What follows belongs to an exercise in optimizing a design on an open flow for small area; a production flow would make more cautious choices. RTL that was checked went through simulation tests only; none was proved equivalent to the original. Not every run is shown, and edits may drop behaviour that the tests do not exercise. For run 6, only the layout was checked, not whether the RTL still works. No driver is modelled on the clock port, so clocking that relies on it looks cheaper here than on a real chip.

$ cat design/flow/flow/area.abc
strash; dch -f; amap; topo
$ cat design/flow/constraint.sdc
create_clock -name core_clock -period 3.3 [get_ports {CLK}]
set_input_delay 0.6600 -clock core_clock [delete_from_list [all_inputs] [get_ports {CLK}]]
set_output_delay 0.6600 -clock core_clock [all_outputs]
set_load 0.01 [all_outputs]
$ cat design/flow/config.mk
export PLATFORM = sky130hd
export DESIGN_NAME = draw_regctrl
export DESIGN_NICKNAME = draw_regctrl
export VERILOG_FILES = /design/flow/design.v
export SDC_FILE = /design/flow/constraint.sdc
export NUM_CORES = 4
export LEC_CHECK = 0
export ABC_AREA = 1
export CAP_MARGIN = 20
export CORE_MARGIN = 2
export CORE_UTILIZATION = 70
export SLEW_MARGIN = 20
export SYNTH_HIERARCHICAL = 1
export SYNTH_MINIMUM_KEEP_SIZE = 0
$ cat design/flow/standard.sh
#!/bin/bash
# synth_recipe.tcl (not shown) runs the flow's synth.tcl, then flattens the netlist and writes it again
# the make line also repeats each setting of config.mk as NAME=value (left out here)
make -C /OpenROAD-flow-scripts/flow DESIGN_CONFIG=/design/flow/config.mk WORK_HOME=/design/flow/orfs CLKGATE_MAP_FILE= SYNTH_SCRIPT=/design/flow/synth_recipe.tcl "${@:-finish}"
$ cat design/flow/design.v
module sel2
(
  input  a,
  input  s,
  input  b,
  input  sn,
  output y
);
assign y = (a & s) | (b & sn);
endmodule
module aoi222
(
  input  a1, b1, a2, b2, a3, b3,
  output y
);
assign y = !((a1 & b1) | (a2 & b2) | (a3 & b3));
endmodule
module aoi22
(
  input  a1, b1, a2, b2,
  output y
);
assign y = !((a1 & b1) | (a2 & b2));
endmodule
module nand3g
(
  input  a, b, c,
  output y
);
assign y = !(a & b & c);
endmodule
module or2g
(
  input  a, b,
  output y
);
assign y = a | b;
endmodule
module selw #(parameter W = 1)
(
  input  [W-1:0] a,
  input          s,
  input  [W-1:0] b,
  input          sn,
  output [W-1:0] y
);
genvar k;
generate for(k = 0; k < W; k = k + 1) begin : B
        sel2 m(.a(a[k]), .s(s), .b(b[k]), .sn(sn), .y(y[k]));
end endgenerate
endmodule
module ao3
(
  input  a1, b1, a2, b2, a3, b3,
  output y
);
assign y = (a1 & b1) | (a2 & b2) | (a3 & b3);
endmodule
module ao4
(
  input  a1, b1, a2, b2, a3, b3, a4, b4,
  output y
);
assign y = (a1 & b1) | (a2 & b2) | (a3 & b3) | (a4 & b4);
endmodule
module ao5
(
  input  a1, b1, a2, b2, a3, b3, a4, b4, a5, b5,
  output y
);
assign y = (a1 & b1) | (a2 & b2) | (a3 & b3) | (a4 & b4) | (a5 & b5);
endmodule
module ao6
(
  input  a1, b1, a2, b2, a3, b3, a4, b4, a5, b5, a6, b6,
  output y
);
assign y = (a1 & b1) | (a2 & b2) | (a3 & b3) | (a4 & b4) | (a5 & b5) | (a6 & b6);
endmodule
module draw_regctrl
(
  input       	CLK,
  input       	RST_X,
  input       	INIT,
  input [11:0]	ERROR,
  input       	CIF_DRWSEL,
  input [3:0]	CIF_REGWRITE,
  input       	CIF_REGREAD,
  input [3:0]	CIF_REGADR,
  input [31:0]	CIF_REGWDATA,
  input       	BUSY_PIXEL,
  input       	BUSY_ADD,
  input       	BUSY_INTERR,
  input       	WORKINGDRW,
  output [31:0]	DRW_REGRDATA,
  output       	REG_EODL,
  output [22:0]	REG_SETFRAME_VRAMADR,
  output [9:0]	REG_SETFRAME_WIDTH,
  output [9:0]	REG_SETFRAME_HEIGHT,
  output [9:0]	REG_SETDRAWAREA_POSX,
  output [9:0]	REG_SETDRAWAREA_POSY,
  output [9:0]	REG_SETDRAWAREA_SIZX,
  output [9:0]	REG_SETDRAWAREA_SIZY,
  output       	REG_SETTEXTURE_FMT,
  output [22:0]	REG_SETTEXTURE_VRAMADR,
  output [9:0]	REG_SETTEXTURE_WIDTH,
  output [9:0]	REG_SETTEXTURE_HEIGHT,
  output [31:0]	REG_SETFCOLOR,
  output       	REG_SETSTMODE,
  output [3:0]	REG_SETSCOLOR_MASK,
  output [31:0]	REG_SETSCOLOR_L,
  output [31:0]	REG_SETSCOLOR_H,
  output       	REG_SETBLENDOFF,
  output [2:0]	REG_SETBLENDALPHA_A,
  output [2:0]	REG_SETBLENDALPHA_B,
  output [2:0]	REG_SETBLENDALPHA_C,
  output [2:0]	REG_SETBLENDALPHA_D,
  output [2:0]	REG_SETBLENDALPHA_E,
  output [7:0]	REG_SETBLENDALPHA_SRCCA,
  output [31:0]	REG_SETBLENDALPHA_COEF0,
  output [31:0]	REG_SETBLENDALPHA_COEF1,
  output [10:0]	REG_PATBLT_DPOSX,
  output [10:0]	REG_PATBLT_DPOSY,
  output [9:0]	REG_PATBLT_DSIZX,
  output [9:0]	REG_PATBLT_DSIZY,
  output [10:0]	REG_BITBLT_DPOSX,
  output [10:0]	REG_BITBLT_DPOSY,
  output [9:0]	REG_BITBLT_DSIZX,
  output [9:0]	REG_BITBLT_DSIZY,
  output [9:0]	REG_BITBLT_SPOSX,
  output [9:0]	REG_BITBLT_SPOSY,
  output       	READYPAT_ADD,
  output       	READYBIT_ADD,
  output       	STARTBLT_ADD,
  output       	READYPAT_PIXEL,
  output       	READYBIT_PIXEL,
  output       	STARTBLT_PIXEL,
  output [3:0]	ERROR_REGCTRL,
  output       	INIT_REGCTRL,
  output [9:0]	REQ_ON_COUNT,
  output [9:0]	REQ_OFF_COUNT
);
wire acc       = CIF_DRWSEL;
wire a_ctrl    = (CIF_REGADR == 4'd0);
wire a_cmd     = (CIF_REGADR == 4'd3);
wire rd_acc    = acc & CIF_REGREAD;
reg ex_wr, ex_val;
always @ (posedge CLK or negedge RST_X) begin
        if( !RST_X ) begin
                ex_wr  <= 1'b0;
                ex_val <= 1'b0;
        end else if(INIT) begin
                ex_wr  <= 1'b0;
                ex_val <= 1'b0;
        end else if(acc & CIF_REGWRITE[0] & a_ctrl) begin
                ex_wr  <= 1'b1;
                ex_val <= CIF_REGWDATA[0];
        end
end
wire exe_is0 = ex_wr & !ex_val;
wire exe_is1 = ex_wr &  ex_val;
reg init_q, exe_q;
always @ (posedge CLK or negedge RST_X) begin
        if( !RST_X ) begin
                init_q <= 1'b0;
                exe_q  <= 1'b0;
        end else begin
                init_q <= exe_is0;
                exe_q  <= exe_is1;
        end
end
assign INIT_REGCTRL = exe_is0 & !init_q;
wire   exe_pls      = exe_is1 & !exe_q;
reg  [31:0] r_CMD;
wire [31:0] cmd_d;
wire [3:0]  cmd_we = {4{acc & a_cmd}} & CIF_REGWRITE;
genvar gb;
generate for(gb = 0; gb < 32; gb = gb + 1) begin : CMDB
        sel2 m(.a(CIF_REGWDATA[gb]), .s(cmd_we[gb/8]), .b(r_CMD[gb]), .sn(!cmd_we[gb/8]), .y(cmd_d[gb]));
end endgenerate
always @ (posedge CLK)
        r_CMD <= cmd_d;
reg  [3:0] rWrSave;
wire       push = &rWrSave;
always @ (posedge CLK or negedge RST_X) begin
        if( !RST_X )
                rWrSave <= 4'd0;
        else if(INIT | !(acc & a_cmd))
                rWrSave <= 4'd0;
        else
                rWrSave <= CIF_REGWRITE | (rWrSave & {4{!push}});
end
wire nI = !INIT;
wire a_on  = acc & (CIF_REGADR == 4'd4);
wire a_off = acc & (CIF_REGADR == 4'd5);
reg  [10-1:0] r_REQ_ON_COUNT; 
wire [10-1:0] r_REQ_ON_COUNT_d; 
wire ld_r_REQ_ON_COUNT = (a_on) & nI; 
wire hd_r_REQ_ON_COUNT = (!a_on) & nI; 
selw #(10) m_r_REQ_ON_COUNT(.a(CIF_REGWDATA[9:0]), .s(ld_r_REQ_ON_COUNT), .b(r_REQ_ON_COUNT), .sn(hd_r_REQ_ON_COUNT), .y(r_REQ_ON_COUNT_d)); 
always @ (posedge CLK or negedge RST_X) 
        if( !RST_X ) r_REQ_ON_COUNT <= {10{1'b0}}; 
        else r_REQ_ON_COUNT <= r_REQ_ON_COUNT_d;
reg  [10-1:0] r_REQ_OFF_COUNT; 
wire [10-1:0] r_REQ_OFF_COUNT_d; 
wire ld_r_REQ_OFF_COUNT = (a_off) & nI; 
wire hd_r_REQ_OFF_COUNT = (!a_off) & nI; 
selw #(10) m_r_REQ_OFF_COUNT(.a(CIF_REGWDATA[9:0]), .s(ld_r_REQ_OFF_COUNT), .b(r_REQ_OFF_COUNT), .sn(hd_r_REQ_OFF_COUNT), .y(r_REQ_OFF_COUNT_d)); 
always @ (posedge CLK or negedge RST_X) 
        if( !RST_X ) r_REQ_OFF_COUNT <= {10{1'b0}}; 
        else r_REQ_OFF_COUNT <= r_REQ_OFF_COUNT_d;
assign REQ_ON_COUNT  = r_REQ_ON_COUNT;
assign REQ_OFF_COUNT = r_REQ_OFF_COUNT;
reg dbg;
always @ (posedge CLK or negedge RST_X) begin
        if( !RST_X )
                dbg <= 1'b0;
        else
                dbg <= 1'b1;
end
reg  [11:0] rErrSave;
wire [11:0] err_d;
wire        err_ld = |ERROR;
selw #(12) m_err(.a(ERROR), .s(err_ld & !INIT), .b(rErrSave), .sn(!err_ld & dbg & !INIT), .y(err_d));
always @ (posedge CLK)
        rErrSave <= err_d;
reg r_ERR;
always @ (posedge CLK or negedge RST_X) begin
        if( !RST_X )
                r_ERR <= 1'b0;
        else if(INIT)
                r_ERR <= 1'b0;
        else if(acc & (CIF_REGADR > 4'd6))
                r_ERR <= 1'b1;
end
reg [3:0]  wptr, rptr;
reg [4:0]  count;
reg [31:0] r_dout;
reg        r_over;
wire       full  = count[4];
wire       empty = (count == 5'd0);
wire       executable;
wire       do_wr = push & !full;
wire       do_rd = executable & !empty;
wire [15:0] wsel = {16{do_wr}} & (16'd1 << wptr);
wire [15:0] rsel = {16{do_rd}} & (16'd1 << rptr);
wire [31:0] word [0:15];
genvar gw;
generate for(gw = 0; gw < 16; gw = gw + 1) begin : MEM
        reg  [31:0] w;
        wire [31:0] d;
        for(gb = 0; gb < 32; gb = gb + 1) begin : B
                sel2 m(.a(r_CMD[gb]), .s(wsel[gw]), .b(w[gb]), .sn(!wsel[gw]), .y(d[gb]));
        end
        always @ (posedge CLK)
                w <= d;
        assign word[gw] = w;
end endgenerate
wire [31:0] dout_d;
wire        dout_hold = !do_rd & dbg;
generate for(gb = 0; gb < 32; gb = gb + 1) begin : RD
        wire [5:0] t;
        wire [1:0] v;
        aoi222 a0(.a1(word[0][gb]),  .b1(rsel[0]),  .a2(word[1][gb]),  .b2(rsel[1]),  .a3(word[2][gb]),  .b3(rsel[2]),  .y(t[0]));
        aoi222 a1(.a1(word[3][gb]),  .b1(rsel[3]),  .a2(word[4][gb]),  .b2(rsel[4]),  .a3(word[5][gb]),  .b3(rsel[5]),  .y(t[1]));
        aoi222 a2(.a1(word[6][gb]),  .b1(rsel[6]),  .a2(word[7][gb]),  .b2(rsel[7]),  .a3(word[8][gb]),  .b3(rsel[8]),  .y(t[2]));
        aoi222 a3(.a1(word[9][gb]),  .b1(rsel[9]),  .a2(word[10][gb]), .b2(rsel[10]), .a3(word[11][gb]), .b3(rsel[11]), .y(t[3]));
        aoi222 a4(.a1(word[12][gb]), .b1(rsel[12]), .a2(word[13][gb]), .b2(rsel[13]), .a3(word[14][gb]), .b3(rsel[14]), .y(t[4]));
        aoi22  a5(.a1(word[15][gb]), .b1(rsel[15]), .a2(r_dout[gb]),   .b2(dout_hold),   .y(t[5]));
        nand3g n0(.a(t[0]), .b(t[1]), .c(t[2]), .y(v[0]));
        nand3g n1(.a(t[3]), .b(t[4]), .c(t[5]), .y(v[1]));
        or2g   o(.a(v[0]), .b(v[1]), .y(dout_d[gb]));
end endgenerate
always @ (posedge CLK)
        r_dout <= dout_d;
always @ (posedge CLK or negedge RST_X) begin
        if( !RST_X ) begin
                wptr   <= 4'd0;
                rptr   <= 4'd0;
                count  <= 5'd0;
                r_over <= 1'b0;
        end else begin
                if(do_wr)
                        wptr <= wptr + 1'b1;
                if(do_rd)
                        rptr <= rptr + 1'b1;
                if(do_wr & !do_rd)
                        count <= count + 1'b1;
                else if(do_rd & !do_wr)
                        count <= count - 1'b1;
                r_over <= push & full;
        end
end
wire [6:0]  rs;
genvar ga;
generate for(ga = 0; ga < 7; ga = ga + 1) begin : RS
        assign rs[ga] = rd_acc & (CIF_REGADR == ga) & nI;
end endgenerate
wire        rhd  = !(rd_acc & (CIF_REGADR != 4'd3) & (CIF_REGADR < 4'd7)) & nI;
wire        rs1d = rs[1] & dbg;
reg  [27:0] r_REGDATA;
wire [27:0] rdd;
ao6 rb0(.a1(rs[0]), .b1(ex_val), .a2(rs[1]), .b2(WORKINGDRW), .a3(rs[2]), .b3(count[0]),
        .a4(rs[4]), .b4(r_REQ_ON_COUNT[0]), .a5(rs[5]), .b5(r_REQ_OFF_COUNT[0]), .a6(rhd), .b6(r_REGDATA[0]), .y(rdd[0]));
generate for(ga = 1; ga < 5; ga = ga + 1) begin : RB4
        if(ga == 3) begin : D
                ao5 m(.a1(rs[2]), .b1(count[ga]), .a2(rs[4]), .b2(r_REQ_ON_COUNT[ga]), .a3(rs[5]), .b3(r_REQ_OFF_COUNT[ga]),
                      .a4(rs[6]), .b4(dbg), .a5(rhd), .b5(r_REGDATA[ga]), .y(rdd[ga]));
        end else begin : C
                ao4 m(.a1(rs[2]), .b1(count[ga]), .a2(rs[4]), .b2(r_REQ_ON_COUNT[ga]), .a3(rs[5]), .b3(r_REQ_OFF_COUNT[ga]),
                      .a4(rhd), .b4(r_REGDATA[ga]), .y(rdd[ga]));
        end
end endgenerate
generate for(ga = 5; ga < 10; ga = ga + 1) begin : RB3
        ao3 m(.a1(rs[4]), .b1(r_REQ_ON_COUNT[ga]), .a2(rs[5]), .b2(r_REQ_OFF_COUNT[ga]), .a3(rhd), .b3(r_REGDATA[ga]), .y(rdd[ga]));
end endgenerate
assign rdd[15:10] = 6'd0;
ao3 rb16(.a1(rs1d), .b1(rErrSave[0]), .a2(rs[2]), .b2(empty), .a3(rhd), .b3(r_REGDATA[16]), .y(rdd[16]));
ao3 rb17(.a1(rs1d), .b1(rErrSave[1]), .a2(rs[2]), .b2(full),  .a3(rhd), .b3(r_REGDATA[17]), .y(rdd[17]));
selw #(10) rb18(.a(rErrSave[11:2]), .s(rs1d), .b(r_REGDATA[27:18]), .sn(rhd), .y(rdd[27:18]));
always @ (posedge CLK or negedge RST_X) begin
        if( !RST_X )
                r_REGDATA <= 28'd0;
        else
                r_REGDATA <= rdd;
end
assign DRW_REGRDATA = {4'd0, r_REGDATA};
localparam P_IDLE0 = 3'd0, P_IDLE1 = 3'd1, P_CMD1 = 3'd2, P_CMD1S = 3'd3,
           P_CMD2  = 3'd4, P_CMD2S = 3'd5, P_CMD3 = 3'd6, P_CMD4  = 3'd7;
localparam C_FRAME = 3'd0, C_DRAWAREA = 3'd1, C_TEXTURE = 3'd2, C_FCOLOR = 3'd3,
           C_SCOLOR = 3'd4, C_BLENDALPHA = 3'd5, C_PATBLT = 3'd6, C_BITBLT = 3'd7;
reg exe_valid;
always @ (posedge CLK or negedge RST_X) begin
        if( !RST_X )
                exe_valid <= 1'b0;
        else if(INIT)
                exe_valid <= 1'b0;
        else if(exe_pls)
                exe_valid <= 1'b1;
end
assign executable = exe_valid & !(BUSY_PIXEL | BUSY_ADD | BUSY_INTERR);
reg  [31:0] r_stkdata;
wire [31:0] stk_d;
generate for(gb = 0; gb < 32; gb = gb + 1) begin : STK
        sel2 m(.a(r_dout[gb]), .s(executable), .b(r_stkdata[gb]), .sn(!executable), .y(stk_d[gb]));
end endgenerate
always @ (posedge CLK)
        r_stkdata <= stk_d;
wire [7:0] op = r_stkdata[31:24];
reg        op_multi;
reg  [2:0] op_cls;
always @* begin
        op_multi = 1'b1;
        op_cls   = C_FRAME;
        case(op)
                8'h20: op_cls = C_FRAME;
                8'h21: op_cls = C_DRAWAREA;
                8'h22: op_cls = C_TEXTURE;
                8'h23: op_cls = C_FCOLOR;
                8'h31: op_cls = C_SCOLOR;
                8'h33: op_cls = C_BLENDALPHA;
                8'h81: op_cls = C_PATBLT;
                8'h82: op_cls = C_BITBLT;
                default: op_multi = 1'b0;
        endcase
end
reg [2:0] ph;
reg [2:0] cls;   
always @ (posedge CLK or negedge RST_X) begin
        if( !RST_X )
                ph <= P_IDLE0;
        else if(INIT)
                ph <= P_IDLE0;
        else case(ph)
                P_IDLE0: if(executable) ph <= P_IDLE1;
                P_IDLE1: ph <= executable ? P_CMD1 : P_CMD1S;
                P_CMD1:  if(executable & op_multi) ph <= P_CMD2;
                P_CMD1S: if(executable) ph <= op_multi ? P_CMD2S : P_CMD1;
                P_CMD2:  if(executable) ph <= (cls == C_FCOLOR) ? P_CMD1 : P_CMD3;
                P_CMD2S: if(executable) ph <= P_CMD1;
                P_CMD3:  if(executable) ph <= (cls == C_BITBLT) ? P_CMD4 : P_CMD1;
                P_CMD4:  if(executable) ph <= P_CMD1;
        endcase
end
always @ (posedge CLK) begin
        if(ph == P_CMD1 && executable)
                cls <= op_cls;
end
wire in1 = ((ph == P_CMD1) | (ph == P_CMD1S)) & executable;
wire in2 = (ph == P_CMD2) & executable;
wire in3 = (ph == P_CMD3) & executable;
wire in4 = (ph == P_CMD4) & executable;
wire ld1_eodl   = in1 & (op == 8'h0F);
wire ld1_tex    = in1 & (op == 8'h22);
wire ld1_stmode = in1 & (op == 8'h30);
wire ld1_scolor = in1 & (op == 8'h31);
wire ld1_boff   = in1 & (op == 8'h32);
wire ld1_balpha = in1 & (op == 8'h33);
wire ld2_frame  = in2 & (cls == C_FRAME);
wire ld2_area   = in2 & (cls == C_DRAWAREA);
wire ld2_tex    = in2 & (cls == C_TEXTURE);
wire ld2_fcolor = in2 & (cls == C_FCOLOR);
wire ld2_scolor = in2 & (cls == C_SCOLOR);
wire ld2_balpha = in2 & (cls == C_BLENDALPHA);
wire ld2_pat    = in2 & (cls == C_PATBLT);
wire ld2_bit    = in2 & (cls == C_BITBLT);
wire ld3_frame  = in3 & (cls == C_FRAME);
wire ld3_area   = in3 & (cls == C_DRAWAREA);
wire ld3_tex    = in3 & (cls == C_TEXTURE);
wire ld3_scolor = in3 & (cls == C_SCOLOR);
wire ld3_balpha = in3 & (cls == C_BLENDALPHA);
wire ld3_pat    = in3 & (cls == C_PATBLT);
wire ld3_bit    = in3 & (cls == C_BITBLT);
wire ld4_bit    = in4;
wire [31:0] sd = r_stkdata;
reg  [23-1:0] r_setframe_vramadr; 
wire [23-1:0] r_setframe_vramadr_d; 
wire ld_r_setframe_vramadr = (ld2_frame) & nI; 
wire hd_r_setframe_vramadr = (!ld2_frame) & nI; 
selw #(23) m_r_setframe_vramadr(.a(sd[22:0]), .s(ld_r_setframe_vramadr), .b(r_setframe_vramadr), .sn(hd_r_setframe_vramadr), .y(r_setframe_vramadr_d)); 
always @ (posedge CLK or negedge RST_X) 
        if( !RST_X ) r_setframe_vramadr <= {23{1'b0}}; 
        else r_setframe_vramadr <= r_setframe_vramadr_d;
reg  [20-1:0] r_setframe_wh; 
wire [20-1:0] r_setframe_wh_d; 
wire ld_r_setframe_wh = (ld3_frame) & nI; 
wire hd_r_setframe_wh = (!ld3_frame) & nI; 
selw #(20) m_r_setframe_wh(.a({sd[25:16], sd[9:0]}), .s(ld_r_setframe_wh), .b(r_setframe_wh), .sn(hd_r_setframe_wh), .y(r_setframe_wh_d)); 
always @ (posedge CLK or negedge RST_X) 
        if( !RST_X ) r_setframe_wh <= {20{1'b0}}; 
        else r_setframe_wh <= r_setframe_wh_d;
reg  [20-1:0] r_setdrawarea_pos; 
wire [20-1:0] r_setdrawarea_pos_d; 
wire ld_r_setdrawarea_pos = (ld2_area) & nI; 
wire hd_r_setdrawarea_pos = (!ld2_area) & nI; 
selw #(20) m_r_setdrawarea_pos(.a({sd[25:16], sd[9:0]}), .s(ld_r_setdrawarea_pos), .b(r_setdrawarea_pos), .sn(hd_r_setdrawarea_pos), .y(r_setdrawarea_pos_d)); 
always @ (posedge CLK or negedge RST_X) 
        if( !RST_X ) r_setdrawarea_pos <= {20{1'b0}}; 
        else r_setdrawarea_pos <= r_setdrawarea_pos_d;
reg  [20-1:0] r_setdrawarea_siz; 
wire [20-1:0] r_setdrawarea_siz_d; 
wire ld_r_setdrawarea_siz = (ld3_area) & nI; 
wire hd_r_setdrawarea_siz = (!ld3_area) & nI; 
selw #(20) m_r_setdrawarea_siz(.a({sd[25:16], sd[9:0]}), .s(ld_r_setdrawarea_siz), .b(r_setdrawarea_siz), .sn(hd_r_setdrawarea_siz), .y(r_setdrawarea_siz_d)); 
always @ (posedge CLK or negedge RST_X) 
        if( !RST_X ) r_setdrawarea_siz <= {20{1'b0}}; 
        else r_setdrawarea_siz <= r_setdrawarea_siz_d;
reg  [1-1:0] r_settexture_fmt; 
wire [1-1:0] r_settexture_fmt_d; 
wire ld_r_settexture_fmt = (ld1_tex) & nI; 
wire hd_r_settexture_fmt = (!ld1_tex) & nI; 
selw #(1) m_r_settexture_fmt(.a(sd[0]), .s(ld_r_settexture_fmt), .b(r_settexture_fmt), .sn(hd_r_settexture_fmt), .y(r_settexture_fmt_d)); 
always @ (posedge CLK or negedge RST_X) 
        if( !RST_X ) r_settexture_fmt <= {1{1'b0}}; 
        else r_settexture_fmt <= r_settexture_fmt_d;
reg  [23-1:0] r_settexture_vramadr; 
wire [23-1:0] r_settexture_vramadr_d; 
wire ld_r_settexture_vramadr = (ld2_tex) & nI; 
wire hd_r_settexture_vramadr = (!ld2_tex) & nI; 
selw #(23) m_r_settexture_vramadr(.a(sd[22:0]), .s(ld_r_settexture_vramadr), .b(r_settexture_vramadr), .sn(hd_r_settexture_vramadr), .y(r_settexture_vramadr_d)); 
always @ (posedge CLK or negedge RST_X) 
        if( !RST_X ) r_settexture_vramadr <= {23{1'b0}}; 
        else r_settexture_vramadr <= r_settexture_vramadr_d;
reg  [20-1:0] r_settexture_wh; 
wire [20-1:0] r_settexture_wh_d; 
wire ld_r_settexture_wh = (ld3_tex) & nI; 
wire hd_r_settexture_wh = (!ld3_tex) & nI; 
selw #(20) m_r_settexture_wh(.a({sd[25:16], sd[9:0]}), .s(ld_r_settexture_wh), .b(r_settexture_wh), .sn(hd_r_settexture_wh), .y(r_settexture_wh_d)); 
always @ (posedge CLK or negedge RST_X) 
        if( !RST_X ) r_settexture_wh <= {20{1'b0}}; 
        else r_settexture_wh <= r_settexture_wh_d;
reg  [32-1:0] r_setfcolor; 
wire [32-1:0] r_setfcolor_d; 
wire ld_r_setfcolor = (ld2_fcolor) & nI; 
wire hd_r_setfcolor = (!ld2_fcolor) & nI; 
selw #(32) m_r_setfcolor(.a(sd), .s(ld_r_setfcolor), .b(r_setfcolor), .sn(hd_r_setfcolor), .y(r_setfcolor_d)); 
always @ (posedge CLK or negedge RST_X) 
        if( !RST_X ) r_setfcolor <= {32{1'b0}}; 
        else r_setfcolor <= r_setfcolor_d;
reg  [1-1:0] r_setstmode; 
wire [1-1:0] r_setstmode_d; 
wire ld_r_setstmode = (ld1_stmode) & nI; 
wire hd_r_setstmode = (!ld1_stmode) & nI; 
selw #(1) m_r_setstmode(.a(sd[0]), .s(ld_r_setstmode), .b(r_setstmode), .sn(hd_r_setstmode), .y(r_setstmode_d)); 
always @ (posedge CLK or negedge RST_X) 
        if( !RST_X ) r_setstmode <= {1{1'b0}}; 
        else r_setstmode <= r_setstmode_d;
reg  [4-1:0] r_setscolor_mask; 
wire [4-1:0] r_setscolor_mask_d; 
wire ld_r_setscolor_mask = (ld1_scolor) & nI; 
wire hd_r_setscolor_mask = (!ld1_scolor) & nI; 
selw #(4) m_r_setscolor_mask(.a(sd[3:0]), .s(ld_r_setscolor_mask), .b(r_setscolor_mask), .sn(hd_r_setscolor_mask), .y(r_setscolor_mask_d)); 
always @ (posedge CLK or negedge RST_X) 
        if( !RST_X ) r_setscolor_mask <= {4{1'b0}}; 
        else r_setscolor_mask <= r_setscolor_mask_d;
reg  [32-1:0] r_setscolor_l; 
wire [32-1:0] r_setscolor_l_d; 
wire ld_r_setscolor_l = (ld2_scolor) & nI; 
wire hd_r_setscolor_l = (!ld2_scolor) & nI; 
selw #(32) m_r_setscolor_l(.a(sd), .s(ld_r_setscolor_l), .b(r_setscolor_l), .sn(hd_r_setscolor_l), .y(r_setscolor_l_d)); 
always @ (posedge CLK or negedge RST_X) 
        if( !RST_X ) r_setscolor_l <= {32{1'b0}}; 
        else r_setscolor_l <= r_setscolor_l_d;
reg  [32-1:0] r_setscolor_h; 
wire [32-1:0] r_setscolor_h_d; 
wire ld_r_setscolor_h = (ld3_scolor) & nI; 
wire hd_r_setscolor_h = (!ld3_scolor) & nI; 
selw #(32) m_r_setscolor_h(.a(sd), .s(ld_r_setscolor_h), .b(r_setscolor_h), .sn(hd_r_setscolor_h), .y(r_setscolor_h_d)); 
always @ (posedge CLK or negedge RST_X) 
        if( !RST_X ) r_setscolor_h <= {32{1'b0}}; 
        else r_setscolor_h <= r_setscolor_h_d;
reg  [23-1:0] r_setblendalpha_abcds; 
wire [23-1:0] r_setblendalpha_abcds_d; 
wire ld_r_setblendalpha_abcds = (ld1_balpha) & nI; 
wire hd_r_setblendalpha_abcds = (!ld1_balpha & !ld1_boff) & nI; 
selw #(23) m_r_setblendalpha_abcds(.a(sd[22:0]), .s(ld_r_setblendalpha_abcds), .b(r_setblendalpha_abcds), .sn(hd_r_setblendalpha_abcds), .y(r_setblendalpha_abcds_d)); 
always @ (posedge CLK or negedge RST_X) 
        if( !RST_X ) r_setblendalpha_abcds <= {23{1'b0}}; 
        else r_setblendalpha_abcds <= r_setblendalpha_abcds_d;
reg  [32-1:0] r_setblendalpha_coef0; 
wire [32-1:0] r_setblendalpha_coef0_d; 
wire ld_r_setblendalpha_coef0 = (ld2_balpha) & nI; 
wire hd_r_setblendalpha_coef0 = (!ld2_balpha & !ld1_boff) & nI; 
selw #(32) m_r_setblendalpha_coef0(.a(sd), .s(ld_r_setblendalpha_coef0), .b(r_setblendalpha_coef0), .sn(hd_r_setblendalpha_coef0), .y(r_setblendalpha_coef0_d)); 
always @ (posedge CLK or negedge RST_X) 
        if( !RST_X ) r_setblendalpha_coef0 <= {32{1'b0}}; 
        else r_setblendalpha_coef0 <= r_setblendalpha_coef0_d;
reg  [32-1:0] r_setblendalpha_coef1; 
wire [32-1:0] r_setblendalpha_coef1_d; 
wire ld_r_setblendalpha_coef1 = (ld3_balpha) & nI; 
wire hd_r_setblendalpha_coef1 = (!ld3_balpha) & nI; 
selw #(32) m_r_setblendalpha_coef1(.a(sd), .s(ld_r_setblendalpha_coef1), .b(r_setblendalpha_coef1), .sn(hd_r_setblendalpha_coef1), .y(r_setblendalpha_coef1_d)); 
always @ (posedge CLK or negedge RST_X) 
        if( !RST_X ) r_setblendalpha_coef1 <= {32{1'b0}}; 
        else r_setblendalpha_coef1 <= r_setblendalpha_coef1_d;
reg  [22-1:0] r_patblt_dpos; 
wire [22-1:0] r_patblt_dpos_d; 
wire ld_r_patblt_dpos = (ld2_pat) & nI; 
wire hd_r_patblt_dpos = (!ld2_pat) & nI; 
selw #(22) m_r_patblt_dpos(.a({sd[26:16], sd[10:0]}), .s(ld_r_patblt_dpos), .b(r_patblt_dpos), .sn(hd_r_patblt_dpos), .y(r_patblt_dpos_d)); 
always @ (posedge CLK or negedge RST_X) 
        if( !RST_X ) r_patblt_dpos <= {22{1'b0}}; 
        else r_patblt_dpos <= r_patblt_dpos_d;
reg  [20-1:0] r_patblt_dsiz; 
wire [20-1:0] r_patblt_dsiz_d; 
wire ld_r_patblt_dsiz = (ld3_pat) & nI; 
wire hd_r_patblt_dsiz = (!ld3_pat) & nI; 
selw #(20) m_r_patblt_dsiz(.a({sd[25:16], sd[9:0]}), .s(ld_r_patblt_dsiz), .b(r_patblt_dsiz), .sn(hd_r_patblt_dsiz), .y(r_patblt_dsiz_d)); 
always @ (posedge CLK or negedge RST_X) 
        if( !RST_X ) r_patblt_dsiz <= {20{1'b0}}; 
        else r_patblt_dsiz <= r_patblt_dsiz_d;
reg  [22-1:0] r_bitblt_dpos; 
wire [22-1:0] r_bitblt_dpos_d; 
wire ld_r_bitblt_dpos = (ld2_bit) & nI; 
wire hd_r_bitblt_dpos = (!ld2_bit) & nI; 
selw #(22) m_r_bitblt_dpos(.a({sd[26:16], sd[10:0]}), .s(ld_r_bitblt_dpos), .b(r_bitblt_dpos), .sn(hd_r_bitblt_dpos), .y(r_bitblt_dpos_d)); 
always @ (posedge CLK or negedge RST_X) 
        if( !RST_X ) r_bitblt_dpos <= {22{1'b0}}; 
        else r_bitblt_dpos <= r_bitblt_dpos_d;
reg  [20-1:0] r_bitblt_dsiz; 
wire [20-1:0] r_bitblt_dsiz_d; 
wire ld_r_bitblt_dsiz = (ld3_bit) & nI; 
wire hd_r_bitblt_dsiz = (!ld3_bit) & nI; 
selw #(20) m_r_bitblt_dsiz(.a({sd[25:16], sd[9:0]}), .s(ld_r_bitblt_dsiz), .b(r_bitblt_dsiz), .sn(hd_r_bitblt_dsiz), .y(r_bitblt_dsiz_d)); 
always @ (posedge CLK or negedge RST_X) 
        if( !RST_X ) r_bitblt_dsiz <= {20{1'b0}}; 
        else r_bitblt_dsiz <= r_bitblt_dsiz_d;
reg  [20-1:0] r_bitblt_spos; 
wire [20-1:0] r_bitblt_spos_d; 
wire ld_r_bitblt_spos = (ld4_bit) & nI; 
wire hd_r_bitblt_spos = (!ld4_bit) & nI; 
selw #(20) m_r_bitblt_spos(.a({sd[25:16], sd[9:0]}), .s(ld_r_bitblt_spos), .b(r_bitblt_spos), .sn(hd_r_bitblt_spos), .y(r_bitblt_spos_d)); 
always @ (posedge CLK or negedge RST_X) 
        if( !RST_X ) r_bitblt_spos <= {20{1'b0}}; 
        else r_bitblt_spos <= r_bitblt_spos_d;
reg r_eodl, r_setblendoff, r_readyBit, r_readyPat, r_start;
always @ (posedge CLK or negedge RST_X) begin
        if( !RST_X ) begin
                r_eodl        <= 1'b0;
                r_setblendoff <= 1'b0;
                r_readyBit    <= 1'b0;
                r_readyPat    <= 1'b0;
                r_start       <= 1'b0;
        end else if(INIT) begin
                r_eodl        <= 1'b0;
                r_setblendoff <= 1'b0;
                r_readyBit    <= 1'b0;
                r_readyPat    <= 1'b0;
                r_start       <= 1'b0;
        end else begin
                r_eodl <= ld1_eodl;
                if(ld1_boff)
                        r_setblendoff <= 1'b1;
                else if(ld1_balpha)
                        r_setblendoff <= 1'b0;
                if(ph == P_CMD4) begin
                        r_readyBit <= 1'b1;
                        r_readyPat <= 1'b0;
                end else if(ph == P_CMD3 && cls == C_PATBLT) begin
                        r_readyBit <= 1'b0;
                        r_readyPat <= 1'b1;
                end
                r_start <= (ph == P_CMD4) | (ph == P_CMD3 && cls == C_PATBLT);
        end
end
assign REG_EODL                = r_eodl;
assign REG_SETFRAME_VRAMADR    = r_setframe_vramadr;
assign REG_SETFRAME_WIDTH      = r_setframe_wh[19:10];
assign REG_SETFRAME_HEIGHT     = r_setframe_wh[9:0];
assign REG_SETDRAWAREA_POSX    = r_setdrawarea_pos[19:10];
assign REG_SETDRAWAREA_POSY    = r_setdrawarea_pos[9:0];
assign REG_SETDRAWAREA_SIZX    = r_setdrawarea_siz[19:10];
assign REG_SETDRAWAREA_SIZY    = r_setdrawarea_siz[9:0];
assign REG_SETTEXTURE_FMT      = r_settexture_fmt;
assign REG_SETTEXTURE_VRAMADR  = r_settexture_vramadr;
assign REG_SETTEXTURE_WIDTH    = r_settexture_wh[19:10];
assign REG_SETTEXTURE_HEIGHT   = r_settexture_wh[9:0];
assign REG_SETFCOLOR           = r_setfcolor;
assign REG_SETSTMODE           = r_setstmode;
assign REG_SETSCOLOR_MASK      = r_setscolor_mask;
assign REG_SETSCOLOR_L         = r_setscolor_l;
assign REG_SETSCOLOR_H         = r_setscolor_h;
assign REG_SETBLENDOFF         = r_setblendoff;
assign REG_SETBLENDALPHA_A     = r_setblendalpha_abcds[22:20];
assign REG_SETBLENDALPHA_B     = r_setblendalpha_abcds[19:17];
assign REG_SETBLENDALPHA_C     = r_setblendalpha_abcds[16:14];
assign REG_SETBLENDALPHA_D     = r_setblendalpha_abcds[13:11];
assign REG_SETBLENDALPHA_E     = r_setblendalpha_abcds[10:8];
assign REG_SETBLENDALPHA_SRCCA = r_setblendalpha_abcds[7:0];
assign REG_SETBLENDALPHA_COEF0 = r_setblendalpha_coef0;
assign REG_SETBLENDALPHA_COEF1 = r_setblendalpha_coef1;
assign REG_PATBLT_DPOSX        = r_patblt_dpos[21:11];
assign REG_PATBLT_DPOSY        = r_patblt_dpos[10:0];
assign REG_PATBLT_DSIZX        = r_patblt_dsiz[19:10];
assign REG_PATBLT_DSIZY        = r_patblt_dsiz[9:0];
assign REG_BITBLT_DPOSX        = r_bitblt_dpos[21:11];
assign REG_BITBLT_DPOSY        = r_bitblt_dpos[10:0];
assign REG_BITBLT_DSIZX        = r_bitblt_dsiz[19:10];
assign REG_BITBLT_DSIZY        = r_bitblt_dsiz[9:0];
assign REG_BITBLT_SPOSX        = r_bitblt_spos[19:10];
assign REG_BITBLT_SPOSY        = r_bitblt_spos[9:0];
assign READYPAT_ADD            = r_readyPat;
assign READYBIT_ADD            = r_readyBit;
assign STARTBLT_ADD            = r_start;
assign READYPAT_PIXEL          = r_readyPat;
assign READYBIT_PIXEL          = r_readyBit;
assign STARTBLT_PIXEL          = r_start;
assign ERROR_REGCTRL           = {1'b0, r_over, 1'b0, r_ERR};
endmodule
$ cat design/flow/flow/run.sh
#!/bin/bash
# ORFS layout (standard.sh) with these changes:
#  - synthesis is synth_recipe.tcl unchanged, except that ABC maps the
#    combinational logic with an area script (flow/area.abc);
#  - port buffers use the smallest buffer cell;
#  - the clock tree uses explicit buffer type and clustering.
set -euo pipefail
HERE=$(pwd)
export MY_ABC_SCRIPT=$HERE/flow/area.abc
export BUFFER_PORTS_ARGS="-buffer_cell sky130_fd_sc_hd__buf_1"
export CTS_ARGS="-sink_clustering_enable -repair_clock_nets -buf_list sky130_fd_sc_hd__clkbuf_16 -sink_clustering_size 32 -sink_clustering_max_diameter 75 -dont_use_dummy_load"
cat flow/abc_override.tcl synth_recipe.tcl > my_synth.tcl
sed "s#SYNTH_SCRIPT=[^ ]*#SYNTH_SCRIPT=$HERE/my_synth.tcl#" standard.sh > my_standard.sh
grep -q "SYNTH_SCRIPT=$HERE/my_synth.tcl" my_standard.sh
bash my_standard.sh > standard.log 2>&1
$ cat design/flow/flow/abc_override.tcl
# Run ABC with an area-oriented mapping script (amap) instead of ORFS's
# delay-oriented one. Registers are mapped before ABC and are untouched.
proc abc {args} {
  set i [lsearch $args -script]
  if {$i >= 0} { lset args [expr {$i+1}] $::env(MY_ABC_SCRIPT) }
  yosys abc {*}$args
}
Fig. 1: run 1, placed cells, one colour a class
Scale: 2 px per um.
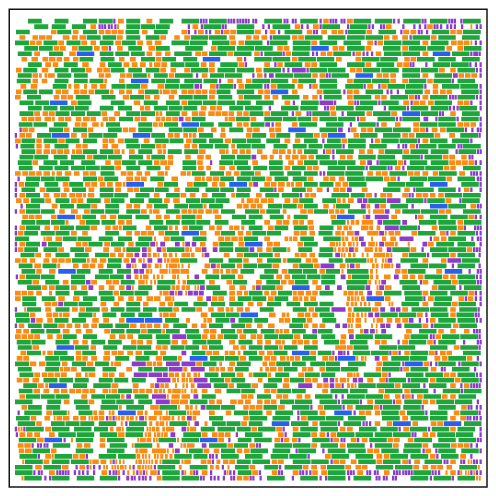
class	colour	cells
sequential cells	green	1,117
remaining buffers and delay cells	purple	669
remaining logic cells	orange	1,718
clock-net drivers	blue	42

Fig. 2: run 1, path with the least slack
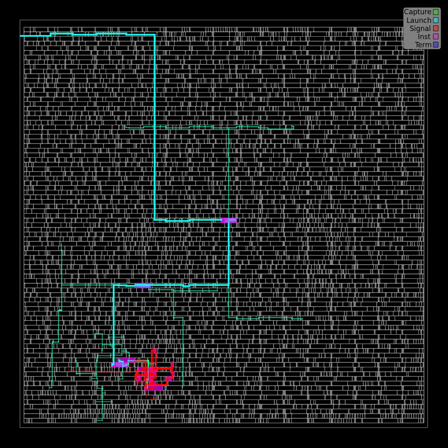
final setup margin: 0.227 ns
final setup TNS: 0 ns

Fig. 3: run 1, port wiring
Scale: 1.5 px per um.
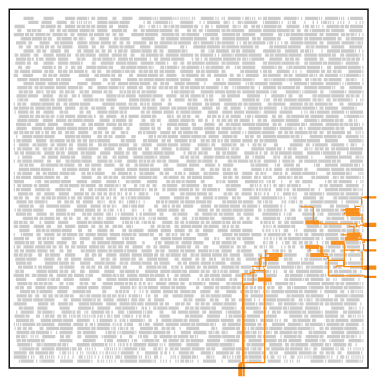
port	colour	direction	edge	end cells	wire
`REG_PATBLT_DPOSY`	orange	output	8 east, 3 south	11	598 um
PortBufs: 532
num ports: 545

==> impl_metrics.tcl, run 1 <==
set metrics [dict create \
    postSynthCellCount 2841 \
    synth_edf_count 3 \
    ys.flop_type "dfxtp_1" \
    grt_usage_pct 44.1 \
    synth_compound_gate_area_share_pct 29.5 \
    synth_xor_area_share_pct 0 \
    clock.fmax_ghz 0.325 \
    cts_tree "done" \
    drc 0 \
    nets 3626 \
    synth-simple-area-share_pct 4.05 \
    cts_num_sinks 1117 \
    route.detailed.wl_per_inst_um 30.2 \
    final_util_pct 81.1 \
    regToRegStartpoint "count[1]" \
    worst_pin_slew_ns 1.07 \
    cts_setup_buffers 0 \
    setup_violations 0 \
    async_flop_share_pct 44.2 \
    fin_worst_skew_ns 0.0614 \
    root_buffer "clkbuf_16" \
    crit_cells 17 \
    rr_endpoint "count[4]" \
    grt_pass1_wl_um 191000 \
    clk_latency_ns 0.63 \
    hpwl_um 81500 \
    largest_reg_flops 512 \
    final_antenna_net_count 0 \
    placed_area_um2 42700 \
    synth.area.mux_share_pct 0 \
    timing.final.hold_violations 0 \
    crit_arrival_ns 3.61 \
    instances_no_fill 4245 \
    area_growth_pct 14.1 \
    reg2reg_slack_ns 0.23 \
    cts_buffer_depth 3 \
    route.met2.wl_um 58900 \
    synth.distinct_cells 35 \
    fillers 3192 \
    status "complete, no violations" \
    highest_layer "met5" \
    ys_seq_area_share_pct 64.8 \
    r2r_cells 17 \
    syn_avg_cell_area_um2 13.5 \
    final-seq-area_um2 24900 \
    drive_gt1_share_pct 6.99 \
    crit_required_ns 3.83 \
    place_congestion 0.951 \
    wl_um 128000 \
    yosysMostFrequentCell "a22o_1" \
    design_area_um2 43800 \
    cp_num_buf_inv 5 \
    crit_end "count[4]" \
    regMostFlops "MEM.w" \
    grt-ovfl-total 0 \
    fin_crit_sh_pct 93.1 \
    synth_top_cell_area_share_pct 32.3 \
    multi_input_area_um2 13400 \
    synth_top_family_by_area "compound AO/OA/AOI/OAI gates" \
    gr-usage-met2_pct 68.9 \
    yosysTopAreaCell "dfxtp_1" \
    wl_met3_um 16000 \
    layout_min_cycle_time_ns 3.07 \
    drt_iter0_markers 4892 \
    synth-seq-cells 1117 \
    numCtsBuffers 42 \
    wl_met1_um 46200 \
    rows 85 \
    globalRouteMet3Util_pct 10.3 \
    cp_cell_sequence "clkinv_1 > nand2_1 > nor4_1 > buf_4 > nor2_1 > clkinv_1 > ha_1 > clkinv_1 > ha_1 > clkinv_1 > nor2_1 > or2_0 > a21oi_1 > nor2_1 > a211oi_1 > nor2_1 > a21oi_1" \
    startpoint "count[1]" \
    crit_fanout 6 \
    hold_buffers 0 \
    via_per_inst 7.51 \
    hp-class "in2async" \
    critPathLaunchType "register" \
    grt_max_degree 84 \
    path_class "reg2reg" \
    synthAdderAreaFrac_pct 0.574 \
    first_global_vias 30682 \
    path_clk_slew_ns 0.11 \
    start_util_pct 71.0 \
    core_um2 54000 \
    firstDrtPassIters 10 \
    yosys_warnings 7 \
    path_delay_family "simple AND/OR/NAND/NOR gates" \
    netlist_area_um2 38400 \
    hold_ws_ns 0.147 \
    dieHeight_um 238 \
    cp-end-kind "register" \
    grt.busiest_layer "met2" \
    vias 31895 \
    relSlewSlack_pct 28.3 \
    rsz0062_at_grt "false" \
    dieArea_um2 56700 \
    htreeDepth 2 \
    synthTopCellsByCount "a22o_1, dfxtp_1, dfrtp_1" \
    slew_violations 0 \
    post_cts_resized 0 \
    antenna_found_initial 2 \
    crit_path_max_incr_delay_ns 0.46 \
    fp.dieW_um 238 \
    cpMaxStageDelayCell "dfrtp_1" \
    dpl.cell_count 4200 \
    use_met1_pct 58.0 \
    drv_cap 0 \
    synth_area_leaders "dfxtp_1, dfrtp_1, a22o_1" \
    dp_slack_ns 0.00456 \
]
## run 1: area by class of cell
| class | count | area share (%) |
|---|---|---|
| tap | 696 | 1.99 |
| multi-input combinational | 1647 | 30.6 |
| timing repair buffer | 669 | 7.58 |
| inverter | 71 | 0.637 |
| clock buffer | 42 | 2.40 |
| sequential | 1117 | 56.8 |
| antenna | 3 | 0.0171 |
## run 1: per-module statistics from Yosys (local to each module, per instance), a selection
module | times used | area [um2]
draw_regctrl | 1 | 26700
aoi222 | 160 | 10.0
ao4 | 3 | 17.5
nand3g | 64 | 5.00
or2g | 32 | 6.26
sel2 | 1037 | 8.76
ao3 | 7 | 13.8
## run 1: cells in the final DEF, fill, tap and decap left out, types with 13 or more instances in the layout
cell and instances:
a22o_1 1037, dfxtp_1 613, buf_1 530, dfrtp_1 494
a222oi_1 172, buf_4 114, nand3_1 79, clkinv_1 70
nor2_1 64, nand2_1 42, clkbuf_16 42, or2_0 38
nor2_2 38, a22oi_1 33, buf_12 23, a21oi_1 21
nor3_1 16, ha_1 16, conb_1 13
Fig. 4: run 1, signal metal coverage by tile
Scale: 1.5 px per um. The die is cut into 24 by 24 equal tiles; white is low, dark blue is high, scaled to the fullest tile. Values are wire area over tile area, all layers added.
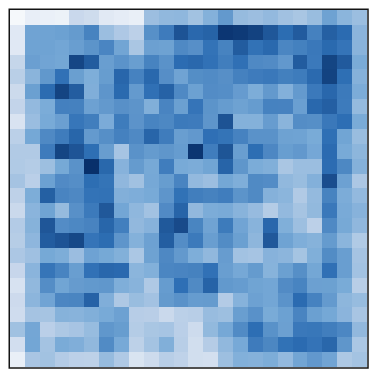

## Run 2: what changed since run 1
--- a/design/flow/flow/run.sh
+++ b/design/flow/flow/run.sh
@@ -10,3 +10,3 @@
 export BUFFER_PORTS_ARGS="-buffer_cell sky130_fd_sc_hd__buf_1"
-export CTS_ARGS="-sink_clustering_enable -repair_clock_nets -buf_list sky130_fd_sc_hd__clkbuf_16 -sink_clustering_size 32 -sink_clustering_max_diameter 75 -dont_use_dummy_load"
+export CTS_ARGS="-sink_clustering_enable -repair_clock_nets -buf_list sky130_fd_sc_hd__clkbuf_16 -sink_clustering_size 30 -sink_clustering_max_diameter 75 -dont_use_dummy_load"
 cat flow/abc_override.tcl synth_recipe.tcl > my_synth.tcl
Fig. 5: run 2, signal metal coverage by tile
Scale: 1.5 px per um. The die is cut into 24 by 24 equal tiles; white is low, dark blue is high, scaled to the fullest tile. Values are wire area over tile area, all layers added.
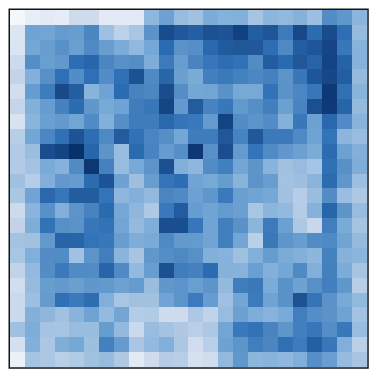
mean over tiles	0.40
tiles over half the peak	63%
fullest tile	0.72

Fig. 6: run 2, placed cells, one colour a class
Scale: 2 px per um.
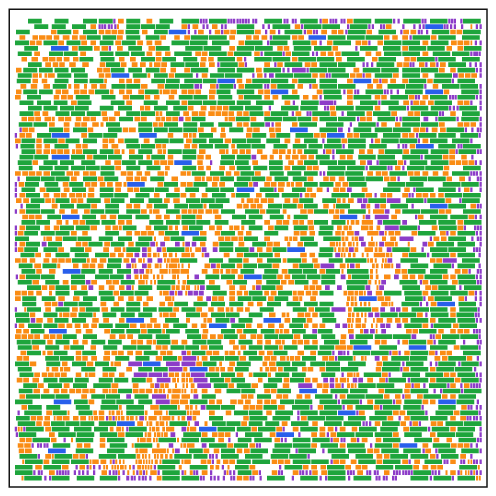
class	colour	cells
remaining buffers and delay cells	purple	669
sequential cells	green	1,117
remaining logic cells	orange	1,718
clock-net drivers	blue	44

==> run 2 against run 1 <==
Against the previous run: wire length about the same; worst setup slack improved by 0.0022 ns; worst hold slack about the same; clock skew decreased by 0.00059 ns; global-route usage increased by 0.12 points; highest routed layer unchanged.
==> impl_metrics.tcl, run 2 <==
set metrics [dict create \
    status "complete, no violations" \
    insertedDiodeCount 0 \
    cp-end-kind "register" \
    setup_violations 0 \
    n_multi_input_combinational_cell 1647 \
    crit_fanout 6 \
    cts_tree "done" \
    rows 85 \
    via_per_inst 7.52 \
    root_buffer "clkbuf_16" \
    firstDrtPassIters 13 \
    design_area_um2 43800 \
    largest_reg_flops 512 \
    cts_buffer_depth 3 \
    regToRegStartpoint "count[1]" \
    crit_end "count[4]" \
    synth_edf_count 3 \
    path_clk_slew_ns 0.11 \
    fin_crit_sh_pct 93.1 \
    clk_latency_ns 0.64 \
    hp-class "in2async" \
    rsz0062_at_grt "false" \
    antenna_found_initial 2 \
    final_antenna_net_count 0 \
    drt_iter0_markers 4951 \
    synth_xor_area_share_pct 0 \
    first_global_vias 30647 \
    yosysTopAreaCell "dfxtp_1" \
    seq_cells 1117 \
    relSlewSlack_pct 25.7 \
    reg2reg_slack_ns 0.23 \
    drive_gt1_share_pct 7.05 \
    dieArea_um2 56700 \
    seq_share_pct 56.7 \
    pin_count 545 \
    final_common_cell "a22o_1" \
    crit_arrival_ns 3.61 \
    syn_avg_cell_area_um2 13.5 \
    synth-seq-cells 1117 \
    async_flop_share_pct 44.2 \
    fp.dieW_um 238 \
    cts_setup_buffers 0 \
    path_class "reg2reg" \
    portBuffers 532 \
    synth_compound_gate_area_share_pct 29.5 \
    final_cell_mix "a22o_1, dfxtp_1, buf_1, dfrtp_1, a222oi_1" \
    hold_ws_ns 0.147 \
    route.detailed.wl_per_inst_um 30.2 \
    postSynthCellCount 2841 \
    multi_input_area_share_pct 30.6 \
    drv_cap 0 \
    largest_class "registers" \
    n_clock_buffer 44 \
    timing.final.hold_violations 0 \
    placed_area_um2 42700 \
    worst_pin_slew_ns 1.11 \
    place_congestion 0.951 \
    fillers 3203 \
    wl_um 128000 \
    post_cts_resized 0 \
    synth-simple-area-share_pct 4.05 \
    core_um2 54000 \
    synth.area.mux_share_pct 0 \
    cpMaxStageDelayCell "dfrtp_1" \
    synth_top_family_by_area "compound AO/OA/AOI/OAI gates" \
    fin_worst_skew_ns 0.0608 \
    synthTopCellsByCount "a22o_1, dfxtp_1, dfrtp_1" \
    final-seq-area_um2 24900 \
    hpwl_um 81500 \
    rr_endpoint "count[4]" \
    grt_max_degree 84 \
    layout_min_cycle_time_ns 3.07 \
    grt_pass1_wl_um 192000 \
    ys.flop_type "dfxtp_1" \
    critPathLaunchType "register" \
    htreeDepth 2 \
    synth_area_leaders "dfxtp_1, dfrtp_1, a22o_1" \
    dieHeight_um 238 \
    cts_num_sinks 1117 \
    r2r_cells 17 \
    grt_usage_pct 44.2 \
    regMostFlops "MEM.w" \
    startpoint "count[1]" \
    clock.fmax_ghz 0.326 \
    area_growth_pct 14.2 \
    hold_buffers 0 \
    nets 3628 \
    slew_violations 0 \
    drc 0 \
    numCtsBuffers 44 \
    taps 696 \
    netlist_area_um2 38400 \
    n_all_inverters 71 \
    crit_path_max_incr_delay_ns 0.46 \
    multi_input_area_um2 13400 \
    ys_seq_area_share_pct 64.8 \
    cp_cell_sequence "clkinv_1 > nand2_1 > nor4_1 > buf_4 > nor2_1 > clkinv_1 > ha_1 > clkinv_1 > ha_1 > clkinv_1 > nor2_1 > or2_0 > a21oi_1 > nor2_1 > a211oi_1 > nor2_1 > a21oi_1" \
    bufAreaShareNonClock_pct 7.57 \
    synthAdderAreaFrac_pct 0.574 \
    yosysMostFrequentCell "a22o_1" \
    buffers 669 \
    crit_required_ns 3.84 \
    synth_top_cell_area_share_pct 32.3 \
    start_util_pct 71.0 \
    grt-ovfl-total 0 \
    setup_tns_ns 0 \
    vias 31915 \
    synth.distinct_cells 35 \
    yosys_warnings 7 \
    clkCellAreaFrac_pct 2.51 \
]
Fig. 7: run 2, M1 wires
Scale: 3 px per um. Supply wires on this layer in grey.
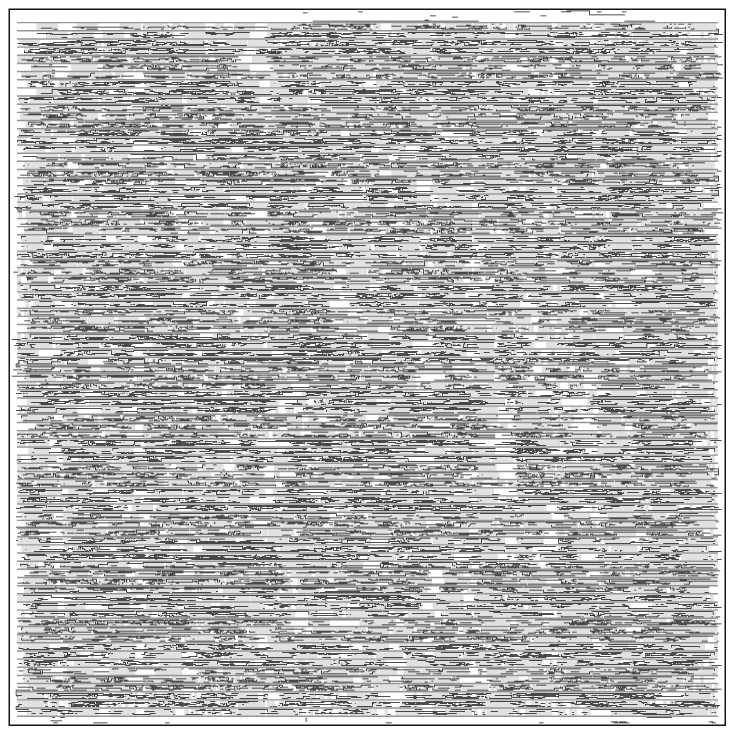
main direction	horizontal
share of all routed wire	36%
nets with wire on the layer	3,360

[run 2: cell types whose count changed in the layout (fill, tap and decap cells not counted), sizes merged]
cell / change
clkbuf: +2
diode: -3
[run 2: metrics by stage]
stage               setup slack (ns)  std cells  utilization (%)
finish                         0.229       4244             81.1
global route                  0.0302       4244             81.1
CTS                            0.270       4244             81.1
detailed placement           0.00456       4200             79.1
global placement            -0.00150       4200             79.1
floorplan                     -0.304       2852                -
[run 2: routing by layer]
| metal | vias to the layer above | share of wire (%) | track usage [%] |
|---|---|---|---|
| li1 | 13069 | - | - |
| met1 | 15823 | 36 | 58.6 |
| met2 | 2509 | 45 | 68.0 |
| met3 | 510 | 12 | 10.2 |
| met4 | 4 | 6.2 | 24.1 |
| met5 | - | 0.017 | 0 |
[run 2: cell families after synthesis]
group | Yosys count
AOI/OAI and AO/OA | 1289
DFF | 1117
and+or+nand+nor | 328
buffers and inverters | 88
adders and majority gates | 17
other | 2
[run 2: critical path: cells and delay by family, from the launching register on]
| kind | cells | cell delay, ns |
|---|---|---|
| compound gates | 3 | 0.60 |
| fa+ha+maj | 2 | 0.55 |
| simple gates | 7 | 0.78 |
| buf+inv | 5 | 0.62 |
| flops | 1 | 0.46 |
Fig. 8: run 2, port wiring
Scale: 1.5 px per um.
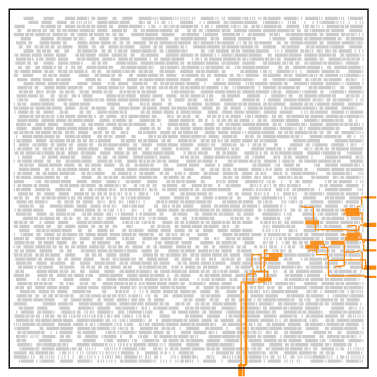

## Run 3: what changed since run 2
--- a/design/flow/flow/run.sh
+++ b/design/flow/flow/run.sh
@@ -10,2 +10,5 @@
 export BUFFER_PORTS_ARGS="-buffer_cell sky130_fd_sc_hd__buf_1"
+# keep the timing-driven placement's trial buffering virtual; repair_design
+# buffers the placed design afterwards
+export GPL_KEEP_OVERFLOW=0
 export CTS_ARGS="-sink_clustering_enable -repair_clock_nets -buf_list sky130_fd_sc_hd__clkbuf_16 -sink_clustering_size 30 -sink_clustering_max_diameter 75 -dont_use_dummy_load"
Fig. 9: run 3, port wiring
Scale: 1.5 px per um.
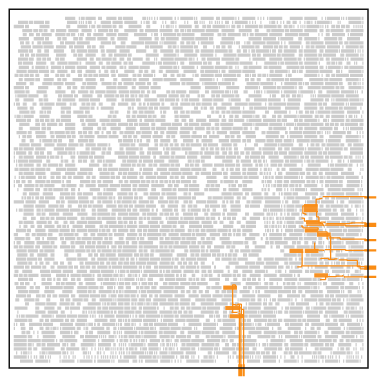
port	colour	direction	edge	end cells	wire
`REG_PATBLT_DPOSY`	orange	output	8 east, 3 south	11	551 um

Fig. 10: run 3, M1 wires
Scale: 3 px per um. Supply wires on this layer in grey.
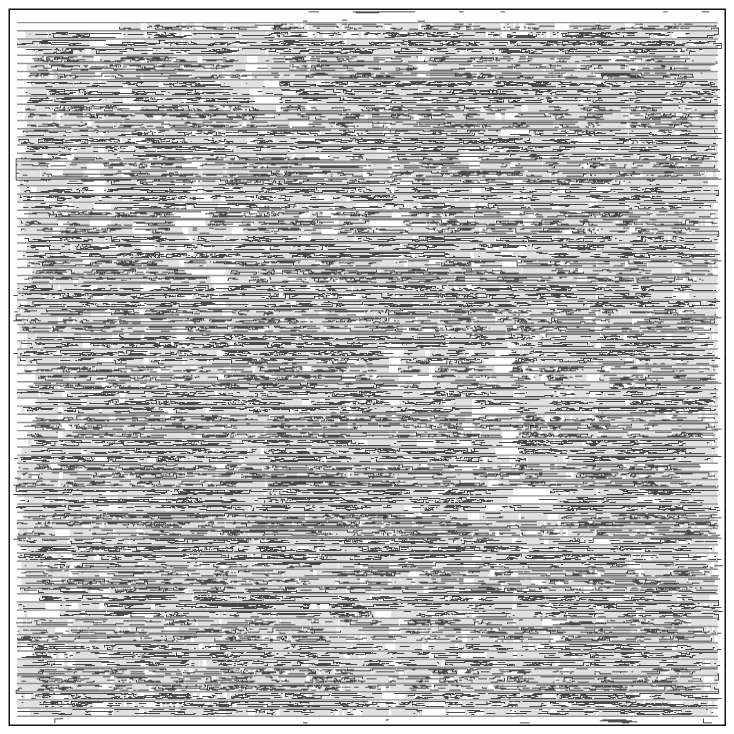
wire length on this layer	46.6 mm
nets with wire on the layer	3,326
longest straight run	99.4 um
main direction	horizontal
share of all routed wire	35%
final WL: 133,000 um
global routing usage on met1: 59.0%
Vias: 32,400

==> run 3 against run 2 <==
Against the previous run: the layout now fails its checks (setup timing); global-route usage rose by 0.92 points; clock skew fell by 0.027 ns; first-iteration DRC count rose by 9.7%; register-to-register slack got worse by 0.22 ns; critical path depth fell by 1; worst hold slack got worse by 0.13 ns; final cell count fell by 0.94%; critical endpoint unchanged; largest cell class unchanged.
==> impl_metrics.tcl, run 3 <==
set metrics [dict create \
    largest_class "registers" \
    hp-class "in2async" \
    final_common_cell "a22o_1" \
    setup_violations 1 \
    antenna_found_initial 4 \
    regToRegStartpoint "exe_valid" \
    dp_slack_ns -1.46 \
    cts_tree "done" \
    design_area_um2 44700 \
    hpwl_um 85400 \
    hold_ws_ns 0.0215 \
    n_multi_input_combinational_cell 1649 \
    reg2reg_slack_ns 0.01 \
    netlist_area_um2 38400 \
    clk_latency_ns 0.64 \
    n_clock_buffer 44 \
    synth.area.mux_share_pct 0 \
    first_global_vias 30934 \
    synth-simple-area-share_pct 4.05 \
    cp_cell_sequence "buf_1 > nor3_4 > nand2_8 > nor2_4 > clkinv_1 > ha_1 > clkinv_1 > ha_1 > clkinv_1 > nor2_1 > or2_0 > a21oi_1 > nor2_1 > a211oi_1 > nor2_1 > a21oi_1" \
    synth_top_cell_area_share_pct 32.3 \
    synthTopCellsByCount "a22o_1, dfxtp_1, dfrtp_1" \
    synthAdderAreaFrac_pct 0.574 \
    final-seq-area_um2 24900 \
    timing.final.hold_violations 0 \
    hold_buffers 0 \
    final_cell_mix "a22o_1, dfxtp_1, buf_1, dfrtp_1, a222oi_1" \
    relSlewSlack_pct 18.4 \
    core_um2 54000 \
    nets 3587 \
    grt_pass1_wl_um 195000 \
    post_cts_resized 10 \
    path_clk_slew_ns 0.11 \
    taps 696 \
    drt_iter0_markers 5432 \
    path_class "in2reg" \
    synth_area_leaders "dfxtp_1, dfrtp_1, a22o_1" \
    start_util_pct 71.0 \
    synth-seq-cells 1117 \
    multi_input_area_um2 13700 \
    grt_usage_pct 45.1 \
    ys_seq_area_share_pct 64.8 \
    rows 85 \
    cts_setup_buffers 8 \
    fin_ws_ns -0.0170 \
    crit_path_max_incr_delay_ns 0.44 \
    htreeDepth 2 \
    buffers 626 \
    seq_cells 1117 \
    path_delay_family "simple AND/OR/NAND/NOR gates" \
    cp-end-kind "register" \
    placed_area_um2 43300 \
    drive_gt1_share_pct 7.21 \
    via_per_inst 7.71 \
    synth_xor_area_share_pct 0 \
    grt_max_degree 41 \
    cts_buffer_depth 3 \
    fin_crit_sh_pct 101 \
    fin_worst_skew_ns 0.0341 \
    crit_required_ns 3.87 \
    slew_violations 0 \
    yosys_warnings 7 \
    worst_pin_slew_ns 1.22 \
    cp_num_buf_inv 4 \
    postSynthCellCount 2841 \
    cpMaxStageDelayCell "nor3_4" \
    synth_top_family_by_area "compound AO/OA/AOI/OAI gates" \
    pin_count 545 \
    violations "setup timing" \
    synth.distinct_cells 35 \
    firstDrtPassIters 11 \
    fillers 3006 \
    portBuffers 532 \
    instances_no_fill 4204 \
    async_flop_share_pct 44.2 \
    dpl.cell_count 4133 \
    clock.fmax_ghz 0.301 \
    bufAreaShareNonClock_pct 8.47 \
    yosysTopAreaCell "dfxtp_1" \
    crit_arrival_ns 3.89 \
    fp.dieW_um 238 \
    seq_share_pct 55.7 \
    place_congestion 0.917 \
    syn_avg_cell_area_um2 13.5 \
    r2r_cells 14 \
    critPathLaunchType "input port" \
    dieHeight_um 238 \
    status "complete, but fails checks" \
    yosysMostFrequentCell "a22o_1" \
    n_all_inverters 71 \
    regMostFlops "MEM.w" \
    crit_fanout 20 \
    synth_edf_count 3 \
    drv_cap 0 \
    layout_min_cycle_time_ns 3.32 \
    dieArea_um2 56700 \
    multi_input_area_share_pct 30.7 \
    rr_endpoint "count[4]" \
    drc 0 \
    ys.flop_type "dfxtp_1" \
    largest_reg_flops 512 \
]
Fig. 11: run 3, path with the least slack
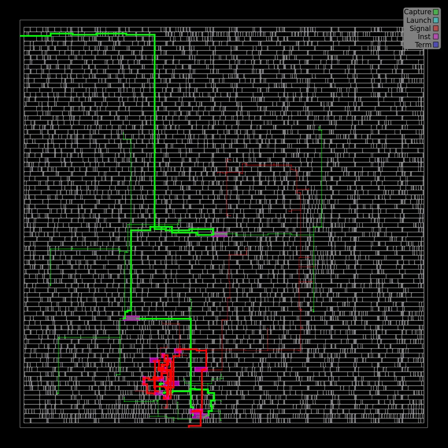
final setup margin: -0.0170 ns
Finished Core Util: 82.8%
final setup TNS: -0.0170 ns

[run 3: cell counts after synthesis]
Identical to the previous run, type by type.
[run 3: worst max path at each step]
stage	cells after the start	endpoint	start
floorplan	6	MEM[10].w[0]	rWrSave[0]
global placement	1	r_REGDATA[5]	RST_X
detailed placement	8	r_setfcolor[17]	BUSY_ADD
CTS	6	MEM[15].w[7]	rWrSave[0]
global route	16	count[4]	BUSY_ADD
finish	16	count[4]	BUSY_ADD
[run 3: worst reg2reg max path, cell delays in order (launching register included)]
cell and delay (ns):
dfrtp_1 0.58, nand2_8 0.21, nor2_4 0.30, clkinv_1 0.25, ha_1 0.31, clkinv_1 0.11, ha_1 0.24, clkinv_1 0.07
nor2_1 0.05, or2_0 0.21, a21oi_1 0.22, nor2_1 0.08, a211oi_1 0.33, nor2_1 0.12, a21oi_1 0.15
[run 3: per-layer routing]
metal	part of all wire (%)	track usage (%)
met5	0.020	0
met4	7.0	26.9
met3	12	9.58
met2	46	70.0
met1	35	59.0
Fig. 12: run 3, placed cells, one colour a class
Scale: 2 px per um.
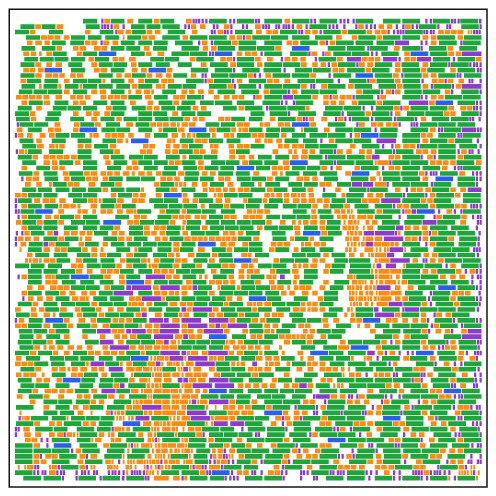

## Run 4: what changed since run 3
--- a/design/flow/flow/run.sh
+++ b/design/flow/flow/run.sh
@@ -13,3 +13,3 @@
 export GPL_KEEP_OVERFLOW=0
-export CTS_ARGS="-sink_clustering_enable -repair_clock_nets -buf_list sky130_fd_sc_hd__clkbuf_16 -sink_clustering_size 30 -sink_clustering_max_diameter 75 -dont_use_dummy_load"
+export CTS_ARGS="-sink_clustering_enable -repair_clock_nets -buf_list sky130_fd_sc_hd__clkbuf_16 -sink_clustering_size 28 -sink_clustering_max_diameter 70 -dont_use_dummy_load"
 cat flow/abc_override.tcl synth_recipe.tcl > my_synth.tcl
Fig. 13: run 4, placed cells, one colour a class
Scale: 2 px per um.
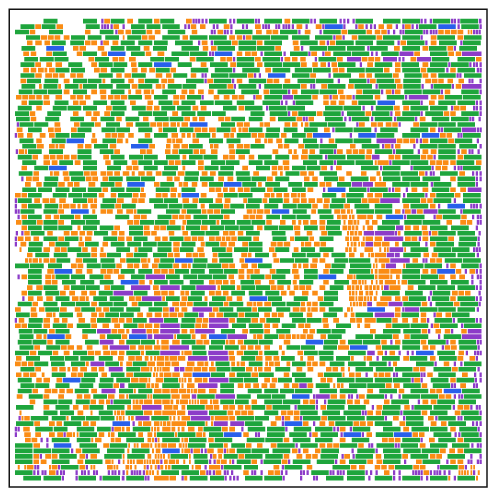
class	colour	cells
sequential cells	green	1,117
clock-net drivers	blue	48
remaining logic cells	orange	1,719
remaining buffers and delay cells	purple	612

Fig. 14: run 4, port wiring
Scale: 1.5 px per um.
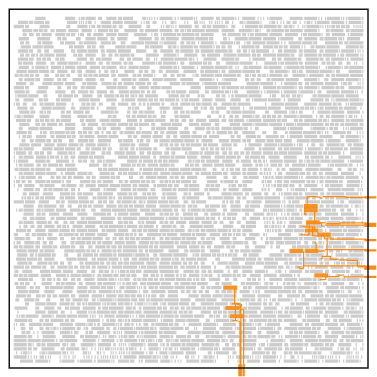
port	colour	direction	edge	end cells	wire
`REG_PATBLT_DPOSY`	orange	output	8 east, 3 south	11	579 um

==> run 4 against run 3 <==
Against the previous run: register-to-register slack better by 0.11 ns; the run now finishes clean; first-iteration DRC count shrank 10%; largest cell class unchanged; critical path depth unchanged; worst setup slack better by 0.14 ns; design area barely moved.
==> impl_metrics.tcl, run 4 <==
set metrics [dict create \
    fin_crit_sh_pct 96.4 \
    firstDrtPassIters 10 \
    fin_ws_ns 0.119 \
    synth.distinct_cells 35 \
    syn_avg_cell_area_um2 13.5 \
    netlist_area_um2 38400 \
    drc 0 \
    fillers 3042 \
    placed_area_um2 43300 \
    synthTopCellsByCount "a22o_1, dfxtp_1, dfrtp_1" \
    postSynthCellCount 2841 \
    status "complete, no violations" \
    seq_share_pct 55.7 \
    layout_min_cycle_time_ns 3.18 \
    multi_input_area_um2 13700 \
    nets 3576 \
    dpl.cell_count 4133 \
    ys_seq_area_share_pct 64.8 \
    instances_no_fill 4193 \
    rows 85 \
    final_common_cell "a22o_1" \
    critPathLaunchType "input port" \
    cts_tree "done" \
    yosysTopAreaCell "dfxtp_1" \
    via_per_inst 7.69 \
    core_um2 54000 \
    cp_cell_sequence "buf_1 > nor3_4 > nand2_8 > nor2_4 > clkinv_1 > ha_1 > clkinv_1 > ha_1 > clkinv_1 > nor2_1 > or2_0 > a21oi_1 > nor2_1 > a211oi_1 > nor2_1 > a21oi_1" \
    seq_cells 1117 \
    dieHeight_um 238 \
    taps 696 \
    cts_num_sinks 1117 \
    yosys_warnings 7 \
    clock.fmax_ghz 0.314 \
    drt_iter0_markers 4890 \
    hpwl_um 85400 \
    yosysMostFrequentCell "a22o_1" \
    buffers 612 \
    synth-seq-cells 1117 \
    cpMaxStageDelayCell "nor3_4" \
    worst_pin_slew_ns 1.25 \
    async_flop_share_pct 44.2 \
    final_util_pct 82.7 \
    ys.flop_type "dfxtp_1" \
    design_area_um2 44700 \
    n_all_inverters 71 \
    dieArea_um2 56700 \
    dp_slack_ns -1.46 \
    cp-end-kind "register" \
    n_multi_input_combinational_cell 1648 \
    portBuffers 532 \
    n_clock_buffer 48 \
    synth_area_leaders "dfxtp_1, dfrtp_1, a22o_1" \
    final-seq-area_um2 24900 \
    hold_ws_ns 0.00467 \
    fp.dieW_um 238 \
    crit_path_max_incr_delay_ns 0.47 \
    largest_class "registers" \
    grt_pass1_wl_um 196000 \
    path_delay_family "simple AND/OR/NAND/NOR gates" \
    rr_endpoint "count[4]" \
    slew_violations 0 \
    timing.final.hold_violations 0 \
    crit_arrival_ns 3.77 \
    synth_edf_count 3 \
    crit_required_ns 3.89 \
    cts_buffer_depth 3 \
    path_clk_slew_ns 0.11 \
    largest_reg_flops 512 \
    first_global_vias 30993 \
    start_util_pct 71.0 \
    crit_fanout 20 \
    hold_buffers 0 \
    bufAreaShareNonClock_pct 8.18 \
    drv_cap 0 \
    regMostFlops "MEM.w" \
    synth_top_cell_area_share_pct 32.3 \
    fin_worst_skew_ns 0.0438 \
    setup_violations 0 \
    htreeDepth 2 \
    antenna_found_initial 6 \
    relSlewSlack_pct 16.4 \
]
Fig. 15: run 4, signal metal coverage by tile
Scale: 1.5 px per um. The die is cut into 24 by 24 equal tiles; white is low, dark blue is high, scaled to the fullest tile. Values are wire area over tile area, all layers added.
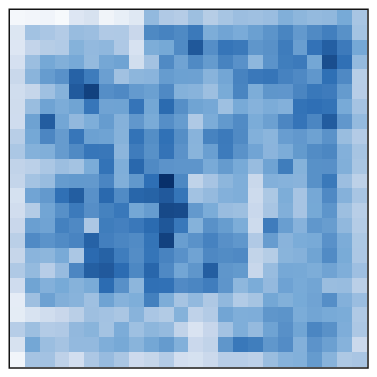
mean over tiles	0.41
tiles over half the peak	50%
fullest tile	0.83
gr usage total: 45.2%
Vias: 32,233
final WL: 132,000 um

[run 4: what timing repair did]
action	CTS	global route
pin swaps	10	2
setup buffers	8	2
resized for setup	12	5
cloned	1	0
setup endpoints to repair	657	239
[run 4: worst max-delay path by stage]
stage / endpoint / cells after the start / startpoint
2_1_floorplan: MEM[10].w[0] / 6 / rWrSave[0]
3_3_place_gp: r_REGDATA[5] / 1 / RST_X
3_5_place_dp: r_setfcolor[17] / 8 / BUSY_ADD
4_1_cts: MEM[13].w[3] / 7 / rWrSave[3]
5_1_grt: count[4] / 16 / count[0]
6_report: count[4] / 16 / BUSY_ADD
[run 4: layer usage]
metal  wire [um]  track usage [%]  part of all wire (%)
met1       46600             58.6                    35
met2       59900             69.8                    45
met3       15700             9.96                    12
met4        9550             27.9                   7.2
met5          52                0                 0.039
[run 4: kinds of logic (layout without fill, tap and decap cells)]
family | count (synthesis) | after routing | synth area share, %
simple gates | 328 | 329 | 4.05
flops | 1117 | 1117 | 64.8
other cells | 2 | 14 | 0.0196
fa+ha+maj | 17 | 17 | 0.574
buf+inv | 88 | 731 | 1.03
compound gates | 1289 | 1289 | 29.5
Fig. 16: run 4, M1 wires
Scale: 3 px per um. Supply wires on this layer in grey.
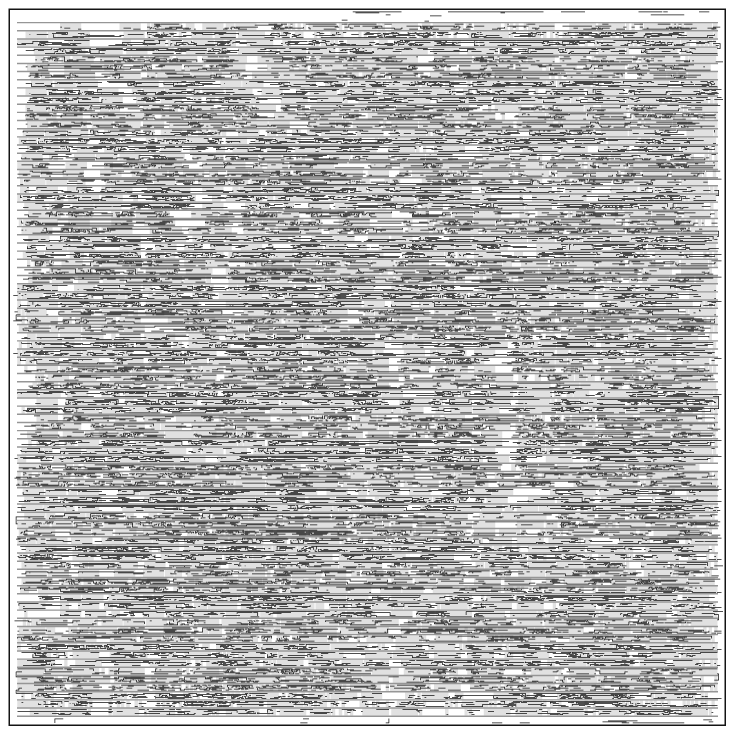

## Run 5: what changed since run 4
--- a/design/flow/flow/run.sh
+++ b/design/flow/flow/run.sh
@@ -10,5 +10,2 @@
 export BUFFER_PORTS_ARGS="-buffer_cell sky130_fd_sc_hd__buf_1"
-# keep the timing-driven placement's trial buffering virtual; repair_design
-# buffers the placed design afterwards
-export GPL_KEEP_OVERFLOW=0
 export CTS_ARGS="-sink_clustering_enable -repair_clock_nets -buf_list sky130_fd_sc_hd__clkbuf_16 -sink_clustering_size 28 -sink_clustering_max_diameter 70 -dont_use_dummy_load"
Fig. 17: run 5, M1 wires
Scale: 3 px per um. Supply wires on this layer in grey.
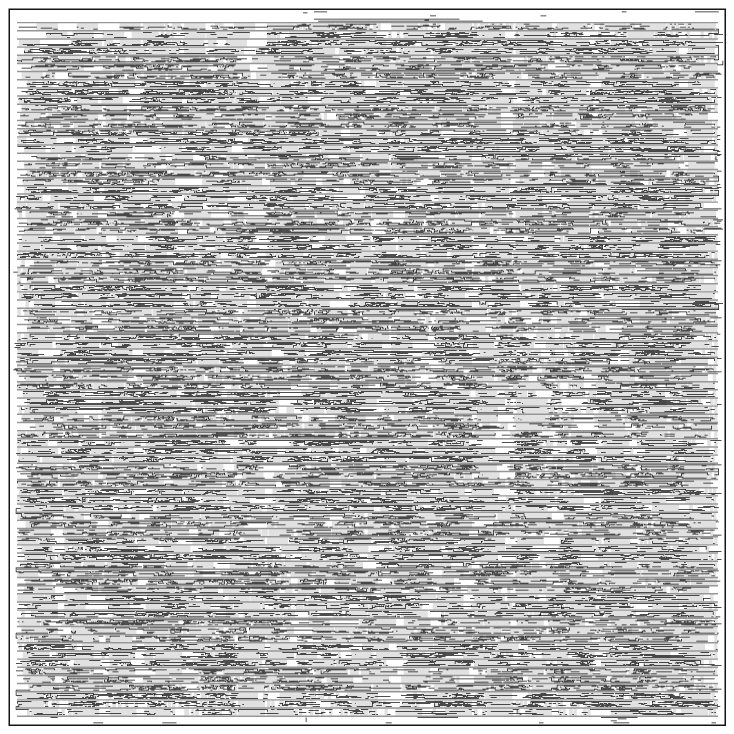
nets with wire on the layer	3,366
wire length on this layer	46.4 mm
share of all routed wire	36%

Fig. 18: run 5, port wiring
Scale: 1.5 px per um.
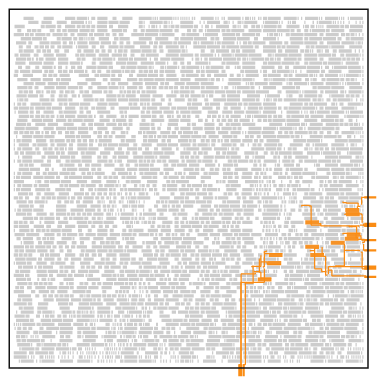
port	colour	direction	edge	end cells	wire
`REG_PATBLT_DPOSY`	orange	output	8 east, 3 south	11	619 um

==> run 5 against run 4 <==
Against the previous run: fmax rose by 5.9%; final cell count increased by 1.4%; worst hold slack gained 0.11 ns; largest cell class unchanged.
==> impl_metrics.tcl, run 5 <==
set metrics [dict create \
    drc 0 \
    final_cell_mix "a22o_1, dfxtp_1, buf_1, dfrtp_1, a222oi_1" \
    crit_path_max_incr_delay_ns 0.45 \
    hpwl_um 81500 \
    synth-seq-cells 1117 \
    area_growth_pct 14.5 \
    drt_iter0_markers 5198 \
    timing.final.hold_violations 0 \
    crit_required_ns 3.85 \
    core_um2 54000 \
    synthTopCellsByCount "a22o_1, dfxtp_1, dfrtp_1" \
    crit_fanout 6 \
    cp_num_buf_inv 5 \
    placed_area_um2 42700 \
    fin_worst_skew_ns 0.0641 \
    synth-simple-area-share_pct 4.05 \
    firstDrtPassIters 12 \
    synth.distinct_cells 35 \
    setup_tns_ns 0 \
    fin_crit_sh_pct 91.0 \
    place_congestion 0.951 \
    n_all_inverters 71 \
    fillers 3165 \
    root_buffer "clkbuf_16" \
    critPathLaunchType "register" \
    yosys_warnings 7 \
    taps 696 \
    dpl.cell_count 4200 \
    wl_um 129000 \
    async_flop_share_pct 44.2 \
    ys.flop_type "dfxtp_1" \
    rows 85 \
    cts_buffer_depth 3 \
    synth_edf_count 3 \
    path_class "reg2reg" \
    relSlewSlack_pct 25.4 \
    cp_cell_sequence "clkinv_1 > nand2_1 > nor4_2 > buf_4 > nor2_1 > clkinv_1 > ha_1 > clkinv_1 > ha_1 > clkinv_1 > nor2_1 > or2_0 > a21oi_1 > nor2_1 > a211oi_1 > nor2_1 > a21oi_1" \
    rsz0062_at_grt "false" \
    buffers 669 \
    cts_tree "done" \
    clk_latency_ns 0.64 \
    seq_share_pct 56.6 \
    synth.area.mux_share_pct 0 \
    synth_top_family_by_area "compound AO/OA/AOI/OAI gates" \
    largest_reg_flops 512 \
    multi_input_area_um2 13400 \
    synthAdderAreaFrac_pct 0.574 \
    netlist_area_um2 38400 \
    slew_violations 0 \
    instances_no_fill 4250 \
    yosysTopAreaCell "dfxtp_1" \
    cts_setup_buffers 0 \
    yosysMostFrequentCell "a22o_1" \
    antenna_found_initial 3 \
    synth_xor_area_share_pct 0 \
    status "complete, no violations" \
    multi_input_area_share_pct 30.5 \
    n_multi_input_combinational_cell 1647 \
    dieHeight_um 238 \
    grt_pass1_wl_um 193000 \
    design_area_um2 43900 \
    dp_slack_ns 0.00456 \
    insertedDiodeCount 2 \
    bufAreaShareNonClock_pct 7.55 \
    path_clk_slew_ns 0.10 \
    pin_count 545 \
    final-seq-area_um2 24900 \
    hold_ws_ns 0.114 \
    crit_arrival_ns 3.55 \
    fin_ws_ns 0.297 \
    final_common_cell "a22o_1" \
    via_per_inst 7.53 \
    fp.dieW_um 238 \
    numCtsBuffers 48 \
    hp-class "in2async" \
    synth_area_leaders "dfxtp_1, dfrtp_1, a22o_1" \
    grt_usage_pct 44.5 \
    final_util_pct 81.3 \
    drv_cap 0 \
    seq_cells 1117 \
    cp-end-kind "register" \
    post_cts_resized 0 \
    postSynthCellCount 2841 \
    largest_class "registers" \
    synth_top_cell_area_share_pct 32.3 \
    cts_num_sinks 1117 \
    htreeDepth 2 \
    nets 3632 \
    grt-ovfl-total 0 \
    portBuffers 532 \
    vias 32014 \
    setup_violations 0 \
    hold_buffers 0 \
    route.detailed.wl_per_inst_um 30.3 \
    worst_pin_slew_ns 1.12 \
    syn_avg_cell_area_um2 13.5 \
    grt_max_degree 84 \
    dieArea_um2 56700 \
    first_global_vias 30832 \
    regMostFlops "MEM.w" \
    clock.fmax_ghz 0.333 \
    layout_min_cycle_time_ns 3.00 \
    clkCellAreaFrac_pct 2.73 \
    final_antenna_net_count 0 \
    ys_seq_area_share_pct 64.8 \
    start_util_pct 71.0 \
    n_clock_buffer 48 \
    path_delay_family "simple AND/OR/NAND/NOR gates" \
    cpMaxStageDelayCell "dfrtp_1" \
    synth_compound_gate_area_share_pct 29.5 \
    drive_gt1_share_pct 7.18 \
]
Fig. 19: run 5, placed cells, one colour a class
Scale: 2 px per um.
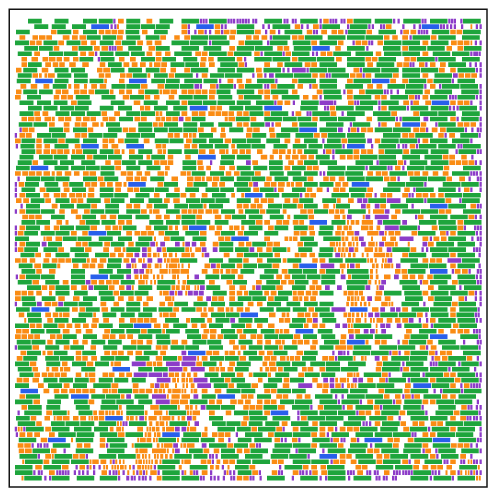
class	colour	cells
remaining logic cells	orange	1,718
clock-net drivers	blue	48
remaining buffers and delay cells	purple	669
sequential cells	green	1,117

run 5: logic make-up (layout without fill, tap and decap cells):
logic type,count (synthesis),count (layout)
fa+ha+maj,17,17
buf+inv,88,788
other cells,2,15
simple gates,328,328
flops,1117,1117
compound gates,1289,1289
run 5: path summary, 6_finish.rpt:
check / start / endpoint / slack, ns / cells after the start
setup reg to reg: count[1] / count[4] / 0.30 / 17
max in group asynchronous: RST_X / r_eodl / 2.17 / 2
hold reg to reg: rErrSave[10] / r_REGDATA[26] / 0.46 / 1
setup / recovery: count[1] / count[4] / 0.30 / 17
min in group core_clock: CIF_REGWDATA[21] / r_CMD[21] / 0.22 / 2
hold / removal: RST_X / r_setblendalpha_coef1[7] / 0.11 / 1
run 5: metal layers:
layer  global-route usage (%)  wire length [um]
met3                     10.4             15700
met1                     58.4             46400
met2                     68.6             58600
met4                     25.3              8050
met5                        0                36
Fig. 20: run 5, path with the least slack
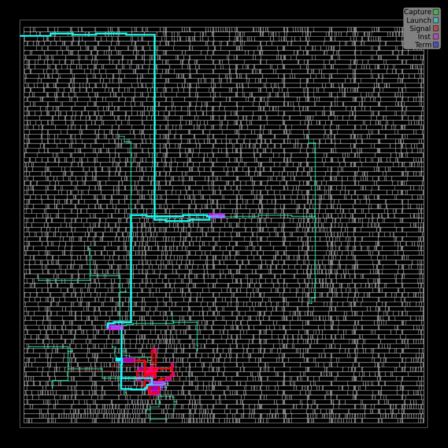

==> run 6: too many edits to list; what changed since run 5 <==
design/flow/design.v: 649 -> 1159 lines; modules unchanged: 0
  plusegen: new, 16 lines
  fifoSecond_32in32out_1024depth: new, 61 lines
  draw_regctrl_reg: new, 214 lines
  draw_regctrl_buf: new, 46 lines
  draw_regctrl_dec: new, 647 lines
  draw_regctrl: edited, 570 -> 175 lines
  removed: sel2, aoi222, aoi22, nand3g, or2g, selw, ao3, ao4, ao5, ao6
==> module draw_regctrl_reg as of run 6 <==
module draw_regctrl_reg
(
  input 		CLK,
  input 		RST_X,
  input 		INIT,
  input [11:0]	ERROR,
  input 		WORKINGDRW,
  input 		CIF_DRWSEL,
  input [3:0]	CIF_REGWRITE,
  input 		CIF_REGREAD,
  input [3:0]	CIF_REGADR,
  input [31:0]	CIF_REGWDATA,
  input       	RBUF_FULL,
  input       	RBUF_EMPTY,
  input [10:0]	RBUF_WCOUNT,
  output [31:0]	DRW_REGRDATA,
  output [31:0]	CMD,
  output       	ERR_REG,
  output 		INIT_REG,
  output       	EXE_FLAG,
  output       	BUF_WR,
  output [9:0]	REQ_ON_COUNT,
  output [9:0]	REQ_OFF_COUNT
);
parameter A_DRAWCTRL    = 0;
parameter A_DRAWSTAT    = 1;
parameter A_DRAWBUFSTAT = 2;
parameter A_DRAWCMD     = 3;
parameter A_REQ_ON_COUNT  = 4;
parameter A_REQ_OFF_COUNT = 5;
parameter A_DEBUG     = 6;
parameter INIT_EXE      = 2;
reg [1:0] r_EXE;
reg [31:0] r_CMD;
reg [3:0]  rWrSave;
reg [3:0] r_DEBUG;  
wire      wWrPlus;
reg [31:0] r_REGDATA;
reg [11:0] rErrSave;
reg r_ERR;
reg init_reg;
reg exe_reg;
reg [9:0] r_REQ_ON_COUNT;
reg [9:0] r_REQ_OFF_COUNT;
always @ (posedge CLK or negedge RST_X) begin
        if( !RST_X )
                r_EXE <= INIT_EXE;
        else if(INIT)
                r_EXE <= INIT_EXE;
        else if( CIF_DRWSEL == 1 && CIF_REGWRITE[0] == 1 && CIF_REGADR == A_DRAWCTRL ) begin
                r_EXE <= CIF_REGWDATA[0];
        end
end
always @ (posedge CLK or negedge RST_X) begin
        if( !RST_X )
                r_CMD <= 0;
        else if(INIT)
                r_CMD <= 0;
        else if( CIF_DRWSEL == 1 && CIF_REGADR == A_DRAWCMD ) begin
                if(CIF_REGWRITE[3] == 1)
                        r_CMD[31:24] <= CIF_REGWDATA[31:24];
                if(CIF_REGWRITE[2] == 1)
                        r_CMD[23:16] <= CIF_REGWDATA[23:16];
                if(CIF_REGWRITE[1] == 1)
                        r_CMD[15:8] <= CIF_REGWDATA[15:8];
                if(CIF_REGWRITE[0] == 1)
                        r_CMD[7:0] <= CIF_REGWDATA[7:0];
        end
end
always @ (posedge CLK or negedge RST_X) begin
        if( !RST_X )
                rWrSave <= 0;
        else if(INIT)
                rWrSave <= 0;
        else if(!CIF_DRWSEL)
                rWrSave <= 0;
        else if(CIF_REGADR != A_DRAWCMD)
                rWrSave <= 0;
        else begin
                if(CIF_REGWRITE[3] == 1)
                        rWrSave[3] <= 1'b1;
                else if(wWrPlus)
                        rWrSave[3] <= 0;
                if(CIF_REGWRITE[2] == 1)
                        rWrSave[2] <= 1'b1;
                else if(wWrPlus)
                        rWrSave[2] <= 0;
                if(CIF_REGWRITE[1] == 1)
                        rWrSave[1] <= 1'b1;
                else if(wWrPlus)
                        rWrSave[1] <= 0;
                if(CIF_REGWRITE[0] == 1)
                        rWrSave[0] <= 1'b1;
                else if(wWrPlus)
                        rWrSave[0] <= 0;
        end
end
assign wWrPlus = &(rWrSave);
always @ (posedge CLK or negedge RST_X) begin
        if( !RST_X )
                r_REQ_ON_COUNT <= 0;
        else if(INIT)
                r_REQ_ON_COUNT <= 0;
        else if( CIF_DRWSEL == 1 && CIF_REGADR == A_REQ_ON_COUNT ) begin
                r_REQ_ON_COUNT[9:0] <= CIF_REGWDATA[9:0];
        end
end
always @ (posedge CLK or negedge RST_X) begin
        if( !RST_X )
                r_REQ_OFF_COUNT <= 0;
        else if(INIT)
                r_REQ_OFF_COUNT <= 0;
        else if( CIF_DRWSEL == 1 && CIF_REGADR == A_REQ_OFF_COUNT ) begin
                r_REQ_OFF_COUNT[9:0] <= CIF_REGWDATA[9:0];
        end
end
always @ (posedge CLK or negedge RST_X) begin
        if( !RST_X )
                r_DEBUG <= 0;
        else
                r_DEBUG <= 8;
end
wire wErrDetect = |(ERROR);
always @ (posedge CLK or negedge RST_X) begin
        if( !RST_X )
                rErrSave <= 0;
        else if(INIT)
                rErrSave <= 0;
        else if(wErrDetect)
                rErrSave <= ERROR;
end
always @ (posedge CLK or negedge RST_X) begin
        if( !RST_X )
                r_REGDATA <= 0;
        else if(INIT)
                r_REGDATA <= 0;
        else if( CIF_DRWSEL == 1 && CIF_REGREAD == 1) begin
                case ( CIF_REGADR )
                        A_DRAWCTRL: begin
                                r_REGDATA[0]      <= r_EXE[0];
                                r_REGDATA[31:1]   <= 31'b0;
                        end
                        A_DRAWSTAT: begin
                                r_REGDATA[31:28]  <= 4'b0;
                                r_REGDATA[27:16]  <= rErrSave;
                                r_REGDATA[15:1]  <= 15'b0;
                                r_REGDATA[0]    <= WORKINGDRW;
                        end
                        A_DRAWBUFSTAT: begin
                                r_REGDATA[31:18]  <= 13'b0;
                                r_REGDATA[17]  <= RBUF_FULL;
                                r_REGDATA[16]  <= RBUF_EMPTY;
                                r_REGDATA[15:11]  <= 5'b0;
                                r_REGDATA[10:0]   <= RBUF_WCOUNT;
                        end
                        A_REQ_ON_COUNT: begin
                                r_REGDATA[31:10]   <= 0;
                                r_REGDATA[9:0]    <= r_REQ_ON_COUNT[9:0];
                        end
                        A_REQ_OFF_COUNT: begin
                                r_REGDATA[31:10]   <= 0;
                                r_REGDATA[9:0]    <= r_REQ_OFF_COUNT[9:0];
                        end
                        A_DEBUG: begin
                                r_REGDATA[31:4]   <= 0;
                                r_REGDATA[3:0]    <= r_DEBUG;
                        end
                        default:
                                r_REGDATA[31:0]     <= r_REGDATA[31:0];
                endcase  
        end       
end          
always @ (posedge CLK or negedge RST_X) begin
        if( !RST_X )
                r_ERR <= 0;
        else if(INIT)
                r_ERR <= 0;
        else if( (CIF_DRWSEL == 1) && (CIF_REGADR > A_DEBUG) ) begin
                r_ERR <= 1;
        end
end
always @* begin
        if(r_EXE == 0)
                init_reg <= 1;
        else
                init_reg <= 0;
end
always @* begin
        if(r_EXE == 1)
                exe_reg <= 1;
        else
                exe_reg <= 0;
end
       assign DRW_REGRDATA = r_REGDATA;
       assign ERR_REG = r_ERR;
       plusegen initpls
       (
               .CLK(CLK),
               .RST_X(RST_X),
               .OUT(INIT_REG),
               .IN(init_reg)
       );
       plusegen exepls
       (
               .CLK(CLK),
               .RST_X(RST_X),
               .OUT(EXE_FLAG),
               .IN(exe_reg)
       );
       assign CMD = r_CMD;
       assign BUF_WR = wWrPlus;
       assign REQ_ON_COUNT = r_REQ_ON_COUNT;
       assign REQ_OFF_COUNT = r_REQ_OFF_COUNT;
       endmodule
==> module draw_regctrl_buf as of run 6 <==
module draw_regctrl_buf
(
  input 		CLK,
  input 		RST_X,
  input 		INIT,
  input [31:0]	INDATA,
  input       	BUF_WR,
  input       	BUF_RD,
  output [31:0]	OUTDATA,
  output       	DATAVALID,
  output       	FULL_REG,
  output       	EMPTY_REG,
  output [10:0]	WCOUNT,
  output       	FULL_DEC,
  output       	EMPTY_DEC,
  output [1:0]	ERR_BUF
);
wire full_fifo, empty_fifo, over_fifo, under_fifo;
wire fvalid;
wire [31:0] fout;
wire [9:0]  wWcount;
fifoSecond_32in32out_1024depth cmd_fifo
(
        .clk          (CLK),
        .din          (INDATA),
        .rd_en        (BUF_RD),
        .rst          (!RST_X),
        .wr_en        (BUF_WR),
        .data_count (wWcount),
        .dout         (fout),
        .empty        (empty_fifo),
        .full         (full_fifo),
        .overflow     (over_fifo),
        .valid        (fvalid),
        .underflow    (under_fifo)
);
assign OUTDATA = fout;
assign DATAVALID = fvalid;
assign FULL_REG = full_fifo;
assign EMPTY_REG = empty_fifo;
assign FULL_DEC = full_fifo;
assign EMPTY_DEC = empty_fifo;
assign ERR_BUF = {over_fifo, under_fifo};
assign WCOUNT[10] = 0;
assign WCOUNT[9:0] = wWcount;
endmodule
==> module plusegen as of run 6 <==
module plusegen
(
  input  CLK,
  input  RST_X,
  input  IN,
  output OUT
);
reg r_in;
always @ (posedge CLK or negedge RST_X) begin
        if( !RST_X )
                r_in <= 0;
        else
                r_in <= IN;
end
assign OUT = IN & !r_in;
endmodule
==> module fifoSecond_32in32out_1024depth as of run 6 <==
module fifoSecond_32in32out_1024depth
(
  input         clk,
  input         rst,
  input  [31:0] din,
  input         wr_en,
  input         rd_en,
  output [31:0] dout,
  output        full,
  output        empty,
  output        valid,
  output        overflow,
  output        underflow,
  output [9:0]  data_count
);
parameter DEPTH = 16;
parameter AW    = 4;
reg [31:0]   mem [0:DEPTH-1];
reg [AW-1:0] wptr, rptr;
reg [AW:0]   count;
reg [31:0]   r_dout;
reg          r_valid, r_over, r_under;
wire do_wr = wr_en & (count != DEPTH);
wire do_rd = rd_en & (count != 0);
always @ (posedge clk) begin
        if(do_wr)
                mem[wptr] <= din;
end
always @ (posedge clk or posedge rst) begin
        if(rst) begin
                wptr    <= 0;
                rptr    <= 0;
                count   <= 0;
                r_dout  <= 0;
                r_valid <= 0;
                r_over  <= 0;
                r_under <= 0;
        end else begin
                if(do_wr)
                        wptr <= wptr + 1'b1;
                if(do_rd) begin
                        rptr   <= rptr + 1'b1;
                        r_dout <= mem[rptr];
                end
                if(do_wr & !do_rd)
                        count <= count + 1'b1;
                else if(do_rd & !do_wr)
                        count <= count - 1'b1;
                r_valid <= do_rd;
                r_over  <= wr_en & (count == DEPTH);
                r_under <= rd_en & (count == 0);
        end
end
assign dout       = r_dout;
assign full       = (count == DEPTH);
assign empty      = (count == 0);
assign valid      = r_valid;
assign overflow   = r_over;
assign underflow  = r_under;
assign data_count = {{(10-AW-1){1'b0}}, count};
endmodule
==> design/flow/run.sh (new file) <==
#!/bin/bash
# synth_recipe.tcl (not shown) runs the flow's synth.tcl, then flattens the netlist and writes it again
# the make line also repeats each setting of config.mk as NAME=value (left out here)
make -C /OpenROAD-flow-scripts/flow DESIGN_CONFIG=/design/flow/config.mk WORK_HOME=/design/flow/orfs CLKGATE_MAP_FILE= SYNTH_SCRIPT=/design/flow/synth_recipe.tcl finish
==> design/flow/config.mk (replaced) <==
export PLATFORM = sky130hd
export DESIGN_NAME = draw_regctrl
export DESIGN_NICKNAME = draw_regctrl
export VERILOG_FILES = /design/flow/design.v
export SDC_FILE = /design/flow/constraint.sdc
export NUM_CORES = 4
export LEC_CHECK = 0
export CAP_MARGIN = 20
export CORE_MARGIN = 2
export CORE_UTILIZATION = 40
export SLEW_MARGIN = 20
removed: design/flow/flow/run.sh
removed: design/flow/flow/abc_override.tcl
removed: design/flow/flow/area.abc
removed: design/flow/standard.sh
Fig. 21: run 6, path with the least slack
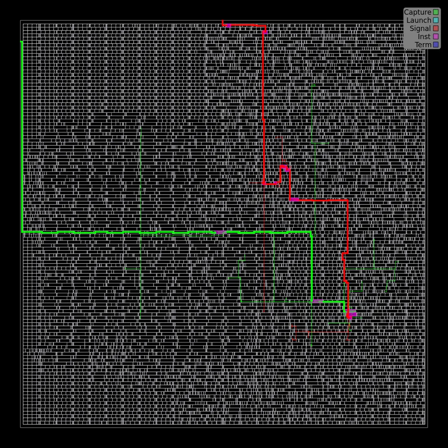
Finished Core Util: 50.9%
min cycle time layout: 2.96 ns

Fig. 22: run 6, signal metal coverage by tile
Scale: 1 px per um. The die is cut into 34 by 34 equal tiles; white is low, dark blue is high, scaled to the fullest tile. Values are wire area over tile area, all layers added.
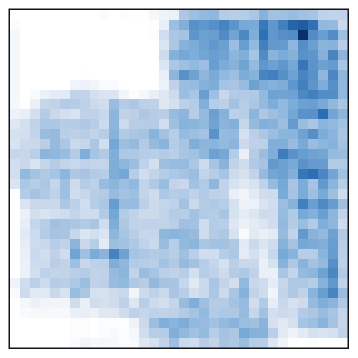
tiles over half the peak	12%
densest ninth of the die	north-east
mean over tiles	0.19

Fig. 23: run 6, port wiring
Scale: 1 px per um.
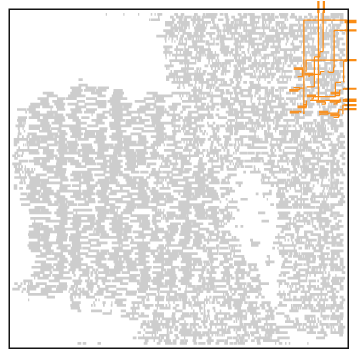
port	colour	direction	edge	end cells	wire
`REG_PATBLT_DPOSY`	orange	output	9 east, 2 north	11	722 um
PortBufs: 533

==> run 6 against run 5 <==
Against the previous run: still clean; wire length up 6.1%; synthesized area up 16%; global-route usage down 21 points; largest cell class unchanged; highest routed layer is now met4.
==> impl_metrics.tcl, run 6 <==
set metrics [dict create \
    rows 122 \
    fillers 9544 \
    grt_usage_pct 23.7 \
    synth-seq-cells 1124 \
    fin_worst_skew_ns 0.0294 \
    drive_gt1_share_pct 14.2 \
    via_per_inst 5.31 \
    grt_max_degree 148 \
    async_flop_share_pct 54.4 \
    synth.area.mux_share_pct 10.3 \
    synth.distinct_cells 62 \
    start_util_pct 40.3 \
    placed_area_um2 52600 \
    synth_top_cell_area_share_pct 34.6 \
    clk_latency_ns 0.70 \
    final_common_cell "nand2_1" \
    area_growth_pct 26.5 \
    status "complete, no violations" \
    grt_pass1_wl_um 199000 \
    cts_tree "done" \
    hold_ws_ns 0.360 \
    gr-usage-met2_pct 38.4 \
    slew_violations 0 \
    crit_arrival_ns 3.53 \
    cts_buffer_depth 3 \
    hpwl_um 89300 \
    synth_edf_count 512 \
    synthTopCellsByCount "nand2_1, dfrtp_1, edfxtp_1" \
    rsz0062_at_grt "false" \
    fin_crit_sh_pct 89.6 \
    hp-class "in2reg" \
    dieHeight_um 338 \
    path_class "in2reg" \
    htreeDepth 3 \
    crit_fanout 23 \
    cp_num_buf_inv 3 \
    fin_ws_ns 0.343 \
    first_global_vias 28505 \
    wl_met1_um 57100 \
    use_met1_pct 32.3 \
    synth_xor_area_share_pct 0.256 \
    yosysTopAreaCell "edfxtp_1" \
    nets 3973 \
    crit_path_max_incr_delay_ns 0.86 \
    regMostFlops "regctrl_buf.cmd_fifo.mem" \
    largest_reg_flops 512 \
    cp_cell_sequence "clkdlybuf4s50_1 > or4b_2 > buf_4 > or3_1 > nor4_2 > nor3_2 > buf_12 > a22o_1" \
    netlist_area_um2 44500 \
    clock.fmax_ghz 0.338 \
    grt-ovfl-total 0 \
    path_clk_slew_ns 0.06 \
    synth_compound_gate_area_share_pct 6.75 \
    timing.final.hold_violations 0 \
    setup_violations 0 \
    synth_area_leaders "edfxtp_1, dfrtp_1, mux4_2" \
    design_area_um2 56300 \
    core_um2 111000 \
    cpMaxStageDelayCell "or4b_2" \
    pin_count 545 \
    postSynthCellCount 3362 \
    fp.dieW_um 338 \
    cp-end-kind "register" \
    ys.flop_type "dfrtp_1" \
    worstHoldPathCells 2 \
    route.detailed.wl_per_inst_um 24.9 \
    critPathLaunchType "input port" \
    ys_seq_area_share_pct 69.0 \
]
run 6: layout make-up:
class	count	area, um2	area share [%]
inverters	28	105	0.187
repair buffers	697	7320	13.0
multi-input cells	1936	12600	22.4
clock inverters	36	288	0.511
diodes	1	2.50	0.00445
clock buffers	181	3360	5.98
flip-flops and latches	1124	30700	54.6
well taps	1488	1860	3.31
run 6: stage by stage:
step	TNS [ns]	std cells
after floorplan	0	3373
after global placement	-59.84	5272
after detailed placement	-69.40	5272
after CTS	0	5490
after global routing	0	5490
final	0	5491
run 6: final timing paths:
| kind | endpoint | from | slack (ns) |
|---|---|---|---|
| max reg2reg | regctrl_dec.r_setblendalpha_coef0[10] | regctrl_dec.exe_valid | 0.41 |
| min in group asynchronous | regctrl_dec.r_bitblt_sposx[0] | RST_X | 0.47 |
| min | regctrl_dec.r_setscolor_l[6] | INIT | 0.36 |
| max in group asynchronous | regctrl_dec.r_stkdata[17] | RST_X | 1.81 |
| min reg2reg | regctrl_dec.r_bitblt_sposy[9] | regctrl_dec.r_bitblt_sposy[9] | 0.48 |
| max | regctrl_dec.r_setblendalpha_coef0[10] | BUSY_ADD | 0.34 |

## what the ideal ports hide
The results above use ideal ports. As a check the final layouts listed here were re-extracted and re-timed, cells and wires unchanged.
Step 1 sets driving cells, clkbuf_16 on the clock port and buf_2 on the other inputs (assumed; they add their load-dependent delay and slew).
Step 2 also shifts input and output timing later by t, the mid clock arrival at the registers, as if the neighbouring blocks saw the same clock.
Slacks: no drivers / after step 1 / after step 2; pairs: no drivers / after step 1.
run | t (ns) | slack for setup (ns) | hold slack, ns | worst setup path after step 2 | slew at the worst register clock pin (ns) | cell pins on the clock port's net
run 1 | 0.661 | 0.227 / 0.227 / -0.013 | 0.147 / 0.120 / 0.486 | input to register | 0.12 / 0.12 | 1
run 2 | 0.681 | 0.229 / 0.229 / -0.022 | 0.147 / 0.118 / 0.477 | input to register | 0.11 / 0.11 | 1
run 3 | 0.694 | -0.017 / 0.014 / -0.674 | 0.021 / -0.022 / 0.472 | input to register | 0.12 / 0.12 | 1
run 4 | 0.699 | 0.119 / 0.123 / -0.541 | 0.005 / -0.041 / 0.482 | input to register | 0.11 / 0.11 | 1
run 5 | 0.679 | 0.297 / 0.297 / -0.006 | 0.114 / 0.090 / 0.463 | input to register | 0.11 / 0.11 | 1
run 6 | 0.749 | 0.343 / 0.386 / -0.363 | 0.360 / 0.336 / 0.479 | input to register | 0.06 / 0.06 | 1
With both steps, setup timing fails in 5 of these runs, where it was met with ideal ports. The setup slack of run 6, which loses most, moves by +0.043 ns with the drivers and by -0.706 ns with both steps.
